This is an optimization exercise on Yosys and OpenROAD, whose aim is small area, a short achievable clock period and few clock cycles per item, not a production implementation.
In this exercise RTL edits were held to simulation tests only and were not proved equivalent to the original.
The series may have gaps, and a smaller design here may also do less where the tests do not look.
Power is estimated from default activity; no workload was simulated.

[flow/run.sh]
#!/bin/bash
# Own flow: the standard layout, but the port buffers are the smallest
# buffer (buf_1) instead of the resizer's default pick.
set -euo pipefail
bash standard.sh "BUFFER_PORTS_ARGS=-buffer_cell sky130_fd_sc_hd__buf_1" finish > standard.log 2>&1
[constraint.sdc]
create_clock -name core_clock -period 5.0 [get_ports {clk_i}]
set_input_delay 1.0000 -clock core_clock [delete_from_list [all_inputs] [get_ports {clk_i}]]
set_output_delay 1.0000 -clock core_clock [all_outputs]
set_load 0.01 [all_outputs]
[standard.sh]
#!/bin/bash
# synth_recipe.tcl (not shown) runs the flow's synth.tcl, then flattens the netlist and writes it again
# the make line also repeats each setting of config.mk as NAME=value (left out here)
make -C /OpenROAD-flow-scripts/flow DESIGN_CONFIG=/design/flow/config.mk WORK_HOME=/design/flow/orfs CLKGATE_MAP_FILE= SYNTH_SCRIPT=/design/flow/synth_recipe.tcl "${@:-finish}"
[config.mk]
export PLATFORM = sky130hd
export DESIGN_NAME = main
export DESIGN_NICKNAME = main
export VERILOG_FILES = /design/flow/design.v
export SDC_FILE = /design/flow/constraint.sdc
export NUM_CORES = 4
export LEC_CHECK = 0
export CAP_MARGIN = 20
export CORE_AREA = 2.5 2.5 59.5 59.5
export DIE_AREA = 0 0 62 62
export SLEW_MARGIN = 20
[design.v]
`timescale 1ns / 1ps
module mult;
endmodule
`timescale 1ns / 1ps
module cbrt (
	input [7 : 0] a_bi,
	output [2 : 0] y_bo
);
    assign y_bo = (a_bi >= 8'd217) ? 3'd7 :
                  (a_bi >= 8'd216) ? 3'd6 :
                  (a_bi >= 8'd125) ? 3'd5 :
                  (a_bi >= 8'd64)  ? 3'd4 :
                  (a_bi >= 8'd27)  ? 3'd3 :
                  (a_bi >= 8'd8)   ? 3'd2 :
                  (a_bi != 8'd0)   ? 3'd1 : 3'd0;
endmodule
`timescale 1ns / 1ps
module main(
	input rst_i,
	input clk_i,
	input [7 : 0] a_in,
	input [7 : 0] b_in,
	output busy_out,
	output [15 : 0] y_out
);
    wire [2:0] g;
    wire [9:0] y_next;
    reg  [9:0] y;
    cbrt cbrt1(.a_bi(b_in), .y_bo(g));
    assign y_next = {2'b00, a_in} + {1'b0, a_in, 1'b0} + {6'd0, g, 1'b0};
    always @(posedge clk_i)
        if (rst_i)
            y <= y_next;
    assign busy_out = 1'b0;
    assign y_out = {6'd0, y};
endmodule
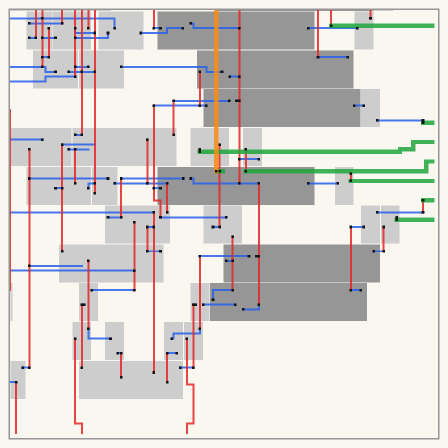
run_1/detail.png
Region (32, 0) to (62, 30) um. Cells in gray, sequential cells in the stronger gray; small squares are vias.
Key: green = metal 3; orange = metal 4; red = metal 2; blue = metal 1
33 logic cells have their middle in the window. Sequential cells in the window: 6. Netlist names of flops here include y (6). Most frequent: buf_1 (9), edfxtp_1 (6).

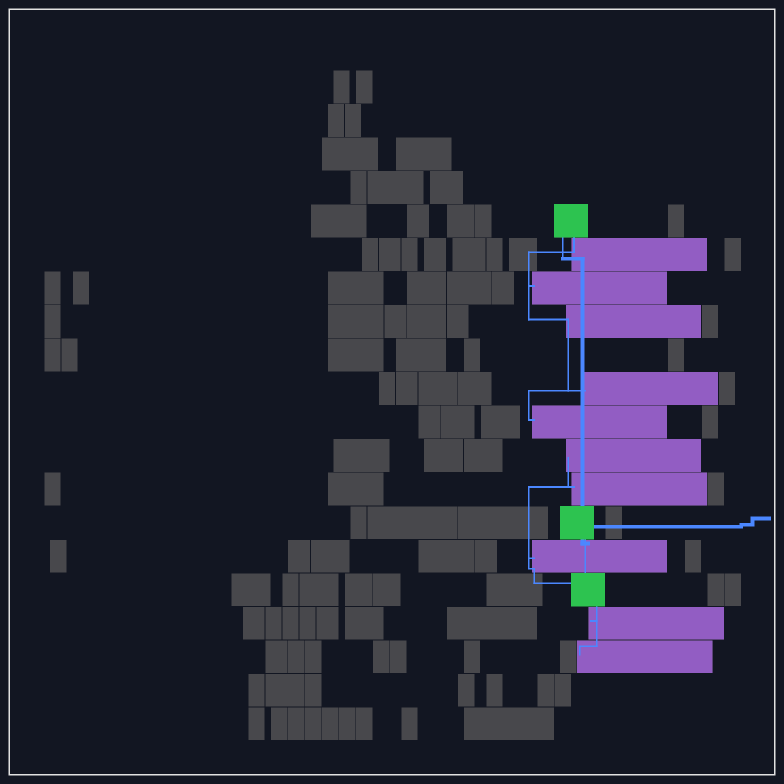
run_1/clk_routes.png
Key: purple = flip-flops [count 10]; blue = clock wires [length 105 um]; green = clock drivers [count 3]
There are 4 routed clock nets.

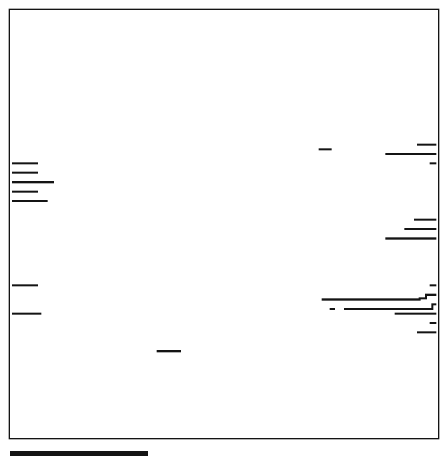
run_1/layer_met3.png
Bar = 20 um.
21 nets have wire on it. The wires run mostly horizontal. The layer holds 7.1% of the routed length. The longest straight run is 14.0 um.

-- run 1: metal layers --
| layer | vias to the layer above | share of wire [%] | track usage [%] |
|---|---|---|---|
| li1 | 359 | - | - |
| met1 | 310 | 40 | 7.23 |
| met2 | 24 | 51 | 15.5 |
| met3 | 2 | 7.1 | 0.621 |
| met4 | 0 | 1.7 | 4.56 |
| met5 | - | 0 | 0 |
-- run 1: through the flow --
stage | total power [mW] | utilization (%) | worst slack, ns
4_1_cts | 0.269 | 33.7 | 1.65
6_report | 0.266 | 33.7 | 1.66
5_1_grt | 0.286 | 33.7 | 1.47
2_1_floorplan | 0.192 | - | 1.77
3_5_place_dp | 0.218 | 32.9 | 1.39
3_3_place_gp | 0.217 | 32.9 | 1.49
-- run 1: layout by cell type (no fill, tap or decap) --
cell and n:
buf_1 27, ha_1 11, inv_1 10, edfxtp_1 10, nand2_1 7, conb_1 7, nor3_1 5, xor2_1 4
fa_1 4, nor2_1 3, a21oi_1 3, o21ai_0 3, clkbuf_4 3, nand3_1 2, nor3b_1 2, or2_2 1
a2bb2oi_1 1, o31a_1 1, a311oi_1 1, or3_1 1, o32ai_1 1, o2111a_1 1, o21bai_1 1, o2111ai_1 1
a211oi_1 1, or4b_1 1, a31oi_1 1, nand4_1 1, a21o_2 1, xnor2_1 1
-- run 1: cell usage after synthesis (2+ instances only) --
| master | n |
|---|---|
| ha_1 | 11 |
| edfxtp_1 | 10 |
| inv_1 | 10 |
| buf_4 | 7 |
| nand2_1 | 7 |
| nor3_1 | 5 |
| fa_1 | 4 |
| xor2_1 | 4 |
| a21oi_1 | 3 |
| nor2_1 | 3 |
| o21ai_0 | 3 |
| nand3_1 | 2 |
| nor3b_1 | 2 |
-- run 1: final cells by class --
class	instances	share of cell area, %
clock buffers	3	2.17
inverters	10	3.62
multi-input cells	66	50.1
flip-flops and latches	10	29.0
well taps	44	5.31
repair buffers	27	9.78
-- run 1: kinds of logic after synthesis --
family,after synthesis
buf+inv,17
compound gates,16
xor+xnor,5
other cells,1
fa+ha+maj,15
simple gates,23
flops,10
-- run 1: worst max-delay path, stage by stage --
cell	delay, ns
buf_1	0.17
nand2_1	0.12
o31a_1	0.25
o32ai_1	0.40
fa_1	0.24
inv_1	0.04
ha_1	0.19
fa_1	0.42
a211oi_1	0.26
or4b_1	0.16
nand4_1	0.08
==> out/qor.csv, run 1 <==
metric,value,unit
register area,300,um2
comb pwr,0.0981,mW
crit start category,input port,
Non-Filler Instances,160,
Post-DP HPWL,1.23,mm
sequential share of power,44.1,%
DIE AREA,3840,um2
Overflow after GRT,0,
Crit Path Class,input port to flip-flop,
"Slew Viols, Final",0,
CTS buffer count,3,
Leakage,0.421,nW
hold_buf cts,0,
Sw Pwr,0.0834,mW
Area Overhead vs Synth,16.8,%
minimum clock period,3.34,ns
worst min path class,input port to flip-flop,
post-synthesis cell type count,29,
CTS max path bufs,2,
CP Data Arrival Time,3.34,ns
Mapped Area,887,um2
Comb power frac,36.9,%
die span in x,62,um
GRT Total Usage,7.64,%
P per Cell Area,257,nW/um2
placed cells,157,
vias in the first global route,603,
Max Clk Rate,299,MHz
MaxCap Viol Count,0,
via count,695,
RSZ-0062 raised after global routing,false,
synth warn,1,
row cnt,20,
Int Power,0.182,mW
Initial Util,28.8,%
"critical path fanouts, max",4,
post-detailed-routing wire length,1.39,mm
RD Place Congestion,0.803,
"Seq/Total Area, Yosys",33.9,%
biggest regs,y x10,
outcome,timing/DRC/antenna clean,
largest net degree at the start of global routing,11,
First-pass DRT Iterations,4,
Hold Path Stages,1,
"CTS clk-pin slew, worst paths",0.05,ns
Largest register FFs,10,
Hold Path End,y[0]$_DFFE_PP_,
# DRC,0,
syn avg cell area,10.2,um2
Most used DFF post-synth,edfxtp_1,
worst hold start,a_in[0],
"EDFF count, synth",10,
Core Region,3080,um2
first-pass GRT wire length,2.19,mm
Hold Fails Final Rpt,0,
Clock Root Buffer,clkbuf_4,
crit end category,flip-flop,
critical path endpoint,y[8]$_DFFE_PP_,
CTS tree,yes,
Ant. Diodes,0,
part of the power in the clock network,18.9,%
share of cells above drive strength 1,4.31,%
Fillers,333,
adder-cell share of the synthesized area,24.5,%
Port Buffers,27,
Clock group,0.0503,mW
CP startpoint,b_in[3],
final setup vio count,0,
complex-gate fraction of the synthesized area,13.0,%
Synth Register Bits,10,
CTS HTree Levels,1,
initial antenna violation count,0,
Seq power,0.117,mW
period utilisation layout,66.8,%
post-cts resize count,0,
"area leader, netlist",edfxtp_1,
Avg WL per Cell,8.67,um
die height,62,um
Synth top area share,33.9,%
VDD IR max,0.0000619,V
clock sinks,10,
dpl cell area,1010,um2
post-CTS setup repair buffer count,0,
TNS Setup,0,ns
Post-Synthesis Cells,87,
"FFs w/ async S/R, synth",0,%
post-route design area,1040,um2
simple logic cell fraction of the synthesized area,13.1,%
"top cells by area, synth","edfxtp_1, ha_1, fa_1",
NumNets Final,151,
I/O pin cnt,35,
XOR/XNOR Fraction of Synth Area,4.94,%
initial drt markers,5,
Reg with most FFs,y,
switch share,31.4,%
mux share of post-synthesis cell area,0,%
ANT nets after route,0,
Top power group,sequential cells,
area occupied by multi-input gates,519,um2
Fin Hold WS,0.950,ns
DR vias/cell,4.34,
largest family of logic cells by synthesized area,adder cells,
worst path required time,5.00,ns
Testbench counts for the RTL of run 1, summed over its fixed seeds: cycles 2,400, items 2,400.
run_1/layout.png
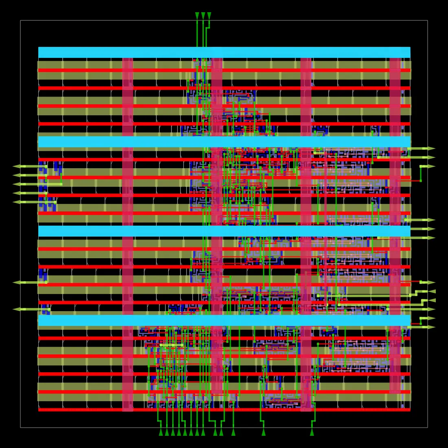

==> inputs of run 2 (changes only) <==
==> flow/run.sh (replaced) <==
#!/bin/bash
# Own flow: the standard layout (standard.sh) with two changes:
#  - synthesis runs flow/synth.tcl: ORFS's synthesis with the same passes and
#    register names, but without full-adder extraction and with ABC mapping by
#    flow/abc.script;
#  - the port buffers are the smallest buffer (buf_1).
# Each step's full log is in orfs/logs/; make's output is in standard.log.
set -euo pipefail
here=$(pwd)
export MY_ABC_SCRIPT=$here/flow/abc.script
bash standard.sh "SYNTH_SCRIPT=$here/flow/synth.tcl" \
  "BUFFER_PORTS_ARGS=-buffer_cell sky130_fd_sc_hd__buf_1" finish > standard.log 2>&1
==> flow/abc.script (new file) <==
strash; dch; map -D 1200; topo; buffer -c; upsize -D 1200 -c; dnsize -D 1200 -c
==> flow/synth.tcl (new file) <==
# ORFS synthesis as synth_recipe.tcl runs it, but with extract_fa skipped and
# abc given the script named by MY_ABC_SCRIPT.
proc synth {args} { yosys synth -nofsm -noshare {*}$args }
proc extract_fa {args} { puts "extract_fa: skipped by my_synth.tcl" }
proc abc {args} {
  set i [lsearch -exact $args -script]
  if {$i >= 0} { lset args [expr {$i + 1}] $::env(MY_ABC_SCRIPT) }
  puts "abc (my_synth.tcl): $args"
  yosys abc {*}$args
}
source $::env(SCRIPTS_DIR)/synth.tcl
# left out here: clear keep_hierarchy, flatten, clean up, hide names made inside functions, write 1_2_yosys.v
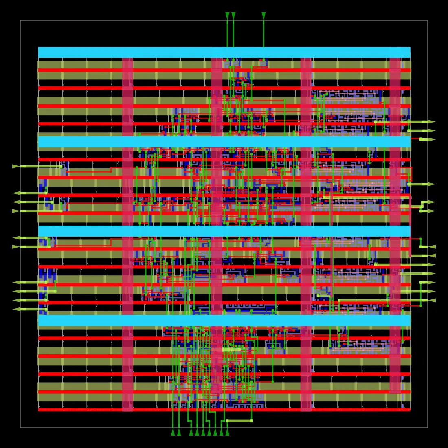
run_2/layout.png
I/O pin cnt: 35
post-route design area: 1130 um2
die height: 62 um

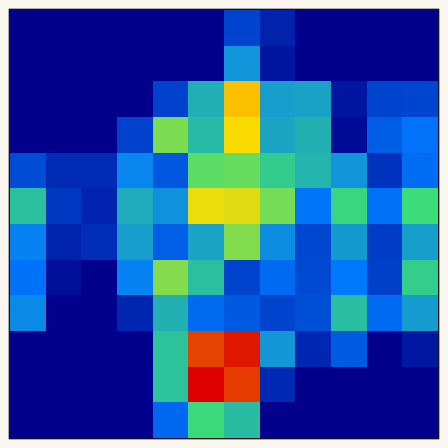
run_2/metal_density.png
12 x 12 tiles, from dark blue (low) to red (high), scaled to the fullest tile. Values are wire area over tile area, all layers added.
The fullest tile reaches 0.36. The emptiest ninth of the die: upper left. 36% of the tiles are nearly empty.
via count: 881
Avg WL per Cell: 8.33 um
post-detailed-routing wire length: 1.71 mm

==> out/qor.csv, run 2 <==
metric,value,unit,change
Max Clk Rate,394,MHz,was 299 MHz
Comb power frac,37.5,%,was 36.9%
M3 GR Usage,0.828,%,was 0.621%
P per Cell Area,234,nW/um2,was 257 nW/um2
share of cells above drive strength 1,10.6,%,was 4.31%
Sw Pwr,0.0906,mW,was 0.0834 mW
die span in x,62,um,unchanged
"Seq/Total Area, Yosys",30.8,%,was 33.9%
"FFs w/ async S/R, synth",0,%,unchanged
"EDFF count, synth",10,,unchanged
first-pass GRT wire length,2.95,mm,was 2.19 mm
Fillers,334,,was 333
First-pass DRT Iterations,4,,unchanged
Rel. slew slack,66.6,%,
post-synthesis cell type count,30,,was 29
Clock Root Buffer,clkbuf_4,,unchanged
"Power, Total",0.264,mW,was 0.266 mW
Post-DP HPWL,1.51,mm,was 1.23 mm
post-CTS setup repair buffer count,0,,unchanged
Ant. Diodes,0,,unchanged
largest net degree at the start of global routing,11,,unchanged
Crit Path Class,input port to flip-flop,,unchanged
Most used DFF post-synth,edfxtp_1,,unchanged
Leakage,0.485,nW,was 0.421 nW
MaxCap Viol Count,0,,unchanged
DR vias/cell,4.30,,was 4.34
VDD IR max,0.0000557,V,was 0.0000619 V
TNS Setup,0,ns,unchanged
Mapped Area,976,um2,was 887 um2
crit-path leading delay family,simple AND/OR/NAND/NOR gates,,was compound AO/OA/AOI/OAI gates
outcome,timing/DRC/antenna clean,,unchanged
Area Overhead vs Synth,15.6,%,was 16.8%
clock sinks,10,,unchanged
"critical path fanouts, max",4,,unchanged
RD Place Congestion,0.947,,was 0.803
worst min path class,input port to flip-flop,,unchanged
CTS tree,yes,,unchanged
"commonest non-fill, non-tap cells in the layout","nor2_1, buf_1, nand2_1",,"was buf_1, ha_1, inv_1, edfxtp_1"
CP peak stage delay,0.29,ns,was 0.42 ns
Buf/Inv on CP,2,,unchanged
ANT nets after route,0,,unchanged
syn avg cell area,7.45,um2,was 10.2 um2
Largest register FFs,10,,unchanged
Post-Synthesis Cells,131,,was 87
biggest regs,y x10,,unchanged
RSZ-0062 raised after global routing,false,,unchanged
Int Power,0.173,mW,was 0.182 mW
crit end category,flip-flop,,unchanged
Synth top cells by count,"nor2_1, nand2_1, inv_1",,"was ha_1, edfxtp_1, inv_1"
# DRC,0,,unchanged
worst path required time,5.01,ns,was 5.00 ns
Port Buffers,27,,unchanged
hold_buf cts,0,,unchanged
CTS buffer count,3,,unchanged
Synth Register Bits,10,,unchanged
row cnt,20,,unchanged
"top cells by area, synth","edfxtp_1, nor2_1, nand2_1",,"was edfxtp_1, ha_1, fa_1"
CP Data Arrival Time,2.55,ns,was 3.34 ns
GRT Total Usage,10.2,%,was 7.64%
final setup vio count,0,,unchanged
Overflow after GRT,0,,unchanged
Reg with most FFs,y,,unchanged
Synth top area share,30.8,%,was 33.9%
slowest cell on the critical path,or2_4,,was fa_1
sequential share of power,42.6,%,was 44.1%
"CTS clk-pin slew, worst paths",0.06,ns,was 0.05 ns
M2 GR Usage,18.8,%,was 15.5%
initial antenna violation count,0,,unchanged
crit start category,input port,,unchanged
synth warn,1,,unchanged
actual slew at the worst max-slew pin,0.501,ns,
CTS HTree Levels,1,,unchanged
NumNets Final,180,,was 151
switch share,34.3,%,was 31.4%
minimum clock period,2.54,ns,was 3.34 ns
DIE AREA,3840,um2,unchanged
crit path cell chain,"buf_1, inv_1, nor2_1, nand4_1, nand3_2, a21oi_4, or2_4, o21ai_1, nand2_1, o211ai_1, nor2_1, nand3_1, nand2_1",,"was buf_1, nand2_1, o31a_1, o32ai_1, fa_1, inv_1, ha_1, fa_1, a211oi_1, or4b_1, nand4_1"
"Slew Viols, Final",0,,unchanged
Initial Util,31.7,%,was 28.8%
vias in the first global route,756,,was 603
"area leader, netlist",edfxtp_1,,unchanged
M1 GR Usage,11.5,%,was 7.23%
CTS max path bufs,2,,unchanged
Core Region,3080,um2,unchanged
Hold Fails Final Rpt,0,,unchanged
GRT Max-Usage Layer,met2,,unchanged
top-count cell post-synth,nor2_1,,was ha_1
initial drt markers,29,,was 5
post-cts resize count,0,,unchanged
period utilisation layout,50.7,%,was 66.8%
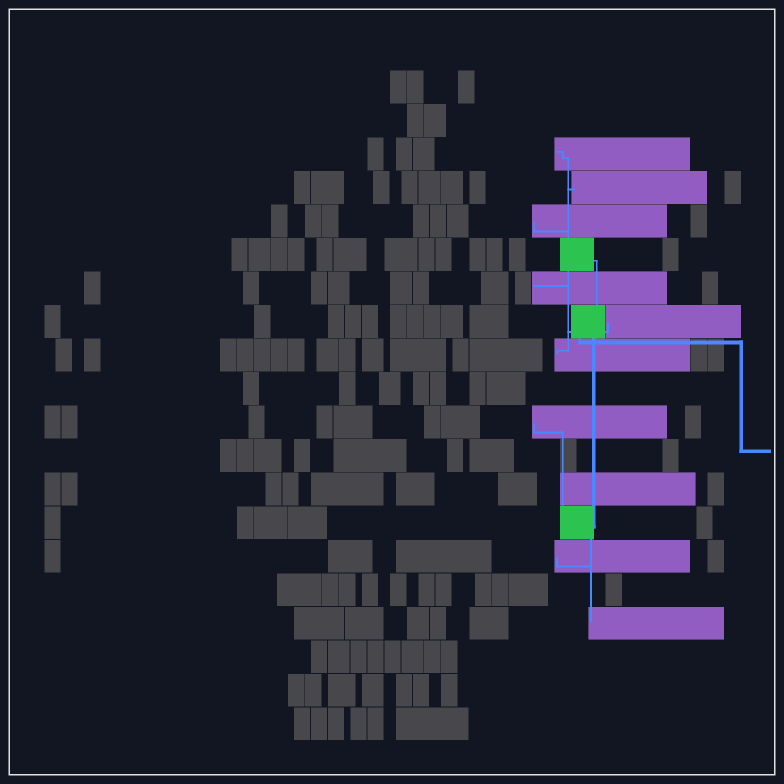
run_2/clk_routes.png
Key: purple = flip-flops [count 10]; blue = clock wires [length 102 um]; green = clock drivers [count 3]
There are 4 routed clock nets.
Clock group: 0.0526 mW
part of the power in the clock network: 19.9%

==> run 2: cell count changes after synthesis, sizes merged, moves of 6 or more <==
| cell | change |
|---|---|
| ha | -11 |
| nand2 | +16 |
| nor2 | +26 |
| inv | +10 |
| nand3 | +6 |
==> run 2: area by class of cell <==
| class | instances | area, um2 | share of cell area, % |
|---|---|---|---|
| Tap cell | 44 | 55.1 | 4.88 |
| Multi-Input combinational cell | 100 | 571 | 50.6 |
| Timing Repair Buffer | 27 | 101 | 8.98 |
| Sequential cell | 10 | 300 | 26.6 |
| Clock inverter | 1 | 3.75 | 0.333 |
| Clock buffer | 3 | 22.5 | 2.00 |
| Inverter | 20 | 75.1 | 6.65 |
==> run 2: cell families (layout without fill, tap and decap cells) <==
logic type / Yosys count / count (layout) / share of synthesized area [%]
other: 1 / 7 / 0.384
buffers and inverters: 27 / 51 / 13.1
xor gates and xnor gates: 8 / 8 / 7.95
and+or+nand+nor: 63 / 63 / 28.7
DFF: 10 / 10 / 30.8
AOI/OAI and AO/OA: 22 / 22 / 19.1
==> run 2: worst paths after layout <==
check / from / to / cells past startpoint
max: b_in[3] / y[7]$_DFFE_PP_ / 13
min: a_in[0] / y[0]$_DFFE_PP_ / 1
==> run 2: power by group through the flow <==
stage	Clock [mW]	Combinational (mW)	Sequential, mW
after detailed placement	0	0.0996	0.114
after global routing	0.0589	0.114	0.114
after global placement	0	0.0983	0.114
after floorplan	0	0.0687	0.122
final	0.0526	0.0990	0.112
after CTS	0.0551	0.0998	0.113
==> run 2: per-stage QoR <==
step / instance area (um2) / hold WS (ns) / cells / util (%) / setup WS (ns)
after floorplan: 998 / 1.10 / 137 / - / 2.54
after global placement: 1100 / 1.28 / 201 / 35.8 / 2.24
after detailed placement: 1100 / 1.27 / 201 / 35.8 / 2.18
after CTS: 1130 / 1.01 / 205 / 36.7 / 2.45
after global routing: 1130 / 1.04 / 205 / 36.7 / 2.17
final: 1130 / 1.02 / 205 / 36.7 / 2.46
==> run 2: routing by layer <==
metal | vias to the layer above | share of wire (%)
li1 | 475 | -
met1 | 373 | 46
met2 | 29 | 46
met3 | 4 | 6.8
met4 | 0 | 1.5
met5 | - | 0
run_2/layer_met3.png
Bar = 20 um.
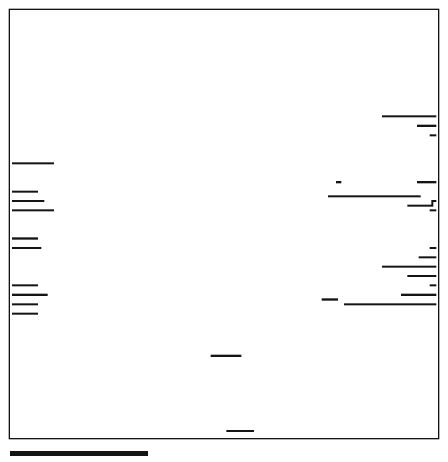

==> inputs of run 3 (changes only) <==
==> design.v (replaced) <==
`timescale 1ns / 1ps
module mult;
endmodule
`timescale 1ns / 1ps
module cbrt (
	input [7 : 0] b,
	output [2 : 0] g
);
    assign g = (b >= 8'd217) ? 3'd7 :
               (b >= 8'd216) ? 3'd6 :
               (b >= 8'd125) ? 3'd5 :
               (b >= 8'd64)  ? 3'd4 :
               (b >= 8'd27)  ? 3'd3 :
               (b >= 8'd8)   ? 3'd2 :
               (b != 8'd0)   ? 3'd1 : 3'd0;
endmodule
`timescale 1ns / 1ps
module main(
	input rst_i,
	input clk_i,
	input [7 : 0] a_in,
	input [7 : 0] b_in,
	output busy_out,
	output [15 : 0] y_out
);
    wire [2:0] g;
    cbrt cbrt1(.b(b_in), .g(g));
    wire [9:0] t = {2'b00, a_in} + {1'b0, a_in, 1'b0};     
    wire [4:0] s = {1'b0, t[3:0]} + {1'b0, g, 1'b0};        
    reg [5:0] q;
    reg e;
    reg [3:0] lo;
    always @(posedge clk_i)
        if (rst_i) begin
            q <= t[9:4];
            e <= s[4];
            lo <= s[3:0];
        end
    assign busy_out = 1'b0;
    assign y_out = {6'd0, q + {5'd0, e}, lo};
endmodule
--- a/config.mk
+++ b/config.mk
@@ -9,3 +9,4 @@
 export CORE_AREA = 2.5 2.5 59.5 59.5
 export DIE_AREA = 0 0 62 62
+export SETUP_SLACK_MARGIN = 2.5
 export SLEW_MARGIN = 20
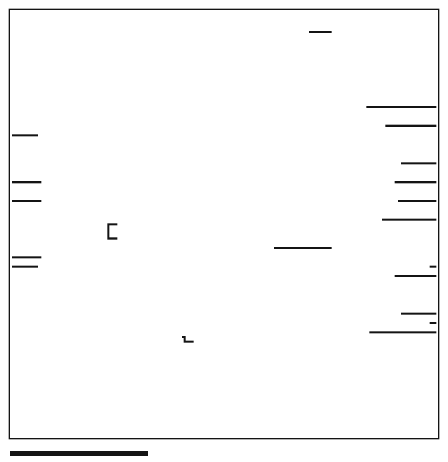
run_3/layer_met3.png
Bar = 20 um.
The layer carries 97.5 um of wire. 19 nets have wire on it.

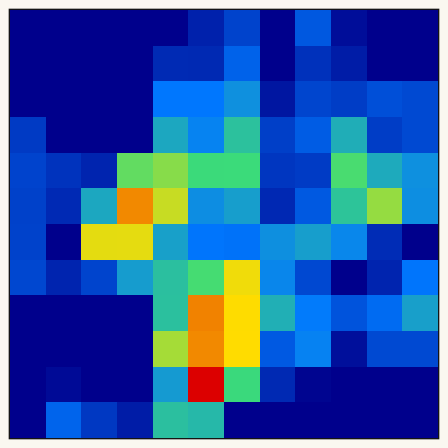
run_3/metal_density.png
12 x 12 tiles, from dark blue (low) to red (high), scaled to the fullest tile. Values are wire area over tile area, all layers added.
The densest ninth of the die: bottom center. 33% of the tiles are nearly empty. The emptiest ninth of the die: upper left. The mean over all tiles is 0.073.
GRT Total Usage: 9.37%
Avg WL per Cell: 9.04 um
via count: 809

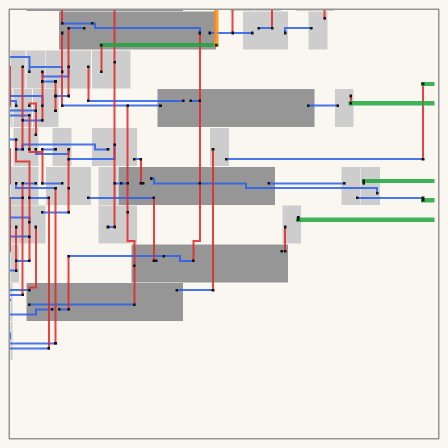
run_3/detail.png
Region (32, 0) to (62, 30) um. Cells in gray, sequential cells in the stronger gray; small squares are vias.
Key: orange = metal 4; red = metal 2; blue = metal 1; green = metal 3
25 logic cells have their middle in the window. Sequential cells in the window: 5. Most frequent: buf_1 (6), edfxtp_1 (5). Netlist names of flops here include lo (4), e (1).

==> out/qor.csv, run 3 <==
metric,value,unit,change
Hold Path Stages,1,,unchanged
first-pass GRT wire length,2.69,mm,was 2.95 mm
"Slew Viols, Final",0,,unchanged
TNS Setup,0,ns,unchanged
Mapped Area,885,um2,was 976 um2
Hold Path End,lo[0]$_DFFE_PP_,,was y[0]$_DFFE_PP_
Area Overhead vs Synth,17.5,%,was 15.6%
Leakage,0.432,nW,was 0.485 nW
Synth Register Bits,11,,was 10
Reg with most FFs,q,,was y
DIE AREA,3840,um2,unchanged
Most used DFF post-synth,edfxtp_1,,unchanged
die height,62,um,unchanged
clock sinks,11,,was 10
share of cells above drive strength 1,3.40,%,was 10.6%
initial drt markers,16,,was 29
RSZ-0062 raised after global routing,false,,unchanged
CTS tree,yes,,unchanged
Port Buffers,27,,unchanged
post-synthesis cell type count,20,,was 30
Crit Path Class,flip-flop to output port,,was input port to flip-flop
Non-Filler Instances,191,,was 205
"area leader, netlist",edfxtp_1,,unchanged
Overflow after GRT,0,,unchanged
P per Cell Area,253,nW/um2,was 234 nW/um2
Rel. slew slack,62.9,%,was 66.6%
"top cells by area, synth","edfxtp_1, nor2_1, xor2_1",,"was edfxtp_1, nor2_1, nand2_1"
actual slew at the worst max-slew pin,0.556,ns,was 0.501 ns
Ant. Diodes,0,,unchanged
top-count cell post-synth,nor2_1,,unchanged
Post-DP HPWL,1.46,mm,was 1.51 mm
Clock Root Buffer,clkbuf_4,,unchanged
row cnt,20,,unchanged
Synth top area share,37.3,%,was 30.8%
Fillers,342,,was 334
final setup vio count,0,,unchanged
"CTS clk-pin slew, worst paths",0.06,ns,about the same
I/O pin cnt,35,,unchanged
"commonest non-fill, non-tap cells in the layout","buf_1, nor2_1, nand2_1, inv_1, edfxtp_1",,"was nor2_1, buf_1, nand2_1"
worst path required time,4.00,ns,was 5.01 ns
period utilisation layout,46.2,%,was 50.7%
DR vias/cell,4.24,,was 4.30
RD Place Congestion,0.761,,was 0.947
post-detailed-routing wire length,1.73,mm,was 1.71 mm
minimum clock period,2.31,ns,was 2.54 ns
ANT nets after route,0,,unchanged
synth warn,1,,unchanged
largest net degree at the start of global routing,12,,was 11
Fin Hold WS,1.03,ns,was 1.02 ns
Initial Util,28.7,%,was 31.7%
vias in the first global route,657,,was 756
hold_buf cts,0,,unchanged
dpl cell area,1010,um2,was 1100 um2
"commonest non-fill, non-tap cell in the layout",buf_1,,
MaxCap Viol Count,0,,unchanged
# DRC,0,,unchanged
outcome,timing/DRC/antenna clean,,unchanged
"Seq/Total Area, Yosys",37.3,%,was 30.8%
post-route design area,1040,um2,was 1130 um2
Core Region,3080,um2,unchanged
Synth top cells by count,"nor2_1, inv_1, nand2_1",,"was nor2_1, nand2_1, inv_1"
crit start category,flip-flop,,was input port
die span in x,62,um,unchanged
final core occ,33.8,%,was 36.7%
register area,330,um2,was 300 um2
syn avg cell area,7.56,um2,was 7.45 um2
Hold Fails Final Rpt,0,,unchanged
CTS max path bufs,2,,unchanged
Post-Synthesis Cells,117,,was 131
crit end category,output port,,was flip-flop
CP Data Arrival Time,1.31,ns,was 2.55 ns
CTS buffer count,3,,unchanged
First-pass DRT Iterations,4,,unchanged
post-CTS setup repair buffer count,0,,unchanged
NumNets Final,166,,was 180
VDD IR max,0.0000607,V,was 0.0000557 V
Largest register FFs,6,,was 10
placed cells,187,,was 201
Max Clk Rate,433,MHz,was 394 MHz
area occupied by multi-input gates,478,um2,was 571 um2
worst hold start,a_in[0],,unchanged
biggest regs,"q x6, lo x4, e x1",,was y x10
"EDFF count, synth",11,,was 10
"critical path fanouts, max",3,,was 4
worst min path class,input port to flip-flop,,unchanged
initial antenna violation count,0,,unchanged
"FFs w/ async S/R, synth",0,%,unchanged
CTS HTree Levels,1,,unchanged
Testbench counts for the RTL of run 3, summed over its fixed seeds: cycles 2,400, items 2,400.
-- run 3: layout make-up --
cell class	instances	area share (%)
clock buffer	4	2.53
sequential	11	31.8
multi-input combinational	92	46.0
timing repair buffer	27	9.75
tap	44	5.29
inverter	13	4.69
-- run 3: kinds of logic after synthesis --
logic type	Yosys count	synth area share (%)
AND/OR/NAND/NOR	51	23.6
buffers and inverters	20	11.5
XOR/XNOR	13	12.9
other	1	0.424
AO/OA/AOI/OAI	21	14.3
flip-flops	11	37.3
-- run 3: repair_timing --
item                                    4_1_cts  5_1_grt
resized for setup                             0        1
hold endpoints to repair                      0        0
endpoints found under the setup margin        0        1
-- run 3: worst max path at each step --
stage	start	endpoint	slack (ns)
2_1_floorplan	b_in[1]	lo[3]$_DFFE_PP_	2.72
5_1_grt	e$_DFFE_PP_	y_out[9]	2.55
4_1_cts	e$_DFFE_PP_	y_out[9]	2.60
3_3_place_gp	a_in[5]	q[4]$_DFFE_PP_	2.54
3_5_place_dp	b_in[1]	lo[3]$_DFFE_PP_	2.51
6_report	e$_DFFE_PP_	y_out[9]	2.69
-- run 3: power breakdown --
group	internal, mW	total, mW	leakage [nW]	switching (mW)
Clock	0.0307	0.0560	0.0150	0.0252
Combinational	0.0301	0.0825	0.309	0.0524
Sequential	0.119	0.125	0.108	0.00598
Total	0.180	0.263	0.432	0.0836
-- run 3: layer usage --
metal  vias up  share of wire, %  track usage, %
met5         -                 0               0
met4         0               1.8            6.38
met3         2               5.6           0.621
met2        22                45            14.1
met1       350                47            12.8
li1        435                 -               -
-- run 3: worst max-delay path, stage by stage, from the launching register on --
cell,delay (ns)
edfxtp_1,0.38
nand3_1,0.14
nor2_2,0.16
nand2_1,0.08
xnor2_1,0.13
buf_1,0.16
-- run 3: stage by stage --
stage,power (mW),setup WS (ns)
2_1_floorplan,0.185,2.72
3_3_place_gp,0.207,2.54
3_5_place_dp,0.209,2.51
4_1_cts,0.266,2.60
5_1_grt,0.284,2.55
6_report,0.263,2.69
run_3/layout.png
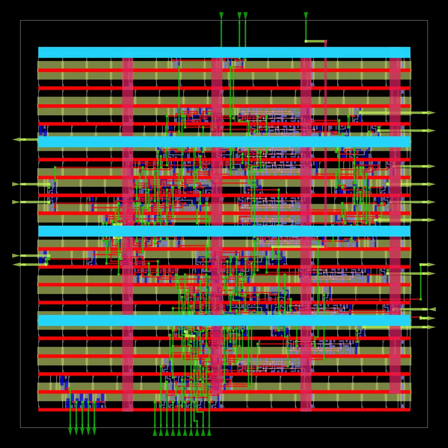

==> inputs of run 4 (changes only) <==
--- a/config.mk
+++ b/config.mk
@@ -9,4 +9,4 @@
 export CORE_AREA = 2.5 2.5 59.5 59.5
 export DIE_AREA = 0 0 62 62
-export SETUP_SLACK_MARGIN = 2.5
+export SETUP_SLACK_MARGIN = 2.8
 export SLEW_MARGIN = 20
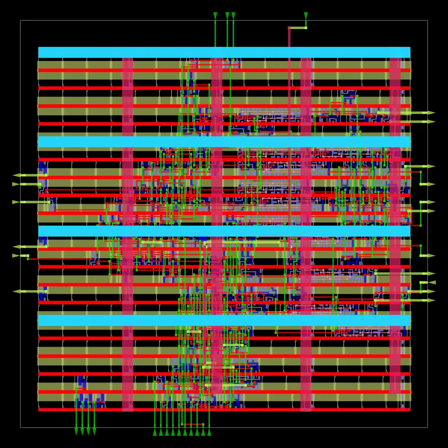
run_4/layout.png
post-route design area: 1150 um2
Non-Filler Instances: 196

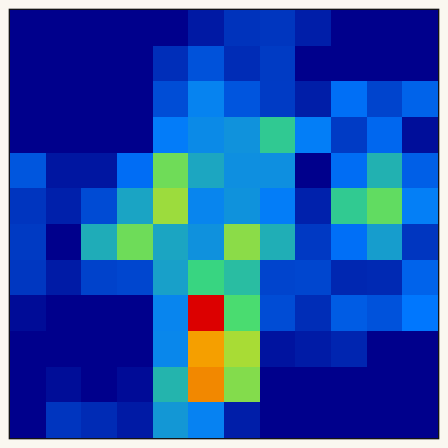
run_4/metal_density.png
12 x 12 tiles, from dark blue (low) to red (high), scaled to the fullest tile. Values are wire area over tile area, all layers added.
The fullest tile reaches 0.48. 33% of the tiles are nearly empty. The mean over all tiles is 0.079.

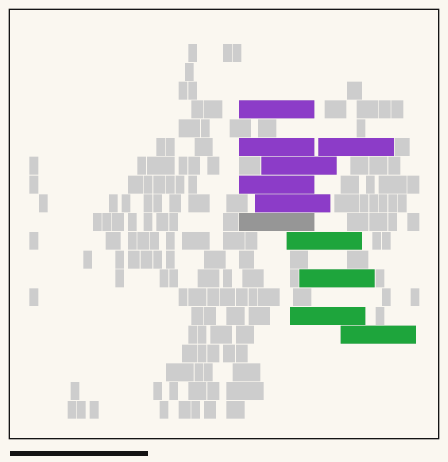
run_4/flops_by_reg.png
Bar = 20 um. Other sequential cells in the stronger gray, the rest of the logic in the fainter gray.
Key: purple = q [flops 6]; green = lo [flops 4]

==> out/qor.csv, run 4 <==
metric,value,unit,change
outcome,timing/DRC/antenna clean,,unchanged
Area Overhead vs Synth,30.6,%,was 17.5%
CTS max path bufs,2,,unchanged
Hold Path End,lo[0]$_DFFE_PP_,,unchanged
largest net degree at the start of global routing,12,,unchanged
period utilisation layout,44.5,%,was 46.2%
Port Buffers,27,,unchanged
Reg with most FFs,q,,unchanged
crit start category,flip-flop,,unchanged
Most used DFF post-synth,edfxtp_1,,unchanged
Synth Register Bits,11,,unchanged
"Seq/Total Area, Yosys",37.3,%,unchanged
Hold Path Stages,1,,unchanged
DIE AREA,3840,um2,unchanged
CTS tree,yes,,unchanged
First-pass DRT Iterations,4,,unchanged
NumNets Final,171,,was 166
clock sinks,11,,unchanged
DR vias/cell,4.39,,was 4.24
"area leader, netlist",edfxtp_1,,unchanged
uppermost routed layer,met4,,unchanged
slowest cell on the critical path,edfxtp_1,,unchanged
"critical path fanouts, max",3,,unchanged
CTS buffer count,3,,unchanged
"CTS clk-pin slew, worst paths",0.06,ns,about the same
CP Data Arrival Time,1.22,ns,was 1.31 ns
row cnt,20,,unchanged
via count,861,,was 809
Initial Util,28.7,%,unchanged
Hold Fails Final Rpt,0,,unchanged
Crit Path Class,flip-flop to output port,,unchanged
top-count cell post-synth,nor2_1,,unchanged
initial antenna violation count,0,,unchanged
P per Cell Area,244,nW/um2,was 253 nW/um2
Fin Hold WS,1.05,ns,was 1.03 ns
RSZ-0062 raised after global routing,true,,was false
Overflow after GRT,0,,unchanged
dpl cell area,1010,um2,about the same
CTS HTree Levels,1,,unchanged
"top cells by area, synth","edfxtp_1, nor2_1, xor2_1",,unchanged
final core occ,37.5,%,was 33.8%
"FFs w/ async S/R, synth",0,%,unchanged
Mapped Area,885,um2,unchanged
first-pass GRT wire length,2.94,mm,was 2.69 mm
crit end category,output port,,unchanged
TNS Setup,0,ns,unchanged
worst hold start,a_in[0],,unchanged
worst path required time,4.00,ns,about the same
Rel. slew slack,62.3,%,was 62.9%
syn avg cell area,7.56,um2,unchanged
# DRC,0,,unchanged
register area,330,um2,unchanged
RD Place Congestion,0.812,,was 0.761
vias in the first global route,730,,was 657
Max Clk Rate,450,MHz,was 433 MHz
Core Region,3080,um2,unchanged
final setup vio count,0,,unchanged
Leakage,0.495,nW,was 0.432 nW
Post-Synthesis Cells,117,,unchanged
share of cells above drive strength 1,21.1,%,was 3.40%
"EDFF count, synth",11,,unchanged
crit path cell chain,"nand3_2, nor2_4, nand2_2, xnor2_1, buf_2",,"was nand3_1, nor2_2, nand2_1, xnor2_1, buf_1"
"commonest non-fill, non-tap cells in the layout","nor2_1, buf_1, inv_1",,"was buf_1, nor2_1, nand2_1, inv_1, edfxtp_1"
CP peak stage delay,0.37,ns,was 0.38 ns
area occupied by multi-input gates,532,um2,was 478 um2
worst min path class,input port to flip-flop,,unchanged
Synth top area share,37.3,%,unchanged
Post-DP HPWL,1.45,mm,was 1.46 mm
Avg WL per Cell,9.57,um,was 9.04 um
post-synthesis cell type count,20,,unchanged
ANT nets after route,0,,unchanged
Fillers,339,,was 342
met3 wire len,89,um,was 97 um
I/O pin cnt,35,,unchanged
routed wl met2,901,um,was 781 um
synth warn,1,,unchanged
initial drt markers,23,,was 16
minimum clock period,2.22,ns,was 2.31 ns
GRT Total Usage,10.4,%,was 9.37%
actual slew at the worst max-slew pin,0.566,ns,was 0.556 ns
die span in x,62,um,unchanged
VDD IR max,0.0000632,V,was 0.0000607 V
Met1 Wirelength,833,um,was 816 um
"Slew Viols, Final",0,,unchanged
Ant. Diodes,0,,unchanged
Clock Root Buffer,clkbuf_4,,unchanged
biggest regs,"q x6, lo x4, e x1",,unchanged
"commonest non-fill, non-tap cell in the layout",nor2_1,,was buf_1
MaxCap Viol Count,0,,unchanged
Synth top cells by count,"nor2_1, inv_1, nand2_1",,unchanged
die height,62,um,unchanged
Largest register FFs,6,,unchanged
"Power, Total",0.282,mW,was 0.263 mW
post-detailed-routing wire length,1.88,mm,was 1.73 mm
==> run 4: cell counts after synthesis <==
No cell type changed its count.
==> run 4: timing repair <==
action	in CTS	in global routing
setup buffers	2	3
hold buffers	0	0
pin swaps	2	10
resized for setup	7	25
endpoints found under the setup margin	4	11
==> run 4: final cells by class <==
type | count | area share, %
Clock buffer | 4 | 2.28
Inverter | 13 | 4.23
Multi-Input combinational cell | 92 | 46.0
Sequential cell | 11 | 28.6
Tap cell | 44 | 4.77
Timing Repair Buffer | 32 | 14.1
==> run 4: where the power goes <==
| group | internal (mW) | switching, mW |
|---|---|---|
| logic | 0.0409 | 0.0590 |
| registers | 0.119 | 0.00618 |
| clock network | 0.0308 | 0.0260 |
==> run 4: layer usage <==
layer | vias up | GRT usage, %
met5 | - | 0
met4 | 0 | 8.51
met3 | 4 | 1.66
met2 | 32 | 16.7
met1 | 376 | 12.1
li1 | 449 | -
==> run 4: stage by stage <==
step / worst slack, ns / instances
floorplan: 2.78 / 123
global placement: 2.56 / 187
detailed placement: 2.49 / 187
CTS: 2.74 / 193
global route: 2.67 / 196
finish: 2.78 / 196
==> run 4: logic make-up after synthesis <==
logic type | count (synthesis) | synth area share, %
other | 1 | 0.424
XOR/XNOR | 13 | 12.9
AND/OR/NAND/NOR | 51 | 23.6
AO/OA/AOI/OAI | 21 | 14.3
buffers and inverters | 20 | 11.5
flip-flops | 11 | 37.3
==> run 4: worst max-delay path by stage <==
stage / endpoint / depth (start not counted) / start / slack, ns
floorplan: lo[3]$_DFFE_PP_ / 7 / b_in[4] / 2.78
global placement: q[4]$_DFFE_PP_ / 10 / a_in[5] / 2.56
detailed placement: q[4]$_DFFE_PP_ / 10 / a_in[5] / 2.49
CTS: y_out[9] / 5 / q[1]$_DFFE_PP_ / 2.74
global route: y_out[9] / 5 / q[1]$_DFFE_PP_ / 2.67
finish: y_out[9] / 5 / q[1]$_DFFE_PP_ / 2.78
==> run 4: critical path, delay by kind of cell, from the launching register on <==
kind	cells	cell delay (ns)
xor+xnor	1	0.12
buf+inv	1	0.15
simple gates	3	0.33
flops	1	0.37
==> inputs of run 5 (changes only) <==
--- a/config.mk
+++ b/config.mk
@@ -8,5 +8,6 @@
 export CAP_MARGIN = 20
 export CORE_AREA = 2.5 2.5 59.5 59.5
+export CTS_CLUSTER_DIAMETER = 100
+export CTS_CLUSTER_SIZE = 30
 export DIE_AREA = 0 0 62 62
-export SETUP_SLACK_MARGIN = 2.8
 export SLEW_MARGIN = 20
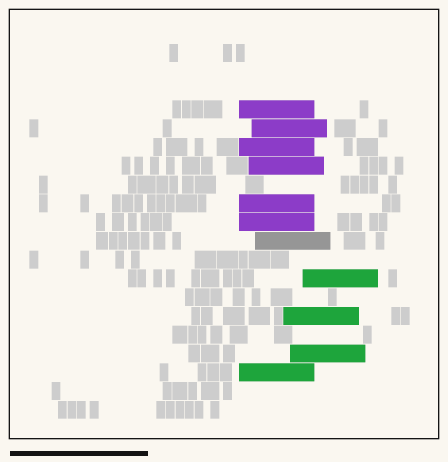
run_5/flops_by_reg.png
Bar = 20 um. Other sequential cells in the stronger gray, the rest of the logic in the fainter gray.
Key: green = lo [flops 4, where lower right]; purple = q [flops 6]
Another 1 sequential cells are not colored.

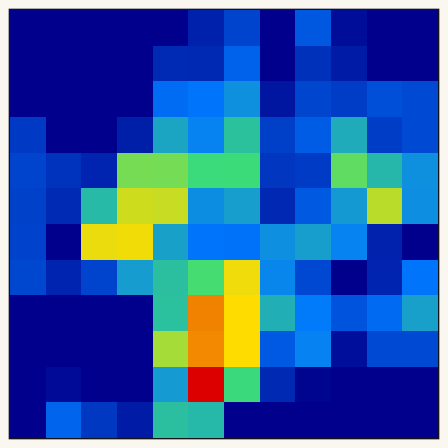
run_5/metal_density.png
12 x 12 tiles, from dark blue (low) to red (high), scaled to the fullest tile. Values are wire area over tile area, all layers added.
The densest ninth of the die: bottom center. The mean over all tiles is 0.073. The emptiest ninth of the die: upper left. 11% of the tiles are over half the peak. 32% of the tiles are nearly empty. The fullest tile reaches 0.36.

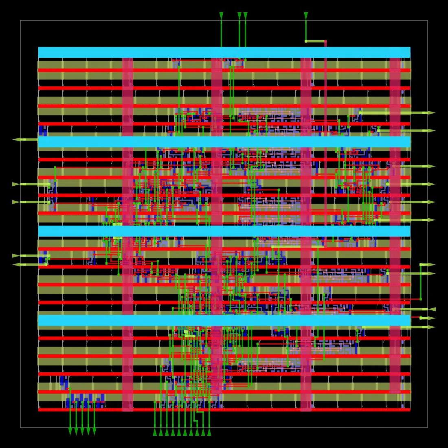
run_5/layout.png
Non-Filler Instances: 191
post-route design area: 1040 um2

==> out/qor.csv, run 5 <==
metric,value,unit,change
outcome,timing/DRC/antenna clean,,unchanged
die height,62,um,unchanged
Crit Path Class,flip-flop to output port,,unchanged
RD Place Congestion,0.761,,was 0.812
Overflow after GRT,0,,unchanged
"commonest non-fill, non-tap cells in the layout","nor2_1, buf_1, nand2_1, inv_1, edfxtp_1",,"was nor2_1, buf_1, inv_1"
Clock Root Buffer,clkbuf_4,,unchanged
"top cells by area, synth","edfxtp_1, nor2_1, xor2_1",,unchanged
"critical path fanouts, max",3,,unchanged
"Slew Viols, Final",0,,unchanged
"FFs w/ async S/R, synth",0,%,unchanged
CTS HTree Levels,1,,unchanged
Ant. Diodes,0,,unchanged
crit start category,flip-flop,,unchanged
row cnt,20,,unchanged
CTS buffer count,3,,unchanged
# DRC,0,,unchanged
MaxCap Viol Count,0,,unchanged
Rel. slew slack,62.9,%,was 62.3%
Largest register FFs,6,,unchanged
initial antenna violation count,0,,unchanged
hold_buf cts,0,,unchanged
Port Buffers,27,,unchanged
DIE AREA,3840,um2,unchanged
GRT Total Usage,9.37,%,was 10.4%
Avg WL per Cell,9.03,um,was 9.57 um
Post-DP HPWL,1.46,mm,was 1.45 mm
Synth Register Bits,11,,unchanged
die span in x,62,um,unchanged
CP Data Arrival Time,1.36,ns,was 1.22 ns
period utilisation layout,47.2,%,was 44.5%
minimum clock period,2.36,ns,was 2.22 ns
worst min path class,input port to flip-flop,,unchanged
Area Overhead vs Synth,17.3,%,was 30.6%
TNS Setup,0,ns,unchanged
"EDFF count, synth",11,,unchanged
fin worst setup slack,2.64,ns,was 2.78 ns
RSZ-0062 raised after global routing,false,,was true
vias in the first global route,657,,was 730
Synth top cells by count,"nor2_1, inv_1, nand2_1",,unchanged
share of cells above drive strength 1,2.72,%,was 21.1%
dpl cell area,1010,um2,about the same
Synth top area share,37.3,%,unchanged
Max Clk Rate,424,MHz,was 450 MHz
Most used DFF post-synth,edfxtp_1,,unchanged
VDD IR max,0.0000607,V,was 0.0000632 V
actual slew at the worst max-slew pin,0.556,ns,was 0.566 ns
Hold Fails Final Rpt,0,,unchanged
Leakage,0.432,nW,was 0.495 nW
top-count cell post-synth,nor2_1,,unchanged
syn avg cell area,7.56,um2,unchanged
pre-CTS WS,2.51,ns,was 2.49 ns
CTS max path bufs,2,,unchanged
Initial Util,28.7,%,unchanged
largest net degree at the start of global routing,12,,unchanged
worst path required time,4.00,ns,about the same
"area leader, netlist",edfxtp_1,,unchanged
first-pass GRT wire length,2.69,mm,was 2.94 mm
via count,806,,was 861
biggest regs,"q x6, lo x4, e x1",,unchanged
I/O pin cnt,35,,unchanged
Core Region,3080,um2,unchanged
ANT nets after route,0,,unchanged
clock sinks,11,,unchanged
Mapped Area,885,um2,unchanged
post-CTS setup repair buffer count,0,,was 2
NumNets Final,166,,was 171
synth warn,1,,unchanged
post-cts resize count,0,,was 7
crit end category,output port,,unchanged
DR vias/cell,4.22,,was 4.39
P per Cell Area,253,nW/um2,was 244 nW/um2
post-detailed-routing wire length,1.72,mm,was 1.88 mm
initial drt markers,16,,was 23
post-synthesis cell type count,20,,unchanged
First-pass DRT Iterations,4,,unchanged
Post-Synthesis Cells,117,,unchanged
"Seq/Total Area, Yosys",37.3,%,unchanged
final setup vio count,0,,unchanged
CTS tree,yes,,unchanged
"CTS clk-pin slew, worst paths",0.06,ns,about the same
final core occ,33.7,%,was 37.5%
Reg with most FFs,q,,unchanged
[run 5: cell counts after synthesis]
No cell type changed its count.
[run 5: metal layers]
| metal | GRT usage, % | vias to the layer above | routed length (um) |
|---|---|---|---|
| met5 | 0 | - | 0 |
| met4 | 6.38 | 0 | 31 |
| met3 | 0.621 | 2 | 97 |
| met2 | 14.1 | 22 | 779 |
| met1 | 12.8 | 347 | 816 |
| li1 | - | 435 | - |
[run 5: worst max-delay path, cell delays in order (launching register included)]
cell and delay, ns:
edfxtp_1 0.38, nand3_1 0.13, nor2_1 0.20, nand2_1 0.09, xnor2_1 0.13, buf_1 0.16
[run 5: worst paths after layout]
kind | startpoint | to | slack (ns) | cells past startpoint
worst max-delay path | e$_DFFE_PP_ | y_out[9] | 2.64 | 5
worst min-delay path | a_in[0] | lo[0]$_DFFE_PP_ | 1.03 | 1
[run 5: layout make-up]
| class | instances | area [um2] |
|---|---|---|
| Sequential cell | 11 | 330 |
| Clock buffer | 4 | 26.3 |
| Multi-Input combinational cell | 92 | 475 |
| Inverter | 13 | 48.8 |
| Timing Repair Buffer | 27 | 101 |
| Fill cell | 341 | 2040 |
| Tap cell | 44 | 55.1 |
[run 5: cell families after synthesis]
group                     after synthesis  share of synthesized area, %
buffers and inverters                  20                          11.5
and+or+nand+nor                        51                          23.6
other                                   1                         0.424
xor gates and xnor gates               13                          12.9
DFF                                    11                          37.3
AOI/OAI and AO/OA                      21                          14.3
[run 5: power by group]
group          internal, mW  total, mW  switching, mW  leakage, nW
registers             0.119      0.125        0.00595        0.108
clock network        0.0307     0.0560         0.0252       0.0150
logic                0.0300     0.0820         0.0520        0.309
[run 5: through the flow]
| step | total power [mW] | std cells | hold WS [ns] |
|---|---|---|---|
| after floorplan | 0.185 | 123 | 1.10 |
| after global placement | 0.207 | 187 | 1.31 |
| after detailed placement | 0.209 | 187 | 1.29 |
| after CTS | 0.266 | 191 | 1.01 |
| after global routing | 0.283 | 191 | 1.03 |
| final | 0.263 | 191 | 1.03 |
==> inputs of run 6 (changes only) <==
--- a/config.mk
+++ b/config.mk
@@ -8,4 +8,5 @@
 export CAP_MARGIN = 20
 export CORE_AREA = 2.5 2.5 59.5 59.5
+export CTS_BUF_LIST = sky130_fd_sc_hd__clkbuf_2
 export CTS_CLUSTER_DIAMETER = 100
 export CTS_CLUSTER_SIZE = 30
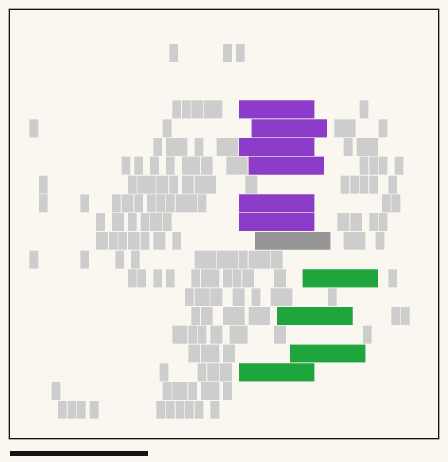
run_6/flops_by_reg.png
Bar = 20 um. Other sequential cells in the stronger gray, the rest of the logic in the fainter gray.
Key: purple = q [flops 6]; green = lo [flops 4, where lower right]
Another 1 sequential cells are not colored.
Seq power: 0.125 mW
register area: 330 um2
fraction of area in registers: 32.0%
final core occ: 33.5%

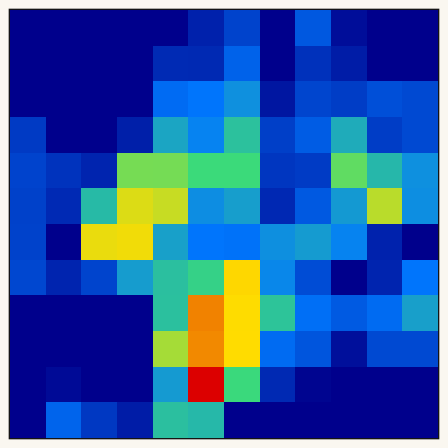
run_6/metal_density.png
12 x 12 tiles, from dark blue (low) to red (high), scaled to the fullest tile. Values are wire area over tile area, all layers added.
10% of the tiles are over half the peak. The emptiest ninth of the die: upper left. The densest ninth of the die: bottom center. 32% of the tiles are nearly empty. The mean over all tiles is 0.073. The fullest tile reaches 0.36.
post-detailed-routing wire length: 1.72 mm
Avg WL per Cell: 9.02 um

==> out/qor.csv, run 6 <==
metric,value,unit,change
initial antenna violation count,0,,unchanged
"commonest non-fill, non-tap cells in the layout","nor2_1, buf_1, nand2_1, inv_1, edfxtp_1",,unchanged
CP startpoint,e$_DFFE_PP_,,unchanged
"CTS clk-pin slew, worst paths",0.10,ns,was 0.06 ns
# DRC,0,,unchanged
ANT nets after route,0,,unchanged
share of cells above drive strength 1,3.40,%,was 2.72%
CTS buffer count,3,,unchanged
minimum clock period,2.35,ns,was 2.36 ns
TNS Setup,0,ns,unchanged
Core Region,3080,um2,unchanged
RD Place Congestion,0.761,,unchanged
DIE AREA,3840,um2,unchanged
Synth top cells by count,"nor2_1, inv_1, nand2_1",,unchanged
Reg with most FFs,q,,unchanged
Leakage,0.434,nW,was 0.432 nW
Rel. slew slack,63.1,%,was 62.9%
P per Cell Area,246,nW/um2,was 253 nW/um2
Overflow after GRT,0,,unchanged
Hold Path Stages,1,,unchanged
first-pass GRT wire length,2.68,mm,was 2.69 mm
VDD IR max,0.0000508,V,was 0.0000607 V
syn avg cell area,7.56,um2,unchanged
vias in the first global route,656,,was 657
Max Clk Rate,425,MHz,was 424 MHz
DR vias/cell,4.24,,was 4.22
Mapped Area,885,um2,unchanged
CP Data Arrival Time,1.35,ns,was 1.36 ns
"Seq/Total Area, Yosys",37.3,%,unchanged
Clock Root Buffer,clkbuf_2,,was clkbuf_4
top-count cell post-synth,nor2_1,,unchanged
period utilisation layout,47.1,%,was 47.2%
Sw Pwr,0.0836,mW,was 0.0831 mW
hold_buf cts,0,,unchanged
synth warn,1,,unchanged
Synth top area share,37.3,%,unchanged
Largest register FFs,6,,unchanged
actual slew at the worst max-slew pin,0.554,ns,was 0.556 ns
dpl cell area,1010,um2,unchanged
die height,62,um,unchanged
placed cells,187,,unchanged
"Slew Viols, Final",0,,unchanged
worst path required time,4.00,ns,about the same
via count,809,,was 806
switch share,33.0,%,was 31.6%
clock sinks,11,,unchanged
crit end category,output port,,unchanged
outcome,timing/DRC/antenna clean,,unchanged
Port Buffers,27,,unchanged
crit start category,flip-flop,,unchanged
NumNets Final,166,,unchanged
"EDFF count, synth",11,,unchanged
Non-Filler Instances,191,,unchanged
RSZ-0062 raised after global routing,false,,unchanged
"critical path fanouts, max",3,,unchanged
Hold Fails Final Rpt,0,,unchanged
Synth Register Bits,11,,unchanged
CTS tree,yes,,unchanged
Initial Util,28.7,%,unchanged
part of the power in the clock network,18.5,%,was 21.3%
post-CTS setup repair buffer count,0,,unchanged
post-synthesis cell type count,20,,unchanged
GRT Total Usage,9.37,%,unchanged
critical path endpoint,y_out[9],,unchanged
initial drt markers,16,,unchanged
post-route design area,1030,um2,was 1040 um2
Area Overhead vs Synth,16.5,%,was 17.3%
CTS HTree Levels,1,,unchanged
MaxCap Viol Count,0,,unchanged
worst min path class,input port to flip-flop,,unchanged
CTS max path bufs,2,,unchanged
sequential share of power,49.2,%,was 47.5%
Comb power frac,32.3,%,was 31.2%
largest net degree at the start of global routing,12,,unchanged
I/O pin cnt,35,,unchanged
Most used DFF post-synth,edfxtp_1,,unchanged
"area leader, netlist",edfxtp_1,,unchanged
post-cts resize count,0,,unchanged
Int Power,0.170,mW,was 0.180 mW
Ant. Diodes,0,,unchanged
row cnt,20,,unchanged
die span in x,62,um,unchanged
Post-DP HPWL,1.46,mm,unchanged
First-pass DRT Iterations,4,,unchanged
Crit Path Class,flip-flop to output port,,unchanged
final setup vio count,0,,unchanged
"top cells by area, synth","edfxtp_1, nor2_1, xor2_1",,unchanged
Post-Synthesis Cells,117,,unchanged
biggest regs,"q x6, lo x4, e x1",,unchanged
"FFs w/ async S/R, synth",0,%,unchanged
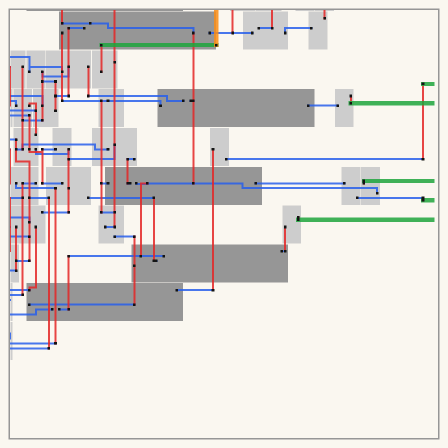
run_6/detail.png
Region (32, 0) to (62, 30) um. Cells in gray, sequential cells in the stronger gray; small squares are vias.
Key: red = metal 2; blue = metal 1; green = metal 3; orange = metal 4
Netlist names of flops here include lo (4), e (1). Sequential cells in the window: 5. 25 logic cells have their middle in the window. Most frequent: buf_1 (6), edfxtp_1 (5).

run 6: power groups by stage:
stage,Combinational (mW),Clock (mW),Sequential (mW)
after floorplan,0.0559,0,0.129
after global placement,0.0801,0,0.127
after detailed placement,0.0822,0,0.127
after CTS,0.0824,0.0487,0.125
after global routing,0.0934,0.0540,0.126
final,0.0821,0.0469,0.125
run 6: worst max-delay path: stages, from the launching register on:
cell      delay [ns]
edfxtp_1        0.39
nand3_1         0.13
nor2_1          0.20
nand2_1         0.09
xnor2_1         0.13
buf_1           0.16
run 6: cell families (layout without fill, tap and decap cells):
| logic type | count (synthesis) | in the layout | synth area share, % |
|---|---|---|---|
| other | 1 | 7 | 0.424 |
| AO/OA/AOI/OAI | 21 | 21 | 14.3 |
| buffers and inverters | 20 | 44 | 11.5 |
| XOR/XNOR | 13 | 13 | 12.9 |
| flip-flops | 11 | 11 | 37.3 |
| AND/OR/NAND/NOR | 51 | 51 | 23.6 |
run 6: area by class of cell:
type                    count  area, um2
flip-flops and latches     11        330
fillers                   342       2050
clock buffers               4       20.0
repair buffers             27        101
multi-input cells          92        475
inverters                  13       48.8
well taps                  44       55.1
run 6: how the worst min path moves through the flow:
| stage | from | end |
|---|---|---|
| global route | a_in[0] | lo[0]$_DFFE_PP_ |
| global placement | a_in[0] | lo[0]$_DFFE_PP_ |
| CTS | a_in[0] | lo[0]$_DFFE_PP_ |
| floorplan | a_in[0] | lo[0]$_DFFE_PP_ |
| detailed placement | a_in[0] | lo[0]$_DFFE_PP_ |
| finish | a_in[0] | lo[0]$_DFFE_PP_ |
run 6: routing by layer:
layer,global-route usage (%),vias to the layer above,share of wire (%)
met5,0,-,0
met4,6.38,0,1.8
met3,0.621,2,5.6
met2,14.3,22,45
met1,12.6,349,47
li1,-,436,-
run 6: metrics by stage:
step | utilization, % | hold slack, ns | power, mW | worst slack [ns]
floorplan | - | 1.10 | 0.185 | 2.72
global placement | 32.8 | 1.31 | 0.207 | 2.54
detailed placement | 32.8 | 1.29 | 0.209 | 2.51
CTS | 33.5 | 1.02 | 0.256 | 2.60
global route | 33.5 | 1.03 | 0.273 | 2.47
finish | 33.5 | 1.04 | 0.254 | 2.65
==> inputs of run 7 (changes only) <==
--- a/config.mk
+++ b/config.mk
@@ -8,7 +8,4 @@
 export CAP_MARGIN = 20
 export CORE_AREA = 2.5 2.5 59.5 59.5
-export CTS_BUF_LIST = sky130_fd_sc_hd__clkbuf_2
-export CTS_CLUSTER_DIAMETER = 100
-export CTS_CLUSTER_SIZE = 30
 export DIE_AREA = 0 0 62 62
 export SLEW_MARGIN = 20
==> out/qor.csv, run 7 <==
metric,value,unit,change
DR vias/cell,4.22,,was 4.24
Max Clk Rate,424,MHz,was 425 MHz
synth warn,1,,unchanged
MaxCap Viol Count,0,,unchanged
worst path required time,4.00,ns,about the same
I/O pin cnt,35,,unchanged
post-detailed-routing wire length,1.72,mm,about the same
clock sinks,11,,unchanged
crit path cell chain,"nand3_1, nor2_1, nand2_1, xnor2_1, buf_1",,unchanged
Post-Synthesis Cells,117,,unchanged
stages on the worst setup path,5,,unchanged
die span in x,62,um,unchanged
placed cells,187,,unchanged
Non-Filler Instances,191,,unchanged
CP peak stage delay,0.38,ns,was 0.39 ns
fin worst setup slack,2.64,ns,was 2.65 ns
CTS buffer count,3,,unchanged
worst min path class,input port to flip-flop,,unchanged
vias in the first global route,657,,was 656
pre-CTS WS,2.51,ns,unchanged
crit end category,output port,,unchanged
minimum clock period,2.36,ns,was 2.35 ns
Largest register FFs,6,,unchanged
Reg with most FFs,q,,unchanged
crit start category,flip-flop,,unchanged
Core Region,3080,um2,unchanged
Clock Root Buffer,clkbuf_4,,was clkbuf_2
crit-path leading delay family,simple AND/OR/NAND/NOR gates,,unchanged
via count,806,,was 809
CTS max path bufs,2,,unchanged
P per Cell Area,253,nW/um2,was 246 nW/um2
Overflow after GRT,0,,unchanged
die height,62,um,unchanged
"critical path fanouts, max",3,,unchanged
actual slew at the worst max-slew pin,0.556,ns,was 0.554 ns
worst hold start,a_in[0],,unchanged
"EDFF count, synth",11,,unchanged
ANT nets after route,0,,unchanged
"CTS clk-pin slew, worst paths",0.06,ns,was 0.10 ns
# DRC,0,,unchanged
CTS HTree Levels,1,,unchanged
Hold Fails Final Rpt,0,,unchanged
top-count cell post-synth,nor2_1,,unchanged
Ant. Diodes,0,,unchanged
Synth top area share,37.3,%,unchanged
DIE AREA,3840,um2,unchanged
Leakage,0.432,nW,was 0.434 nW
RD Place Congestion,0.761,,unchanged
CP startpoint,e$_DFFE_PP_,,unchanged
Post-DP HPWL,1.46,mm,unchanged
"commonest non-fill, non-tap cells in the layout","nor2_1, buf_1, nand2_1, inv_1, edfxtp_1",,unchanged
Initial Util,28.7,%,unchanged
Fillers,341,,was 342
row cnt,20,,unchanged
"Power, Total",0.263,mW,was 0.254 mW
first-pass GRT wire length,2.69,mm,was 2.68 mm
GRT Total Usage,9.37,%,unchanged
Port Buffers,27,,unchanged
"top cells by area, synth","edfxtp_1, nor2_1, xor2_1",,unchanged
Crit Path Class,flip-flop to output port,,unchanged
syn avg cell area,7.56,um2,unchanged
Hold Path Stages,1,,unchanged
VDD IR max,0.0000607,V,was 0.0000508 V
biggest regs,"q x6, lo x4, e x1",,unchanged
initial antenna violation count,0,,unchanged
outcome,timing/DRC/antenna clean,,unchanged
slowest cell on the critical path,edfxtp_1,,unchanged
CP Data Arrival Time,1.36,ns,was 1.35 ns
post-cts resize count,0,,unchanged
"Seq/Total Area, Yosys",37.3,%,unchanged
Mapped Area,885,um2,unchanged
Most used DFF post-synth,edfxtp_1,,unchanged
"FFs w/ async S/R, synth",0,%,unchanged
TNS Setup,0,ns,unchanged
Avg WL per Cell,9.03,um,was 9.02 um
"Slew Viols, Final",0,,unchanged
post-CTS setup repair buffer count,0,,unchanged
post-synthesis cell type count,20,,unchanged
Synth top cells by count,"nor2_1, inv_1, nand2_1",,unchanged
NumNets Final,166,,unchanged
Buf/Inv on CP,1,,unchanged
## run 7: cell count changes in the layout (fill, tap and decap cells not counted)
cell	delta
clkbuf_4	+3
clkbuf_1	+1
clkbuf_2	-4
## run 7: cells by family (layout without fill, tap and decap cells)
family                    after synthesis  count (layout)  synth area share (%)
and+or+nand+nor                        51              51                  23.6
buffers and inverters                  20              44                  11.5
other                                   1               7                 0.424
DFF                                    11              11                  37.3
AOI/OAI and AO/OA                      21              21                  14.3
xor gates and xnor gates               13              13                  12.9
## run 7: cell type report
class | instances | area (um2) | share of cell area, %
Multi-Input combinational cell | 92 | 475 | 45.8
Sequential cell | 11 | 330 | 31.8
Timing Repair Buffer | 27 | 101 | 9.77
Tap cell | 44 | 55.1 | 5.31
Inverter | 13 | 48.8 | 4.70
Clock buffer | 4 | 26.3 | 2.53
## run 7: where the power goes
| part | total (mW) | switching [mW] | internal [mW] | leakage, nW |
|---|---|---|---|---|
| clock network | 0.0560 | 0.0252 | 0.0307 | 0.0150 |
| logic | 0.0820 | 0.0520 | 0.0300 | 0.309 |
| registers | 0.125 | 0.00595 | 0.119 | 0.108 |
| total | 0.263 | 0.0831 | 0.180 | 0.432 |
## run 7: through the flow
step | util, % | hold WS, ns | cell area (um2)
2_1_floorplan | - | 1.10 | 907
3_3_place_gp | 32.8 | 1.31 | 1010
3_5_place_dp | 32.8 | 1.29 | 1010
4_1_cts | 33.7 | 1.01 | 1040
5_1_grt | 33.7 | 1.03 | 1040
6_report | 33.7 | 1.03 | 1040
## run 7: path summary, 6_finish.rpt
| path | slack [ns] | end |
|---|---|---|
| worst max-delay path | 2.64 | y_out[9] |
| worst min-delay path | 1.03 | lo[0]$_DFFE_PP_ |
## run 7: layer usage
layer,global-route usage (%),vias up,part of all wire [%],routed length (um)
met3,0.621,2,5.6,97
met1,12.8,347,47,816
met5,0,-,0,0
met2,14.1,22,45,779
met4,6.38,0,1.8,31
li1,-,435,-,-
## Run 8: files that changed since run 7, shown whole
removed: flow/abc.script
removed: flow/synth.tcl
==> flow/run.sh <==
#!/bin/bash
# Own flow: the standard layout (standard.sh) with these changes:
#  - the port buffers are the smallest buffer (buf_1);
#  - the one tie cell of the netlist drives all constant outputs
#    (SKIP_REPAIR_TIE_FANOUT).
# make's output goes to standard.log, each ORFS step's log to orfs/logs/.
set -euo pipefail
here=$(pwd)
bash standard.sh "SYNTH_NETLIST_FILES=$here/flow/netlist.v" \
  "BUFFER_PORTS_ARGS=-buffer_cell sky130_fd_sc_hd__buf_1" \
  SKIP_REPAIR_TIE_FANOUT=1 finish > standard.log 2>&1
==> flow/netlist.v <==
module main(rst_i, clk_i, a_in, b_in, busy_out, y_out);
  input rst_i;
  wire rst_i;
  input clk_i;
  wire clk_i;
  input [7:0] a_in;
  wire [7:0] a_in;
  input [7:0] b_in;
  wire [7:0] b_in;
  output busy_out;
  wire busy_out;
  output [15:0] y_out;
  wire [15:0] y_out;
  wire cb__00_;
  wire cb__01_;
  wire cb__02_;
  wire cb__03_;
  wire cb__04_;
  wire cb__05_;
  wire cb__06_;
  wire cb__07_;
  wire cb__08_;
  wire cb__09_;
  wire cb__10_;
  wire cb__11_;
  wire cb__12_;
  wire cb__13_;
  wire cb__14_;
  wire e;
  wire g0;
  wire g1;
  wire g2;
  wire n10_nand2;
  wire n11_nor2;
  wire n12_o21ai;
  wire n1_xor2;
  wire n2_xor2;
  wire n3_nand2;
  wire n4_xnor2;
  wire n5_and2;
  wire n6_o21a;
  wire n7_a21oi;
  wire n8_xor2;
  wire n9_xnor2;
  wire o10_nor2;
  wire o12_nand2;
  wire o13_nor2;
  wire o2_nand2;
  wire o4_nand3;
  wire o6_nand4;
  wire o8_nand4;
  wire o9_inv;
  wire q0;
  wire q1;
  wire q2;
  wire q3;
  wire q4;
  wire q5;
  wire qd0;
  wire qd1;
  wire qd2;
  wire qd3;
  wire qd4;
  wire qd5;
  wire t3__00_;
  wire t3__01_;
  wire t3__02_;
  wire t3__03_;
  wire t3__04_;
  wire t3__05_;
  wire t3__06_;
  wire t3__07_;
  wire t3__08_;
  wire t3__09_;
  wire t3__10_;
  wire t3__11_;
  wire t3__12_;
  wire t3__13_;
  wire t3__14_;
  wire t3__15_;
  wire t3__16_;
  wire t3__17_;
  wire t3__18_;
  wire t3__19_;
  wire tr1;
  wire tr2;
  wire tr3;
  wire const0;
  sky130_fd_sc_hd__nand2_1 u0 (.A(b_in[3]), .B(b_in[4]), .Y(cb__00_));
  sky130_fd_sc_hd__nor2_1 u1 (.A(b_in[1]), .B(b_in[0]), .Y(cb__01_));
  sky130_fd_sc_hd__clkinv_1 u2 (.A(cb__01_), .Y(cb__02_));
  sky130_fd_sc_hd__nand3_1 u3 (.A(cb__02_), .B(b_in[2]), .C(b_in[5]), .Y(cb__03_));
  sky130_fd_sc_hd__nor2_1 u4 (.A(cb__00_), .B(cb__03_), .Y(cb__04_));
  sky130_fd_sc_hd__nor2_1 u5 (.A(b_in[7]), .B(cb__04_), .Y(cb__05_));
  sky130_fd_sc_hd__clkinv_1 u6 (.A(b_in[5]), .Y(cb__06_));
  sky130_fd_sc_hd__nand2_1 u7 (.A(cb__00_), .B(cb__06_), .Y(cb__07_));
  sky130_fd_sc_hd__nand3_1 u8 (.A(cb__07_), .B(b_in[6]), .C(b_in[7]), .Y(cb__08_));
  sky130_fd_sc_hd__nor4_1 u9 (.A(b_in[2]), .B(b_in[5]), .C(cb__02_), .D(cb__08_), .Y(cb__09_));
  sky130_fd_sc_hd__clkinv_1 u10 (.A(b_in[3]), .Y(cb__10_));
  sky130_fd_sc_hd__clkinv_1 u11 (.A(b_in[4]), .Y(cb__11_));
  sky130_fd_sc_hd__a21oi_1 u12 (.A1(cb__10_), .A2(cb__11_), .B1(cb__07_), .Y(cb__12_));
  sky130_fd_sc_hd__nor2_1 u13 (.A(b_in[3]), .B(cb__01_), .Y(cb__13_));
  sky130_fd_sc_hd__a2111oi_0 u14 (.A1(b_in[1]), .A2(b_in[0]), .B1(b_in[2]), .C1(b_in[5]), .D1(cb__13_), .Y(cb__14_));
  sky130_fd_sc_hd__o32ai_1 u15 (.A1(b_in[6]), .A2(cb__12_), .A3(cb__14_), .B1(cb__05_), .B2(cb__09_), .Y(g0));
  sky130_fd_sc_hd__or2_2 u16 (.A(b_in[6]), .B(b_in[7]), .X(g2));
  sky130_fd_sc_hd__a32oi_1 u17 (.A1(cb__10_), .A2(cb__06_), .A3(cb__11_), .B1(cb__08_), .B2(g2), .Y(g1));
  sky130_fd_sc_hd__clkinv_1 u18 (.A(a_in[7]), .Y(t3__00_));
  sky130_fd_sc_hd__clkinv_1 u19 (.A(a_in[5]), .Y(t3__01_));
  sky130_fd_sc_hd__clkinv_1 u20 (.A(a_in[3]), .Y(t3__02_));
  sky130_fd_sc_hd__a21oi_1 u21 (.A1(a_in[1]), .A2(a_in[0]), .B1(a_in[2]), .Y(t3__03_));
  sky130_fd_sc_hd__nor2_1 u22 (.A(t3__02_), .B(t3__03_), .Y(t3__04_));
  sky130_fd_sc_hd__nor2_1 u23 (.A(a_in[4]), .B(t3__04_), .Y(t3__05_));
  sky130_fd_sc_hd__nor2_1 u24 (.A(t3__01_), .B(t3__05_), .Y(t3__06_));
  sky130_fd_sc_hd__nor2_1 u25 (.A(a_in[6]), .B(t3__06_), .Y(t3__07_));
  sky130_fd_sc_hd__nor2_1 u26 (.A(t3__00_), .B(t3__07_), .Y(qd5));
  sky130_fd_sc_hd__xor2_1 u27 (.A(a_in[1]), .B(a_in[0]), .X(tr1));
  sky130_fd_sc_hd__nand2_1 u28 (.A(a_in[2]), .B(a_in[1]), .Y(t3__08_));
  sky130_fd_sc_hd__nand2_1 u29 (.A(t3__08_), .B(t3__02_), .Y(t3__09_));
  sky130_fd_sc_hd__nand2_1 u30 (.A(t3__09_), .B(a_in[4]), .Y(t3__10_));
  sky130_fd_sc_hd__nand2_1 u31 (.A(t3__10_), .B(t3__01_), .Y(t3__11_));
  sky130_fd_sc_hd__a21oi_1 u32 (.A1(t3__11_), .A2(a_in[6]), .B1(a_in[7]), .Y(t3__12_));
  sky130_fd_sc_hd__nor2_1 u33 (.A(t3__12_), .B(qd5), .Y(qd4));
  sky130_fd_sc_hd__a21oi_1 u34 (.A1(a_in[6]), .A2(t3__11_), .B1(t3__07_), .Y(t3__13_));
  sky130_fd_sc_hd__xor2_1 u35 (.A(a_in[7]), .B(t3__13_), .X(qd3));
  sky130_fd_sc_hd__o21ai_0 u36 (.A1(t3__01_), .A2(t3__05_), .B1(t3__11_), .Y(t3__14_));
  sky130_fd_sc_hd__xnor2_1 u37 (.A(a_in[6]), .B(t3__14_), .Y(qd2));
  sky130_fd_sc_hd__o21ai_0 u38 (.A1(a_in[4]), .A2(t3__04_), .B1(t3__10_), .Y(t3__15_));
  sky130_fd_sc_hd__xor2_1 u39 (.A(t3__01_), .B(t3__15_), .X(qd1));
  sky130_fd_sc_hd__o21ai_0 u40 (.A1(t3__02_), .A2(t3__03_), .B1(t3__09_), .Y(t3__16_));
  sky130_fd_sc_hd__xnor2_1 u41 (.A(a_in[4]), .B(t3__16_), .Y(qd0));
  sky130_fd_sc_hd__a21oi_1 u42 (.A1(a_in[2]), .A2(a_in[1]), .B1(t3__03_), .Y(t3__17_));
  sky130_fd_sc_hd__xor2_1 u43 (.A(a_in[3]), .B(t3__17_), .X(tr3));
  sky130_fd_sc_hd__clkinv_1 u44 (.A(a_in[1]), .Y(t3__18_));
  sky130_fd_sc_hd__nor2_1 u45 (.A(a_in[0]), .B(t3__18_), .Y(t3__19_));
  sky130_fd_sc_hd__xor2_1 u46 (.A(a_in[2]), .B(t3__19_), .X(tr2));
  sky130_fd_sc_hd__xor2_1 u47 (.A(tr1), .B(g0), .X(n1_xor2));
  sky130_fd_sc_hd__xor2_1 u48 (.A(tr2), .B(g1), .X(n2_xor2));
  sky130_fd_sc_hd__nand2_1 u49 (.A(tr1), .B(g0), .Y(n3_nand2));
  sky130_fd_sc_hd__xnor2_1 u50 (.A(n2_xor2), .B(n3_nand2), .Y(n4_xnor2));
  sky130_fd_sc_hd__and2_0 u51 (.A(tr2), .B(g1), .X(n5_and2));
  sky130_fd_sc_hd__o21a_1 u52 (.A1(tr2), .A2(g1), .B1(tr1), .X(n6_o21a));
  sky130_fd_sc_hd__a21oi_1 u53 (.A1(n6_o21a), .A2(g0), .B1(n5_and2), .Y(n7_a21oi));
  sky130_fd_sc_hd__xor2_1 u54 (.A(tr3), .B(g2), .X(n8_xor2));
  sky130_fd_sc_hd__xnor2_1 u55 (.A(n8_xor2), .B(n7_a21oi), .Y(n9_xnor2));
  sky130_fd_sc_hd__nand2_1 u56 (.A(tr3), .B(g2), .Y(n10_nand2));
  sky130_fd_sc_hd__nor2_1 u57 (.A(tr3), .B(g2), .Y(n11_nor2));
  sky130_fd_sc_hd__o21ai_1 u58 (.A1(n11_nor2), .A2(n7_a21oi), .B1(n10_nand2), .Y(n12_o21ai));
  sky130_fd_sc_hd__xor2_1 u59 (.A(q0), .B(e), .X(y_out[4]));
  sky130_fd_sc_hd__nand2_1 u60 (.A(q0), .B(e), .Y(o2_nand2));
  sky130_fd_sc_hd__xnor2_1 u61 (.A(q1), .B(o2_nand2), .Y(y_out[5]));
  sky130_fd_sc_hd__nand3_1 u62 (.A(q0), .B(q1), .C(e), .Y(o4_nand3));
  sky130_fd_sc_hd__xnor2_1 u63 (.A(q2), .B(o4_nand3), .Y(y_out[6]));
  sky130_fd_sc_hd__nand4_1 u64 (.A(q0), .B(q1), .C(q2), .D(e), .Y(o6_nand4));
  sky130_fd_sc_hd__xnor2_1 u65 (.A(q3), .B(o6_nand4), .Y(y_out[7]));
  sky130_fd_sc_hd__nand4_1 u66 (.A(q0), .B(q1), .C(q2), .D(q3), .Y(o8_nand4));
  sky130_fd_sc_hd__inv_1 u67 (.A(e), .Y(o9_inv));
  sky130_fd_sc_hd__nor2_1 u68 (.A(o8_nand4), .B(o9_inv), .Y(o10_nor2));
  sky130_fd_sc_hd__xor2_1 u69 (.A(q4), .B(o10_nor2), .X(y_out[8]));
  sky130_fd_sc_hd__nand2_1 u70 (.A(q4), .B(e), .Y(o12_nand2));
  sky130_fd_sc_hd__nor2_1 u71 (.A(o8_nand4), .B(o12_nand2), .Y(o13_nor2));
  sky130_fd_sc_hd__xor2_1 u72 (.A(q5), .B(o13_nor2), .X(y_out[9]));
  sky130_fd_sc_hd__edfxtp_1 \lo[0]$_DFFE_PP_  (.CLK(clk_i), .D(a_in[0]), .DE(rst_i), .Q(y_out[0]));
  sky130_fd_sc_hd__edfxtp_1 \lo[1]$_DFFE_PP_  (.CLK(clk_i), .D(n1_xor2), .DE(rst_i), .Q(y_out[1]));
  sky130_fd_sc_hd__edfxtp_1 \lo[2]$_DFFE_PP_  (.CLK(clk_i), .D(n4_xnor2), .DE(rst_i), .Q(y_out[2]));
  sky130_fd_sc_hd__edfxtp_1 \lo[3]$_DFFE_PP_  (.CLK(clk_i), .D(n9_xnor2), .DE(rst_i), .Q(y_out[3]));
  sky130_fd_sc_hd__edfxtp_1 \e$_DFFE_PP_  (.CLK(clk_i), .D(n12_o21ai), .DE(rst_i), .Q(e));
  sky130_fd_sc_hd__edfxtp_1 \q[0]$_DFFE_PP_  (.CLK(clk_i), .D(qd0), .DE(rst_i), .Q(q0));
  sky130_fd_sc_hd__edfxtp_1 \q[1]$_DFFE_PP_  (.CLK(clk_i), .D(qd1), .DE(rst_i), .Q(q1));
  sky130_fd_sc_hd__edfxtp_1 \q[2]$_DFFE_PP_  (.CLK(clk_i), .D(qd2), .DE(rst_i), .Q(q2));
  sky130_fd_sc_hd__edfxtp_1 \q[3]$_DFFE_PP_  (.CLK(clk_i), .D(qd3), .DE(rst_i), .Q(q3));
  sky130_fd_sc_hd__edfxtp_1 \q[4]$_DFFE_PP_  (.CLK(clk_i), .D(qd4), .DE(rst_i), .Q(q4));
  sky130_fd_sc_hd__edfxtp_1 \q[5]$_DFFE_PP_  (.CLK(clk_i), .D(qd5), .DE(rst_i), .Q(q5));
  sky130_fd_sc_hd__conb_1 tie0 (.LO(const0));
  sky130_fd_sc_hd__buf_4 cbuf10 (.A(const0), .X(y_out[10]));
  sky130_fd_sc_hd__buf_4 cbuf11 (.A(const0), .X(y_out[11]));
  sky130_fd_sc_hd__buf_4 cbuf12 (.A(const0), .X(y_out[12]));
  sky130_fd_sc_hd__buf_4 cbuf13 (.A(const0), .X(y_out[13]));
  sky130_fd_sc_hd__buf_4 cbuf14 (.A(const0), .X(y_out[14]));
  sky130_fd_sc_hd__buf_4 cbuf15 (.A(const0), .X(y_out[15]));
  sky130_fd_sc_hd__buf_4 cbufb (.A(const0), .X(busy_out));
endmodule
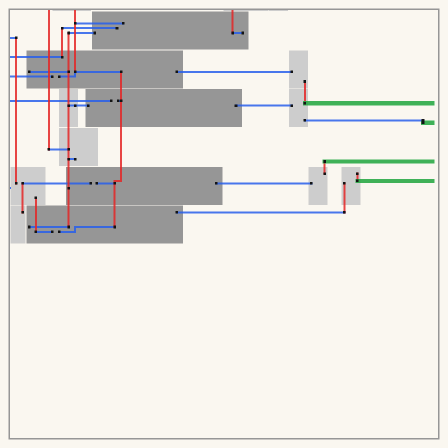
run_8/detail.png
Region (32, 0) to (62, 30) um. Cells in gray, sequential cells in the stronger gray; small squares are vias.
Key: red = metal 2; blue = metal 1; green = metal 3
Sequential cells in the window: 5. Netlist names of flops here include lo (4), e (1). 12 logic cells have their middle in the window. Most frequent: edfxtp_1 (5), buf_1 (4).

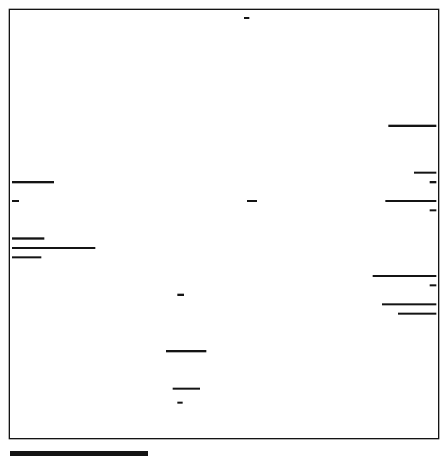
run_8/layer_met3.png
Bar = 20 um.
The wires run mostly horizontal. The longest straight run is 11.7 um. 18 nets have wire on it. The layer carries 78.3 um of wire.
M3 GR Usage: 1.86%
via count: 645

==> out/qor.csv, run 8 <==
metric,value,unit,change
RD Place Congestion,0.746,,was 0.761
"CTS clk-pin slew, worst paths",0.06,ns,about the same
"commonest non-fill, non-tap cells in the layout","buf_1, nor2_1, edfxtp_1, xor2_1, nand2_1",,"was nor2_1, buf_1, nand2_1, inv_1, edfxtp_1"
Post-DP HPWL,1.22,mm,was 1.46 mm
Rel. slew slack,60.6,%,was 62.9%
hold_buf cts,0,,unchanged
RSZ-0062 raised after global routing,false,,unchanged
vias in the first global route,609,,was 657
final setup vio count,0,,unchanged
Hold Path Stages,1,,unchanged
Crit Path Class,input port to flip-flop,,was flip-flop to output port
TNS Setup,0,ns,unchanged
crit end category,flip-flop,,was output port
CTS tree,yes,,unchanged
CTS HTree Levels,1,,unchanged
"Slew Viols, Final",0,,unchanged
worst min path class,input port to flip-flop,,unchanged
DIE AREA,3840,um2,unchanged
die height,62,um,unchanged
"critical path fanouts, max",3,,unchanged
VDD IR max,0.0000533,V,was 0.0000607 V
post-route design area,928,um2,was 1040 um2
Clock Root Buffer,clkbuf_4,,unchanged
CTS buffer count,3,,unchanged
dpl cell area,902,um2,was 1010 um2
minimum clock period,2.34,ns,was 2.36 ns
row cnt,20,,unchanged
syn avg cell area,8.68,um2,was 7.56 um2
initial antenna violation count,0,,unchanged
I/O pin cnt,35,,unchanged
synth warn,0,,was 1
largest net degree at the start of global routing,12,,unchanged
Core Region,3080,um2,unchanged
worst path required time,5.00,ns,was 4.00 ns
ANT nets after route,0,,unchanged
Initial Util,25.9,%,was 28.7%
post-cts resize count,0,,unchanged
MaxCap Viol Count,0,,unchanged
register area,330,um2,unchanged
outcome,timing/DRC/antenna clean,,unchanged
Fillers,351,,was 341
Overflow after GRT,0,,unchanged
"Power, Total",0.254,mW,was 0.263 mW
crit start category,input port,,was flip-flop
post-CTS setup repair buffer count,0,,unchanged
Max Clk Rate,427,MHz,was 424 MHz
actual slew at the worst max-slew pin,0.577,ns,was 0.556 ns
First-pass DRT Iterations,4,,unchanged
P per Cell Area,274,nW/um2,was 253 nW/um2
biggest regs,"q x6, lo x4, e x1",,unchanged
Area Overhead vs Synth,16.3,%,was 17.3%
Port Buffers,27,,unchanged
Mapped Area,798,um2,was 885 um2
CTS max path bufs,2,,unchanged
die span in x,62,um,unchanged
NumNets Final,135,,was 166
Post-Synthesis Cells,92,,was 117
initial drt markers,22,,was 16
Leakage,0.322,nW,was 0.432 nW
Hold Fails Final Rpt,0,,unchanged
Avg WL per Cell,8.52,um,was 9.03 um
share of cells above drive strength 1,3.45,%,was 2.72%
Largest register FFs,6,,unchanged
area occupied by multi-input gates,382,um2,was 475 um2
Ant. Diodes,0,,unchanged
DR vias/cell,4.03,,was 4.22
clock sinks,11,,unchanged
first-pass GRT wire length,2.24,mm,was 2.69 mm
period utilisation layout,46.8,%,was 47.2%
Reg with most FFs,q,,unchanged
"commonest non-fill, non-tap cell in the layout",buf_1,,
# DRC,0,,unchanged
CP Data Arrival Time,2.35,ns,was 1.36 ns
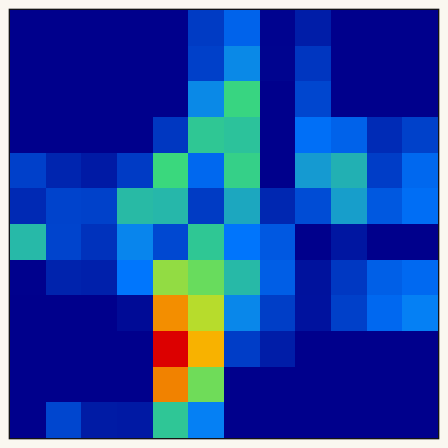
run_8/metal_density.png
12 x 12 tiles, from dark blue (low) to red (high), scaled to the fullest tile. Values are wire area over tile area, all layers added.
The emptiest ninth of the die: upper left. The densest ninth of the die: bottom center. 5.6% of the tiles are over half the peak. The fullest tile reaches 0.41. The mean over all tiles is 0.058. 45% of the tiles are nearly empty.
GRT Total Usage: 8.01%
post-detailed-routing wire length: 1.36 mm

==> run 8: area by class of cell <==
type	count	share of cell area, %
tap	44	5.93
clock buffer	4	2.83
sequential	11	35.6
inverter	9	3.64
timing repair buffer	27	10.9
multi-input combinational	65	41.1
==> run 8: report_power, final <==
group | total, mW | leakage (nW) | internal (mW) | switching, mW
logic | 0.0735 | 0.199 | 0.0295 | 0.0440
registers | 0.126 | 0.108 | 0.118 | 0.00793
clock network | 0.0542 | 0.0150 | 0.0306 | 0.0236
==> run 8: worst paths after layout <==
path / from / end / slack, ns
worst max-delay path: b_in[1] / e$_DFFE_PP_ / 2.66
worst min-delay path: a_in[0] / lo[0]$_DFFE_PP_ / 1.05
==> run 8: through the flow <==
step / cells / utilization [%] / setup slack [ns] / hold WS (ns)
detailed placement: 156 / 29.3 / 2.43 / 1.32
global placement: 156 / 29.3 / 2.62 / 1.32
finish: 160 / 30.2 / 2.66 / 1.05
global route: 160 / 30.2 / 2.61 / 1.06
floorplan: 92 / - / 2.83 / 1.10
CTS: 160 / 30.2 / 2.71 / 1.05
==> run 8: metal layers <==
layer / vias up / routed length (um) / GRT usage [%]
met2: 22 / 676 / 12.9
met3: 4 / 78 / 1.86
met5: - / 0 / 0
met1: 272 / 567 / 8.33
met4: 0 / 42 / 7.90
li1: 347 / - / -
==> run 8: critical path, cell delays in order <==
cell and delay [ns]:
buf_1 0.09, nor2_1 0.16, nor2_1 0.05, a2111oi_0 0.47, o32ai_1 0.22, a21oi_1 0.26
o21ai_1 0.09
run_8/flops_by_reg.png
Bar = 20 um. Other sequential cells in the stronger gray, the rest of the logic in the fainter gray.
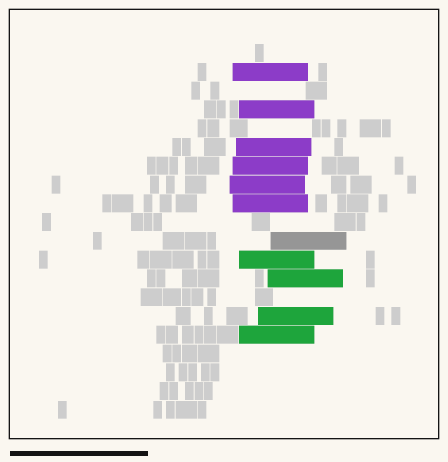

==> run 9: a larger rewrite; changed files in full <==
==> flow/run.sh <==
#!/bin/bash
# Own flow: the standard layout (standard.sh) with these changes:
#  - the port buffers are the smallest buffer (buf_1);
#  - the one tie cell of the netlist drives all constant outputs
#    (SKIP_REPAIR_TIE_FANOUT);
#  - CTS (CTS_ARGS) adds no dummy load.
# make's output goes to standard.log, each ORFS step's log to orfs/logs/.
set -euo pipefail
here=$(pwd)
bash standard.sh "SYNTH_NETLIST_FILES=$here/flow/netlist.v" \
  "BUFFER_PORTS_ARGS=-buffer_cell sky130_fd_sc_hd__buf_1" \
  SKIP_REPAIR_TIE_FANOUT=1 \
  "CTS_ARGS=-sink_clustering_enable -sink_clustering_size 50 -sink_clustering_max_diameter 500 -repair_clock_nets -dont_use_dummy_load -root_buf sky130_fd_sc_hd__clkbuf_4 -buf_list sky130_fd_sc_hd__clkbuf_4" finish > standard.log 2>&1
==> flow/netlist.v <==
module main(rst_i, clk_i, a_in, b_in, busy_out, y_out);
  input rst_i;
  wire rst_i;
  input clk_i;
  wire clk_i;
  input [7:0] a_in;
  wire [7:0] a_in;
  input [7:0] b_in;
  wire [7:0] b_in;
  output busy_out;
  wire busy_out;
  output [15:0] y_out;
  wire [15:0] y_out;
  wire cb__00_;
  wire cb__01_;
  wire cb__02_;
  wire cb__03_;
  wire cb__04_;
  wire cb__05_;
  wire cb__06_;
  wire cb__07_;
  wire cb__08_;
  wire e;
  wire g0;
  wire g1;
  wire g2;
  wire n10_nand2;
  wire n11_nor2;
  wire n12_o21ai;
  wire n1_xor2;
  wire n2_xor2;
  wire n3_nand2;
  wire n4_xnor2;
  wire n5_and2;
  wire n6_o21a;
  wire n7_a21oi;
  wire n8_xor2;
  wire n9_xnor2;
  wire o10_nor2;
  wire o12_nand4;
  wire o13_nor2;
  wire o2_nand2;
  wire o4_nor2b;
  wire o6_nand2;
  wire o7_nor2;
  wire o9_nand3;
  wire q0;
  wire q1;
  wire q2;
  wire q3;
  wire q4;
  wire q5;
  wire qd0;
  wire qd1;
  wire qd2;
  wire qd3;
  wire qd4;
  wire qd5;
  wire t3__00_;
  wire t3__01_;
  wire t3__02_;
  wire t3__03_;
  wire t3__04_;
  wire t3__05_;
  wire t3__06_;
  wire t3__07_;
  wire t3__08_;
  wire t3__09_;
  wire t3__10_;
  wire t3__11_;
  wire t3__12_;
  wire t3__13_;
  wire t3__14_;
  wire t3__15_;
  wire t3__16_;
  wire t3__17_;
  wire t3__18_;
  wire t3__19_;
  wire tr1;
  wire tr2;
  wire tr3;
  wire const0;
  sky130_fd_sc_hd__a21o_1 u0 (.A1(b_in[1]), .A2(b_in[0]), .B1(b_in[2]), .X(cb__00_));
  sky130_fd_sc_hd__a31oi_1 u1 (.A1(b_in[3]), .A2(b_in[4]), .A3(cb__00_), .B1(b_in[7]), .Y(cb__01_));
  sky130_fd_sc_hd__o211ai_1 u2 (.A1(b_in[1]), .A2(b_in[0]), .B1(b_in[5]), .C1(b_in[2]), .Y(cb__02_));
  sky130_fd_sc_hd__and4_1 u3 (.A(b_in[3]), .B(b_in[6]), .C(b_in[4]), .D(cb__02_), .X(cb__03_));
  sky130_fd_sc_hd__o21bai_1 u4 (.A1(b_in[3]), .A2(b_in[4]), .B1_N(b_in[7]), .Y(cb__04_));
  sky130_fd_sc_hd__or3_1 u5 (.A(b_in[2]), .B(b_in[1]), .C(b_in[0]), .X(cb__05_));
  sky130_fd_sc_hd__a21oi_1 u6 (.A1(cb__04_), .A2(cb__05_), .B1(b_in[5]), .Y(cb__06_));
  sky130_fd_sc_hd__or2_0 u7 (.A(b_in[6]), .B(b_in[7]), .X(g2));
  sky130_fd_sc_hd__xor2_1 u8 (.A(b_in[6]), .B(b_in[7]), .X(cb__07_));
  sky130_fd_sc_hd__o22ai_1 u9 (.A1(cb__01_), .A2(cb__03_), .B1(cb__06_), .B2(cb__07_), .Y(g0));
  sky130_fd_sc_hd__a21oi_1 u10 (.A1(b_in[3]), .A2(b_in[4]), .B1(b_in[5]), .Y(cb__08_));
  sky130_fd_sc_hd__a21oi_1 u11 (.A1(cb__04_), .A2(cb__08_), .B1(cb__07_), .Y(g1));
  sky130_fd_sc_hd__clkinv_1 u12 (.A(a_in[7]), .Y(t3__00_));
  sky130_fd_sc_hd__clkinv_1 u13 (.A(a_in[5]), .Y(t3__01_));
  sky130_fd_sc_hd__clkinv_1 u14 (.A(a_in[3]), .Y(t3__02_));
  sky130_fd_sc_hd__a21oi_1 u15 (.A1(a_in[1]), .A2(a_in[0]), .B1(a_in[2]), .Y(t3__03_));
  sky130_fd_sc_hd__nor2_1 u16 (.A(t3__02_), .B(t3__03_), .Y(t3__04_));
  sky130_fd_sc_hd__nor2_1 u17 (.A(a_in[4]), .B(t3__04_), .Y(t3__05_));
  sky130_fd_sc_hd__nor2_1 u18 (.A(t3__01_), .B(t3__05_), .Y(t3__06_));
  sky130_fd_sc_hd__nor2_1 u19 (.A(a_in[6]), .B(t3__06_), .Y(t3__07_));
  sky130_fd_sc_hd__nor2_1 u20 (.A(t3__00_), .B(t3__07_), .Y(qd5));
  sky130_fd_sc_hd__xor2_1 u21 (.A(a_in[1]), .B(a_in[0]), .X(tr1));
  sky130_fd_sc_hd__nand2_1 u22 (.A(a_in[2]), .B(a_in[1]), .Y(t3__08_));
  sky130_fd_sc_hd__nand2_1 u23 (.A(t3__08_), .B(t3__02_), .Y(t3__09_));
  sky130_fd_sc_hd__nand2_1 u24 (.A(t3__09_), .B(a_in[4]), .Y(t3__10_));
  sky130_fd_sc_hd__nand2_1 u25 (.A(t3__10_), .B(t3__01_), .Y(t3__11_));
  sky130_fd_sc_hd__a21oi_1 u26 (.A1(t3__11_), .A2(a_in[6]), .B1(a_in[7]), .Y(t3__12_));
  sky130_fd_sc_hd__nor2_1 u27 (.A(t3__12_), .B(qd5), .Y(qd4));
  sky130_fd_sc_hd__a21oi_1 u28 (.A1(a_in[6]), .A2(t3__11_), .B1(t3__07_), .Y(t3__13_));
  sky130_fd_sc_hd__xor2_1 u29 (.A(a_in[7]), .B(t3__13_), .X(qd3));
  sky130_fd_sc_hd__o21ai_0 u30 (.A1(t3__01_), .A2(t3__05_), .B1(t3__11_), .Y(t3__14_));
  sky130_fd_sc_hd__xnor2_1 u31 (.A(a_in[6]), .B(t3__14_), .Y(qd2));
  sky130_fd_sc_hd__o21ai_0 u32 (.A1(a_in[4]), .A2(t3__04_), .B1(t3__10_), .Y(t3__15_));
  sky130_fd_sc_hd__xor2_1 u33 (.A(t3__01_), .B(t3__15_), .X(qd1));
  sky130_fd_sc_hd__o21ai_0 u34 (.A1(t3__02_), .A2(t3__03_), .B1(t3__09_), .Y(t3__16_));
  sky130_fd_sc_hd__xnor2_1 u35 (.A(a_in[4]), .B(t3__16_), .Y(qd0));
  sky130_fd_sc_hd__a21oi_1 u36 (.A1(a_in[2]), .A2(a_in[1]), .B1(t3__03_), .Y(t3__17_));
  sky130_fd_sc_hd__xor2_1 u37 (.A(a_in[3]), .B(t3__17_), .X(tr3));
  sky130_fd_sc_hd__clkinv_1 u38 (.A(a_in[1]), .Y(t3__18_));
  sky130_fd_sc_hd__nor2_1 u39 (.A(a_in[0]), .B(t3__18_), .Y(t3__19_));
  sky130_fd_sc_hd__xor2_1 u40 (.A(a_in[2]), .B(t3__19_), .X(tr2));
  sky130_fd_sc_hd__xor2_1 u41 (.A(tr1), .B(g0), .X(n1_xor2));
  sky130_fd_sc_hd__xor2_1 u42 (.A(tr2), .B(g1), .X(n2_xor2));
  sky130_fd_sc_hd__nand2_1 u43 (.A(tr1), .B(g0), .Y(n3_nand2));
  sky130_fd_sc_hd__xnor2_1 u44 (.A(n2_xor2), .B(n3_nand2), .Y(n4_xnor2));
  sky130_fd_sc_hd__and2_0 u45 (.A(tr2), .B(g1), .X(n5_and2));
  sky130_fd_sc_hd__o21a_1 u46 (.A1(tr2), .A2(g1), .B1(tr1), .X(n6_o21a));
  sky130_fd_sc_hd__a21oi_1 u47 (.A1(n6_o21a), .A2(g0), .B1(n5_and2), .Y(n7_a21oi));
  sky130_fd_sc_hd__xor2_1 u48 (.A(tr3), .B(g2), .X(n8_xor2));
  sky130_fd_sc_hd__xnor2_1 u49 (.A(n8_xor2), .B(n7_a21oi), .Y(n9_xnor2));
  sky130_fd_sc_hd__nand2_1 u50 (.A(tr3), .B(g2), .Y(n10_nand2));
  sky130_fd_sc_hd__nor2_1 u51 (.A(tr3), .B(g2), .Y(n11_nor2));
  sky130_fd_sc_hd__o21ai_1 u52 (.A1(n11_nor2), .A2(n7_a21oi), .B1(n10_nand2), .Y(n12_o21ai));
  sky130_fd_sc_hd__xor2_1 u53 (.A(q0), .B(e), .X(y_out[4]));
  sky130_fd_sc_hd__nand2_2 u54 (.A(q0), .B(e), .Y(o2_nand2));
  sky130_fd_sc_hd__xnor2_1 u55 (.A(q1), .B(o2_nand2), .Y(y_out[5]));
  sky130_fd_sc_hd__nor2b_1 u56 (.A(o2_nand2), .B_N(q1), .Y(o4_nor2b));
  sky130_fd_sc_hd__xor2_1 u57 (.A(q2), .B(o4_nor2b), .X(y_out[6]));
  sky130_fd_sc_hd__nand2_1 u58 (.A(q1), .B(q2), .Y(o6_nand2));
  sky130_fd_sc_hd__nor2_1 u59 (.A(o2_nand2), .B(o6_nand2), .Y(o7_nor2));
  sky130_fd_sc_hd__xor2_1 u60 (.A(q3), .B(o7_nor2), .X(y_out[7]));
  sky130_fd_sc_hd__nand3_1 u61 (.A(q1), .B(q2), .C(q3), .Y(o9_nand3));
  sky130_fd_sc_hd__nor2_1 u62 (.A(o2_nand2), .B(o9_nand3), .Y(o10_nor2));
  sky130_fd_sc_hd__xor2_1 u63 (.A(q4), .B(o10_nor2), .X(y_out[8]));
  sky130_fd_sc_hd__nand4_1 u64 (.A(q1), .B(q2), .C(q3), .D(q4), .Y(o12_nand4));
  sky130_fd_sc_hd__nor2_1 u65 (.A(o2_nand2), .B(o12_nand4), .Y(o13_nor2));
  sky130_fd_sc_hd__xor2_1 u66 (.A(q5), .B(o13_nor2), .X(y_out[9]));
  sky130_fd_sc_hd__edfxtp_1 \lo[0]$_DFFE_PP_  (.CLK(clk_i), .D(a_in[0]), .DE(rst_i), .Q(y_out[0]));
  sky130_fd_sc_hd__edfxtp_1 \lo[1]$_DFFE_PP_  (.CLK(clk_i), .D(n1_xor2), .DE(rst_i), .Q(y_out[1]));
  sky130_fd_sc_hd__edfxtp_1 \lo[2]$_DFFE_PP_  (.CLK(clk_i), .D(n4_xnor2), .DE(rst_i), .Q(y_out[2]));
  sky130_fd_sc_hd__edfxtp_1 \lo[3]$_DFFE_PP_  (.CLK(clk_i), .D(n9_xnor2), .DE(rst_i), .Q(y_out[3]));
  sky130_fd_sc_hd__edfxtp_1 \e$_DFFE_PP_  (.CLK(clk_i), .D(n12_o21ai), .DE(rst_i), .Q(e));
  sky130_fd_sc_hd__edfxtp_1 \q[0]$_DFFE_PP_  (.CLK(clk_i), .D(qd0), .DE(rst_i), .Q(q0));
  sky130_fd_sc_hd__edfxtp_1 \q[1]$_DFFE_PP_  (.CLK(clk_i), .D(qd1), .DE(rst_i), .Q(q1));
  sky130_fd_sc_hd__edfxtp_1 \q[2]$_DFFE_PP_  (.CLK(clk_i), .D(qd2), .DE(rst_i), .Q(q2));
  sky130_fd_sc_hd__edfxtp_1 \q[3]$_DFFE_PP_  (.CLK(clk_i), .D(qd3), .DE(rst_i), .Q(q3));
  sky130_fd_sc_hd__edfxtp_1 \q[4]$_DFFE_PP_  (.CLK(clk_i), .D(qd4), .DE(rst_i), .Q(q4));
  sky130_fd_sc_hd__edfxtp_1 \q[5]$_DFFE_PP_  (.CLK(clk_i), .D(qd5), .DE(rst_i), .Q(q5));
  sky130_fd_sc_hd__conb_1 tie0 (.LO(const0));
  sky130_fd_sc_hd__buf_4 cbuf10 (.A(const0), .X(y_out[10]));
  sky130_fd_sc_hd__buf_4 cbuf11 (.A(const0), .X(y_out[11]));
  sky130_fd_sc_hd__buf_4 cbuf12 (.A(const0), .X(y_out[12]));
  sky130_fd_sc_hd__buf_4 cbuf13 (.A(const0), .X(y_out[13]));
  sky130_fd_sc_hd__buf_4 cbuf14 (.A(const0), .X(y_out[14]));
  sky130_fd_sc_hd__buf_4 cbuf15 (.A(const0), .X(y_out[15]));
  sky130_fd_sc_hd__buf_4 cbufb (.A(const0), .X(busy_out));
endmodule
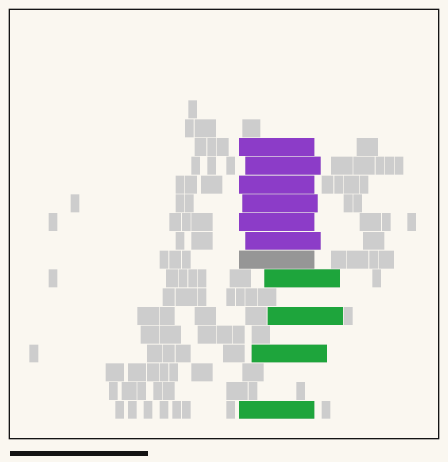
run_9/flops_by_reg.png
Bar = 20 um. Other sequential cells in the stronger gray, the rest of the logic in the fainter gray.
Key: purple = q [flops 6]; green = lo [flops 4]
Another 1 sequential cells are not colored.

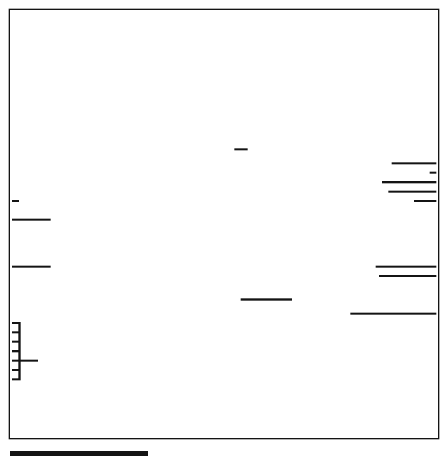
run_9/layer_met3.png
Bar = 20 um.
The wires run mostly horizontal. 13 nets have wire on it.

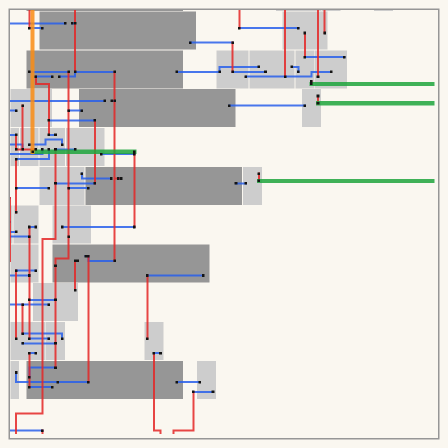
run_9/detail.png
Region (32, 0) to (62, 30) um. Cells in gray, sequential cells in the stronger gray; small squares are vias.
Key: red = metal 2; green = metal 3; orange = metal 4; blue = metal 1
Most frequent: edfxtp_1 (6), buf_1 (5), xor2_1 (5). Netlist names of flops here include lo (4). 26 logic cells have their middle in the window. Sequential cells in the window: 6.

==> out/qor.csv, run 9 <==
metric,value,unit,change
# DRC,0,,unchanged
Largest register FFs,6,,unchanged
first-pass GRT wire length,2.08,mm,was 2.24 mm
post-cts resize count,0,,unchanged
crit end category,output port,,was flip-flop
clock sinks,11,,unchanged
period utilisation layout,44.1,%,was 46.8%
row cnt,20,,unchanged
Clock Root Buffer,clkbuf_4,,unchanged
initial drt markers,26,,was 22
via count,603,,was 645
CTS HTree Levels,1,,unchanged
Post-Synthesis Cells,86,,was 92
RD Place Congestion,0.696,,was 0.746
Reg with most FFs,q,,unchanged
synth warn,0,,unchanged
share of cells above drive strength 1,3.67,%,was 3.45%
"commonest non-fill, non-tap cells in the layout","buf_1, xor2_1, edfxtp_1, nor2_1, a21oi_1",,"was buf_1, nor2_1, edfxtp_1, xor2_1, nand2_1"
actual slew at the worst max-slew pin,0.511,ns,was 0.577 ns
Rel. slew slack,66.0,%,was 60.6%
Hold Fails Final Rpt,0,,unchanged
Area Overhead vs Synth,16.0,%,was 16.3%
worst hold start,a_in[0],,unchanged
Ant. Diodes,0,,unchanged
Fillers,329,,was 351
"Power, Total",0.253,mW,was 0.254 mW
"CTS clk-pin slew, worst paths",0.06,ns,about the same
largest net degree at the start of global routing,12,,unchanged
Hold Path End,lo[0]$_DFFE_PP_,,unchanged
I/O pin cnt,35,,unchanged
initial antenna violation count,0,,unchanged
post-route design area,916,um2,was 928 um2
"Slew Viols, Final",0,,unchanged
vias in the first global route,532,,was 609
"commonest non-fill, non-tap cell in the layout",buf_1,,unchanged
minimum clock period,2.20,ns,was 2.34 ns
post-CTS setup repair buffer count,0,,unchanged
Max Clk Rate,454,MHz,was 427 MHz
NumNets Final,129,,was 135
outcome,timing/DRC/antenna clean,,unchanged
area occupied by multi-input gates,392,um2,was 382 um2
crit start category,flip-flop,,was input port
P per Cell Area,276,nW/um2,was 274 nW/um2
placed cells,150,,was 156
Port Buffers,27,,unchanged
Leakage,0.322,nW,about the same
worst min path class,input port to flip-flop,,unchanged
Avg WL per Cell,7.82,um,was 8.52 um
GRT Total Usage,7.36,%,was 8.01%
die span in x,62,um,unchanged
DIE AREA,3840,um2,unchanged
DR vias/cell,3.94,,was 4.03
Non-Filler Instances,153,,was 160
CP Data Arrival Time,1.20,ns,was 2.35 ns
dpl cell area,893,um2,was 902 um2
TNS Setup,0,ns,unchanged
hold_buf cts,0,,unchanged
post-detailed-routing wire length,1.20,mm,was 1.36 mm
Overflow after GRT,0,,unchanged
biggest regs,"q x6, lo x4, e x1",,unchanged
VDD IR max,0.0000540,V,was 0.0000533 V
CTS max path bufs,2,,unchanged
First-pass DRT Iterations,2,,was 4
MaxCap Viol Count,0,,unchanged
register area,330,um2,unchanged
worst path required time,4.00,ns,was 5.00 ns
"critical path fanouts, max",5,,was 3
syn avg cell area,9.18,um2,was 8.68 um2
Core Region,3080,um2,unchanged
Mapped Area,790,um2,was 798 um2
Hold Path Stages,1,,unchanged
CTS tree,yes,,unchanged
die height,62,um,unchanged
Initial Util,25.7,%,was 25.9%
ANT nets after route,0,,unchanged
Crit Path Class,flip-flop to output port,,was input port to flip-flop
Post-DP HPWL,1.04,mm,was 1.22 mm
final setup vio count,0,,unchanged
RSZ-0062 raised after global routing,false,,unchanged
CTS buffer count,3,,unchanged
## run 9: worst max path at each step
stage	from	end	slack (ns)	cells past startpoint
after detailed placement	b_in[2]	lo[3]$_DFFE_PP_	2.65	6
after CTS	q[1]$_DFFE_PP_	y_out[9]	2.78	4
after global routing	q[0]$_DFFE_PP_	y_out[6]	2.68	4
after floorplan	b_in[2]	lo[3]$_DFFE_PP_	2.84	5
after global placement	b_in[2]	lo[3]$_DFFE_PP_	2.69	6
final	q[1]$_DFFE_PP_	y_out[9]	2.80	4
## run 9: routing by layer
| layer | vias to the layer above | GRT usage (%) | wire length [um] |
|---|---|---|---|
| li1 | 331 | - | - |
| met1 | 256 | 8.44 | 514 |
| met2 | 14 | 12.1 | 570 |
| met3 | 2 | 1.24 | 89 |
| met4 | 0 | 5.78 | 22 |
| met5 | - | 0 | 0 |
## run 9: metrics by stage
| step | util, % | hold WS [ns] | setup slack (ns) |
|---|---|---|---|
| floorplan | - | 1.10 | 2.84 |
| global placement | 29.0 | 1.33 | 2.69 |
| detailed placement | 29.0 | 1.33 | 2.65 |
| CTS | 29.8 | 1.06 | 2.78 |
| global route | 29.8 | 1.06 | 2.68 |
| finish | 29.8 | 1.05 | 2.80 |
## run 9: cell type report
cell class	count	share of cell area [%]
multi-input cells	64	42.8
flip-flops and latches	11	36.1
repair buffers	27	11.1
well taps	44	6.01
clock buffers	3	2.46
inverters	4	1.64
## run 9: power by group
group | internal, mW | switching [mW]
sequential | 0.119 | 0.00699
combinational | 0.0304 | 0.0444
clock | 0.0276 | 0.0246
## run 9: worst max-delay path: stages, from the launching register on
cell and delay (ns):
edfxtp_1 0.42, nand4_1 0.09, nor2_1 0.12, xor2_1 0.15, buf_1 0.16

[re-timing with driven ports]
The results above use ideal ports. As a check the final layouts listed here were re-extracted and re-timed, cells and wires unchanged. Step 1 sets driving cells, clkbuf_16 on the clock port and buf_2 on the other inputs (assumed; they add their load-dependent delay and slew). Step 2 adds t to the input delays and takes it off the output delays; t is the mean of the earliest and latest rising clock arrival at the registers after step 1. Input paths then give back, and output paths get back, about the clock's delay inside the block. Slacks: no drivers / after step 1 / after step 2; pairs: no drivers / after step 1.
run	t, ns	slack for setup (ns)	hold WS [ns]
run 1	0.270	1.659 / 1.653 / 1.383	0.950 / 0.958 / 1.227
run 2	0.271	2.464 / 2.458 / 2.187	1.017 / 1.032 / 1.303
run 3	0.277	2.690 / 2.668 / 2.493	1.031 / 1.031 / 1.307
run 4	0.278	2.776 / 2.755 / 2.525	1.046 / 1.050 / 1.328
run 5	0.277	2.642 / 2.620 / 2.493	1.031 / 1.031 / 1.307
run 6	0.260	2.645 / 2.623 / 2.500	1.043 / 1.042 / 1.302
run 7	0.277	2.642 / 2.620 / 2.493	1.031 / 1.031 / 1.307
run 8	0.272	2.659 / 2.646 / 2.374	1.052 / 1.064 / 1.336
run 9	0.278	2.797 / 2.780 / 2.634	1.052 / 1.054 / 1.332
After both steps setup and hold are still met in every run listed. The setup slack of run 8, which loses most, moves by -0.013 ns with the drivers and by -0.285 ns with both steps.
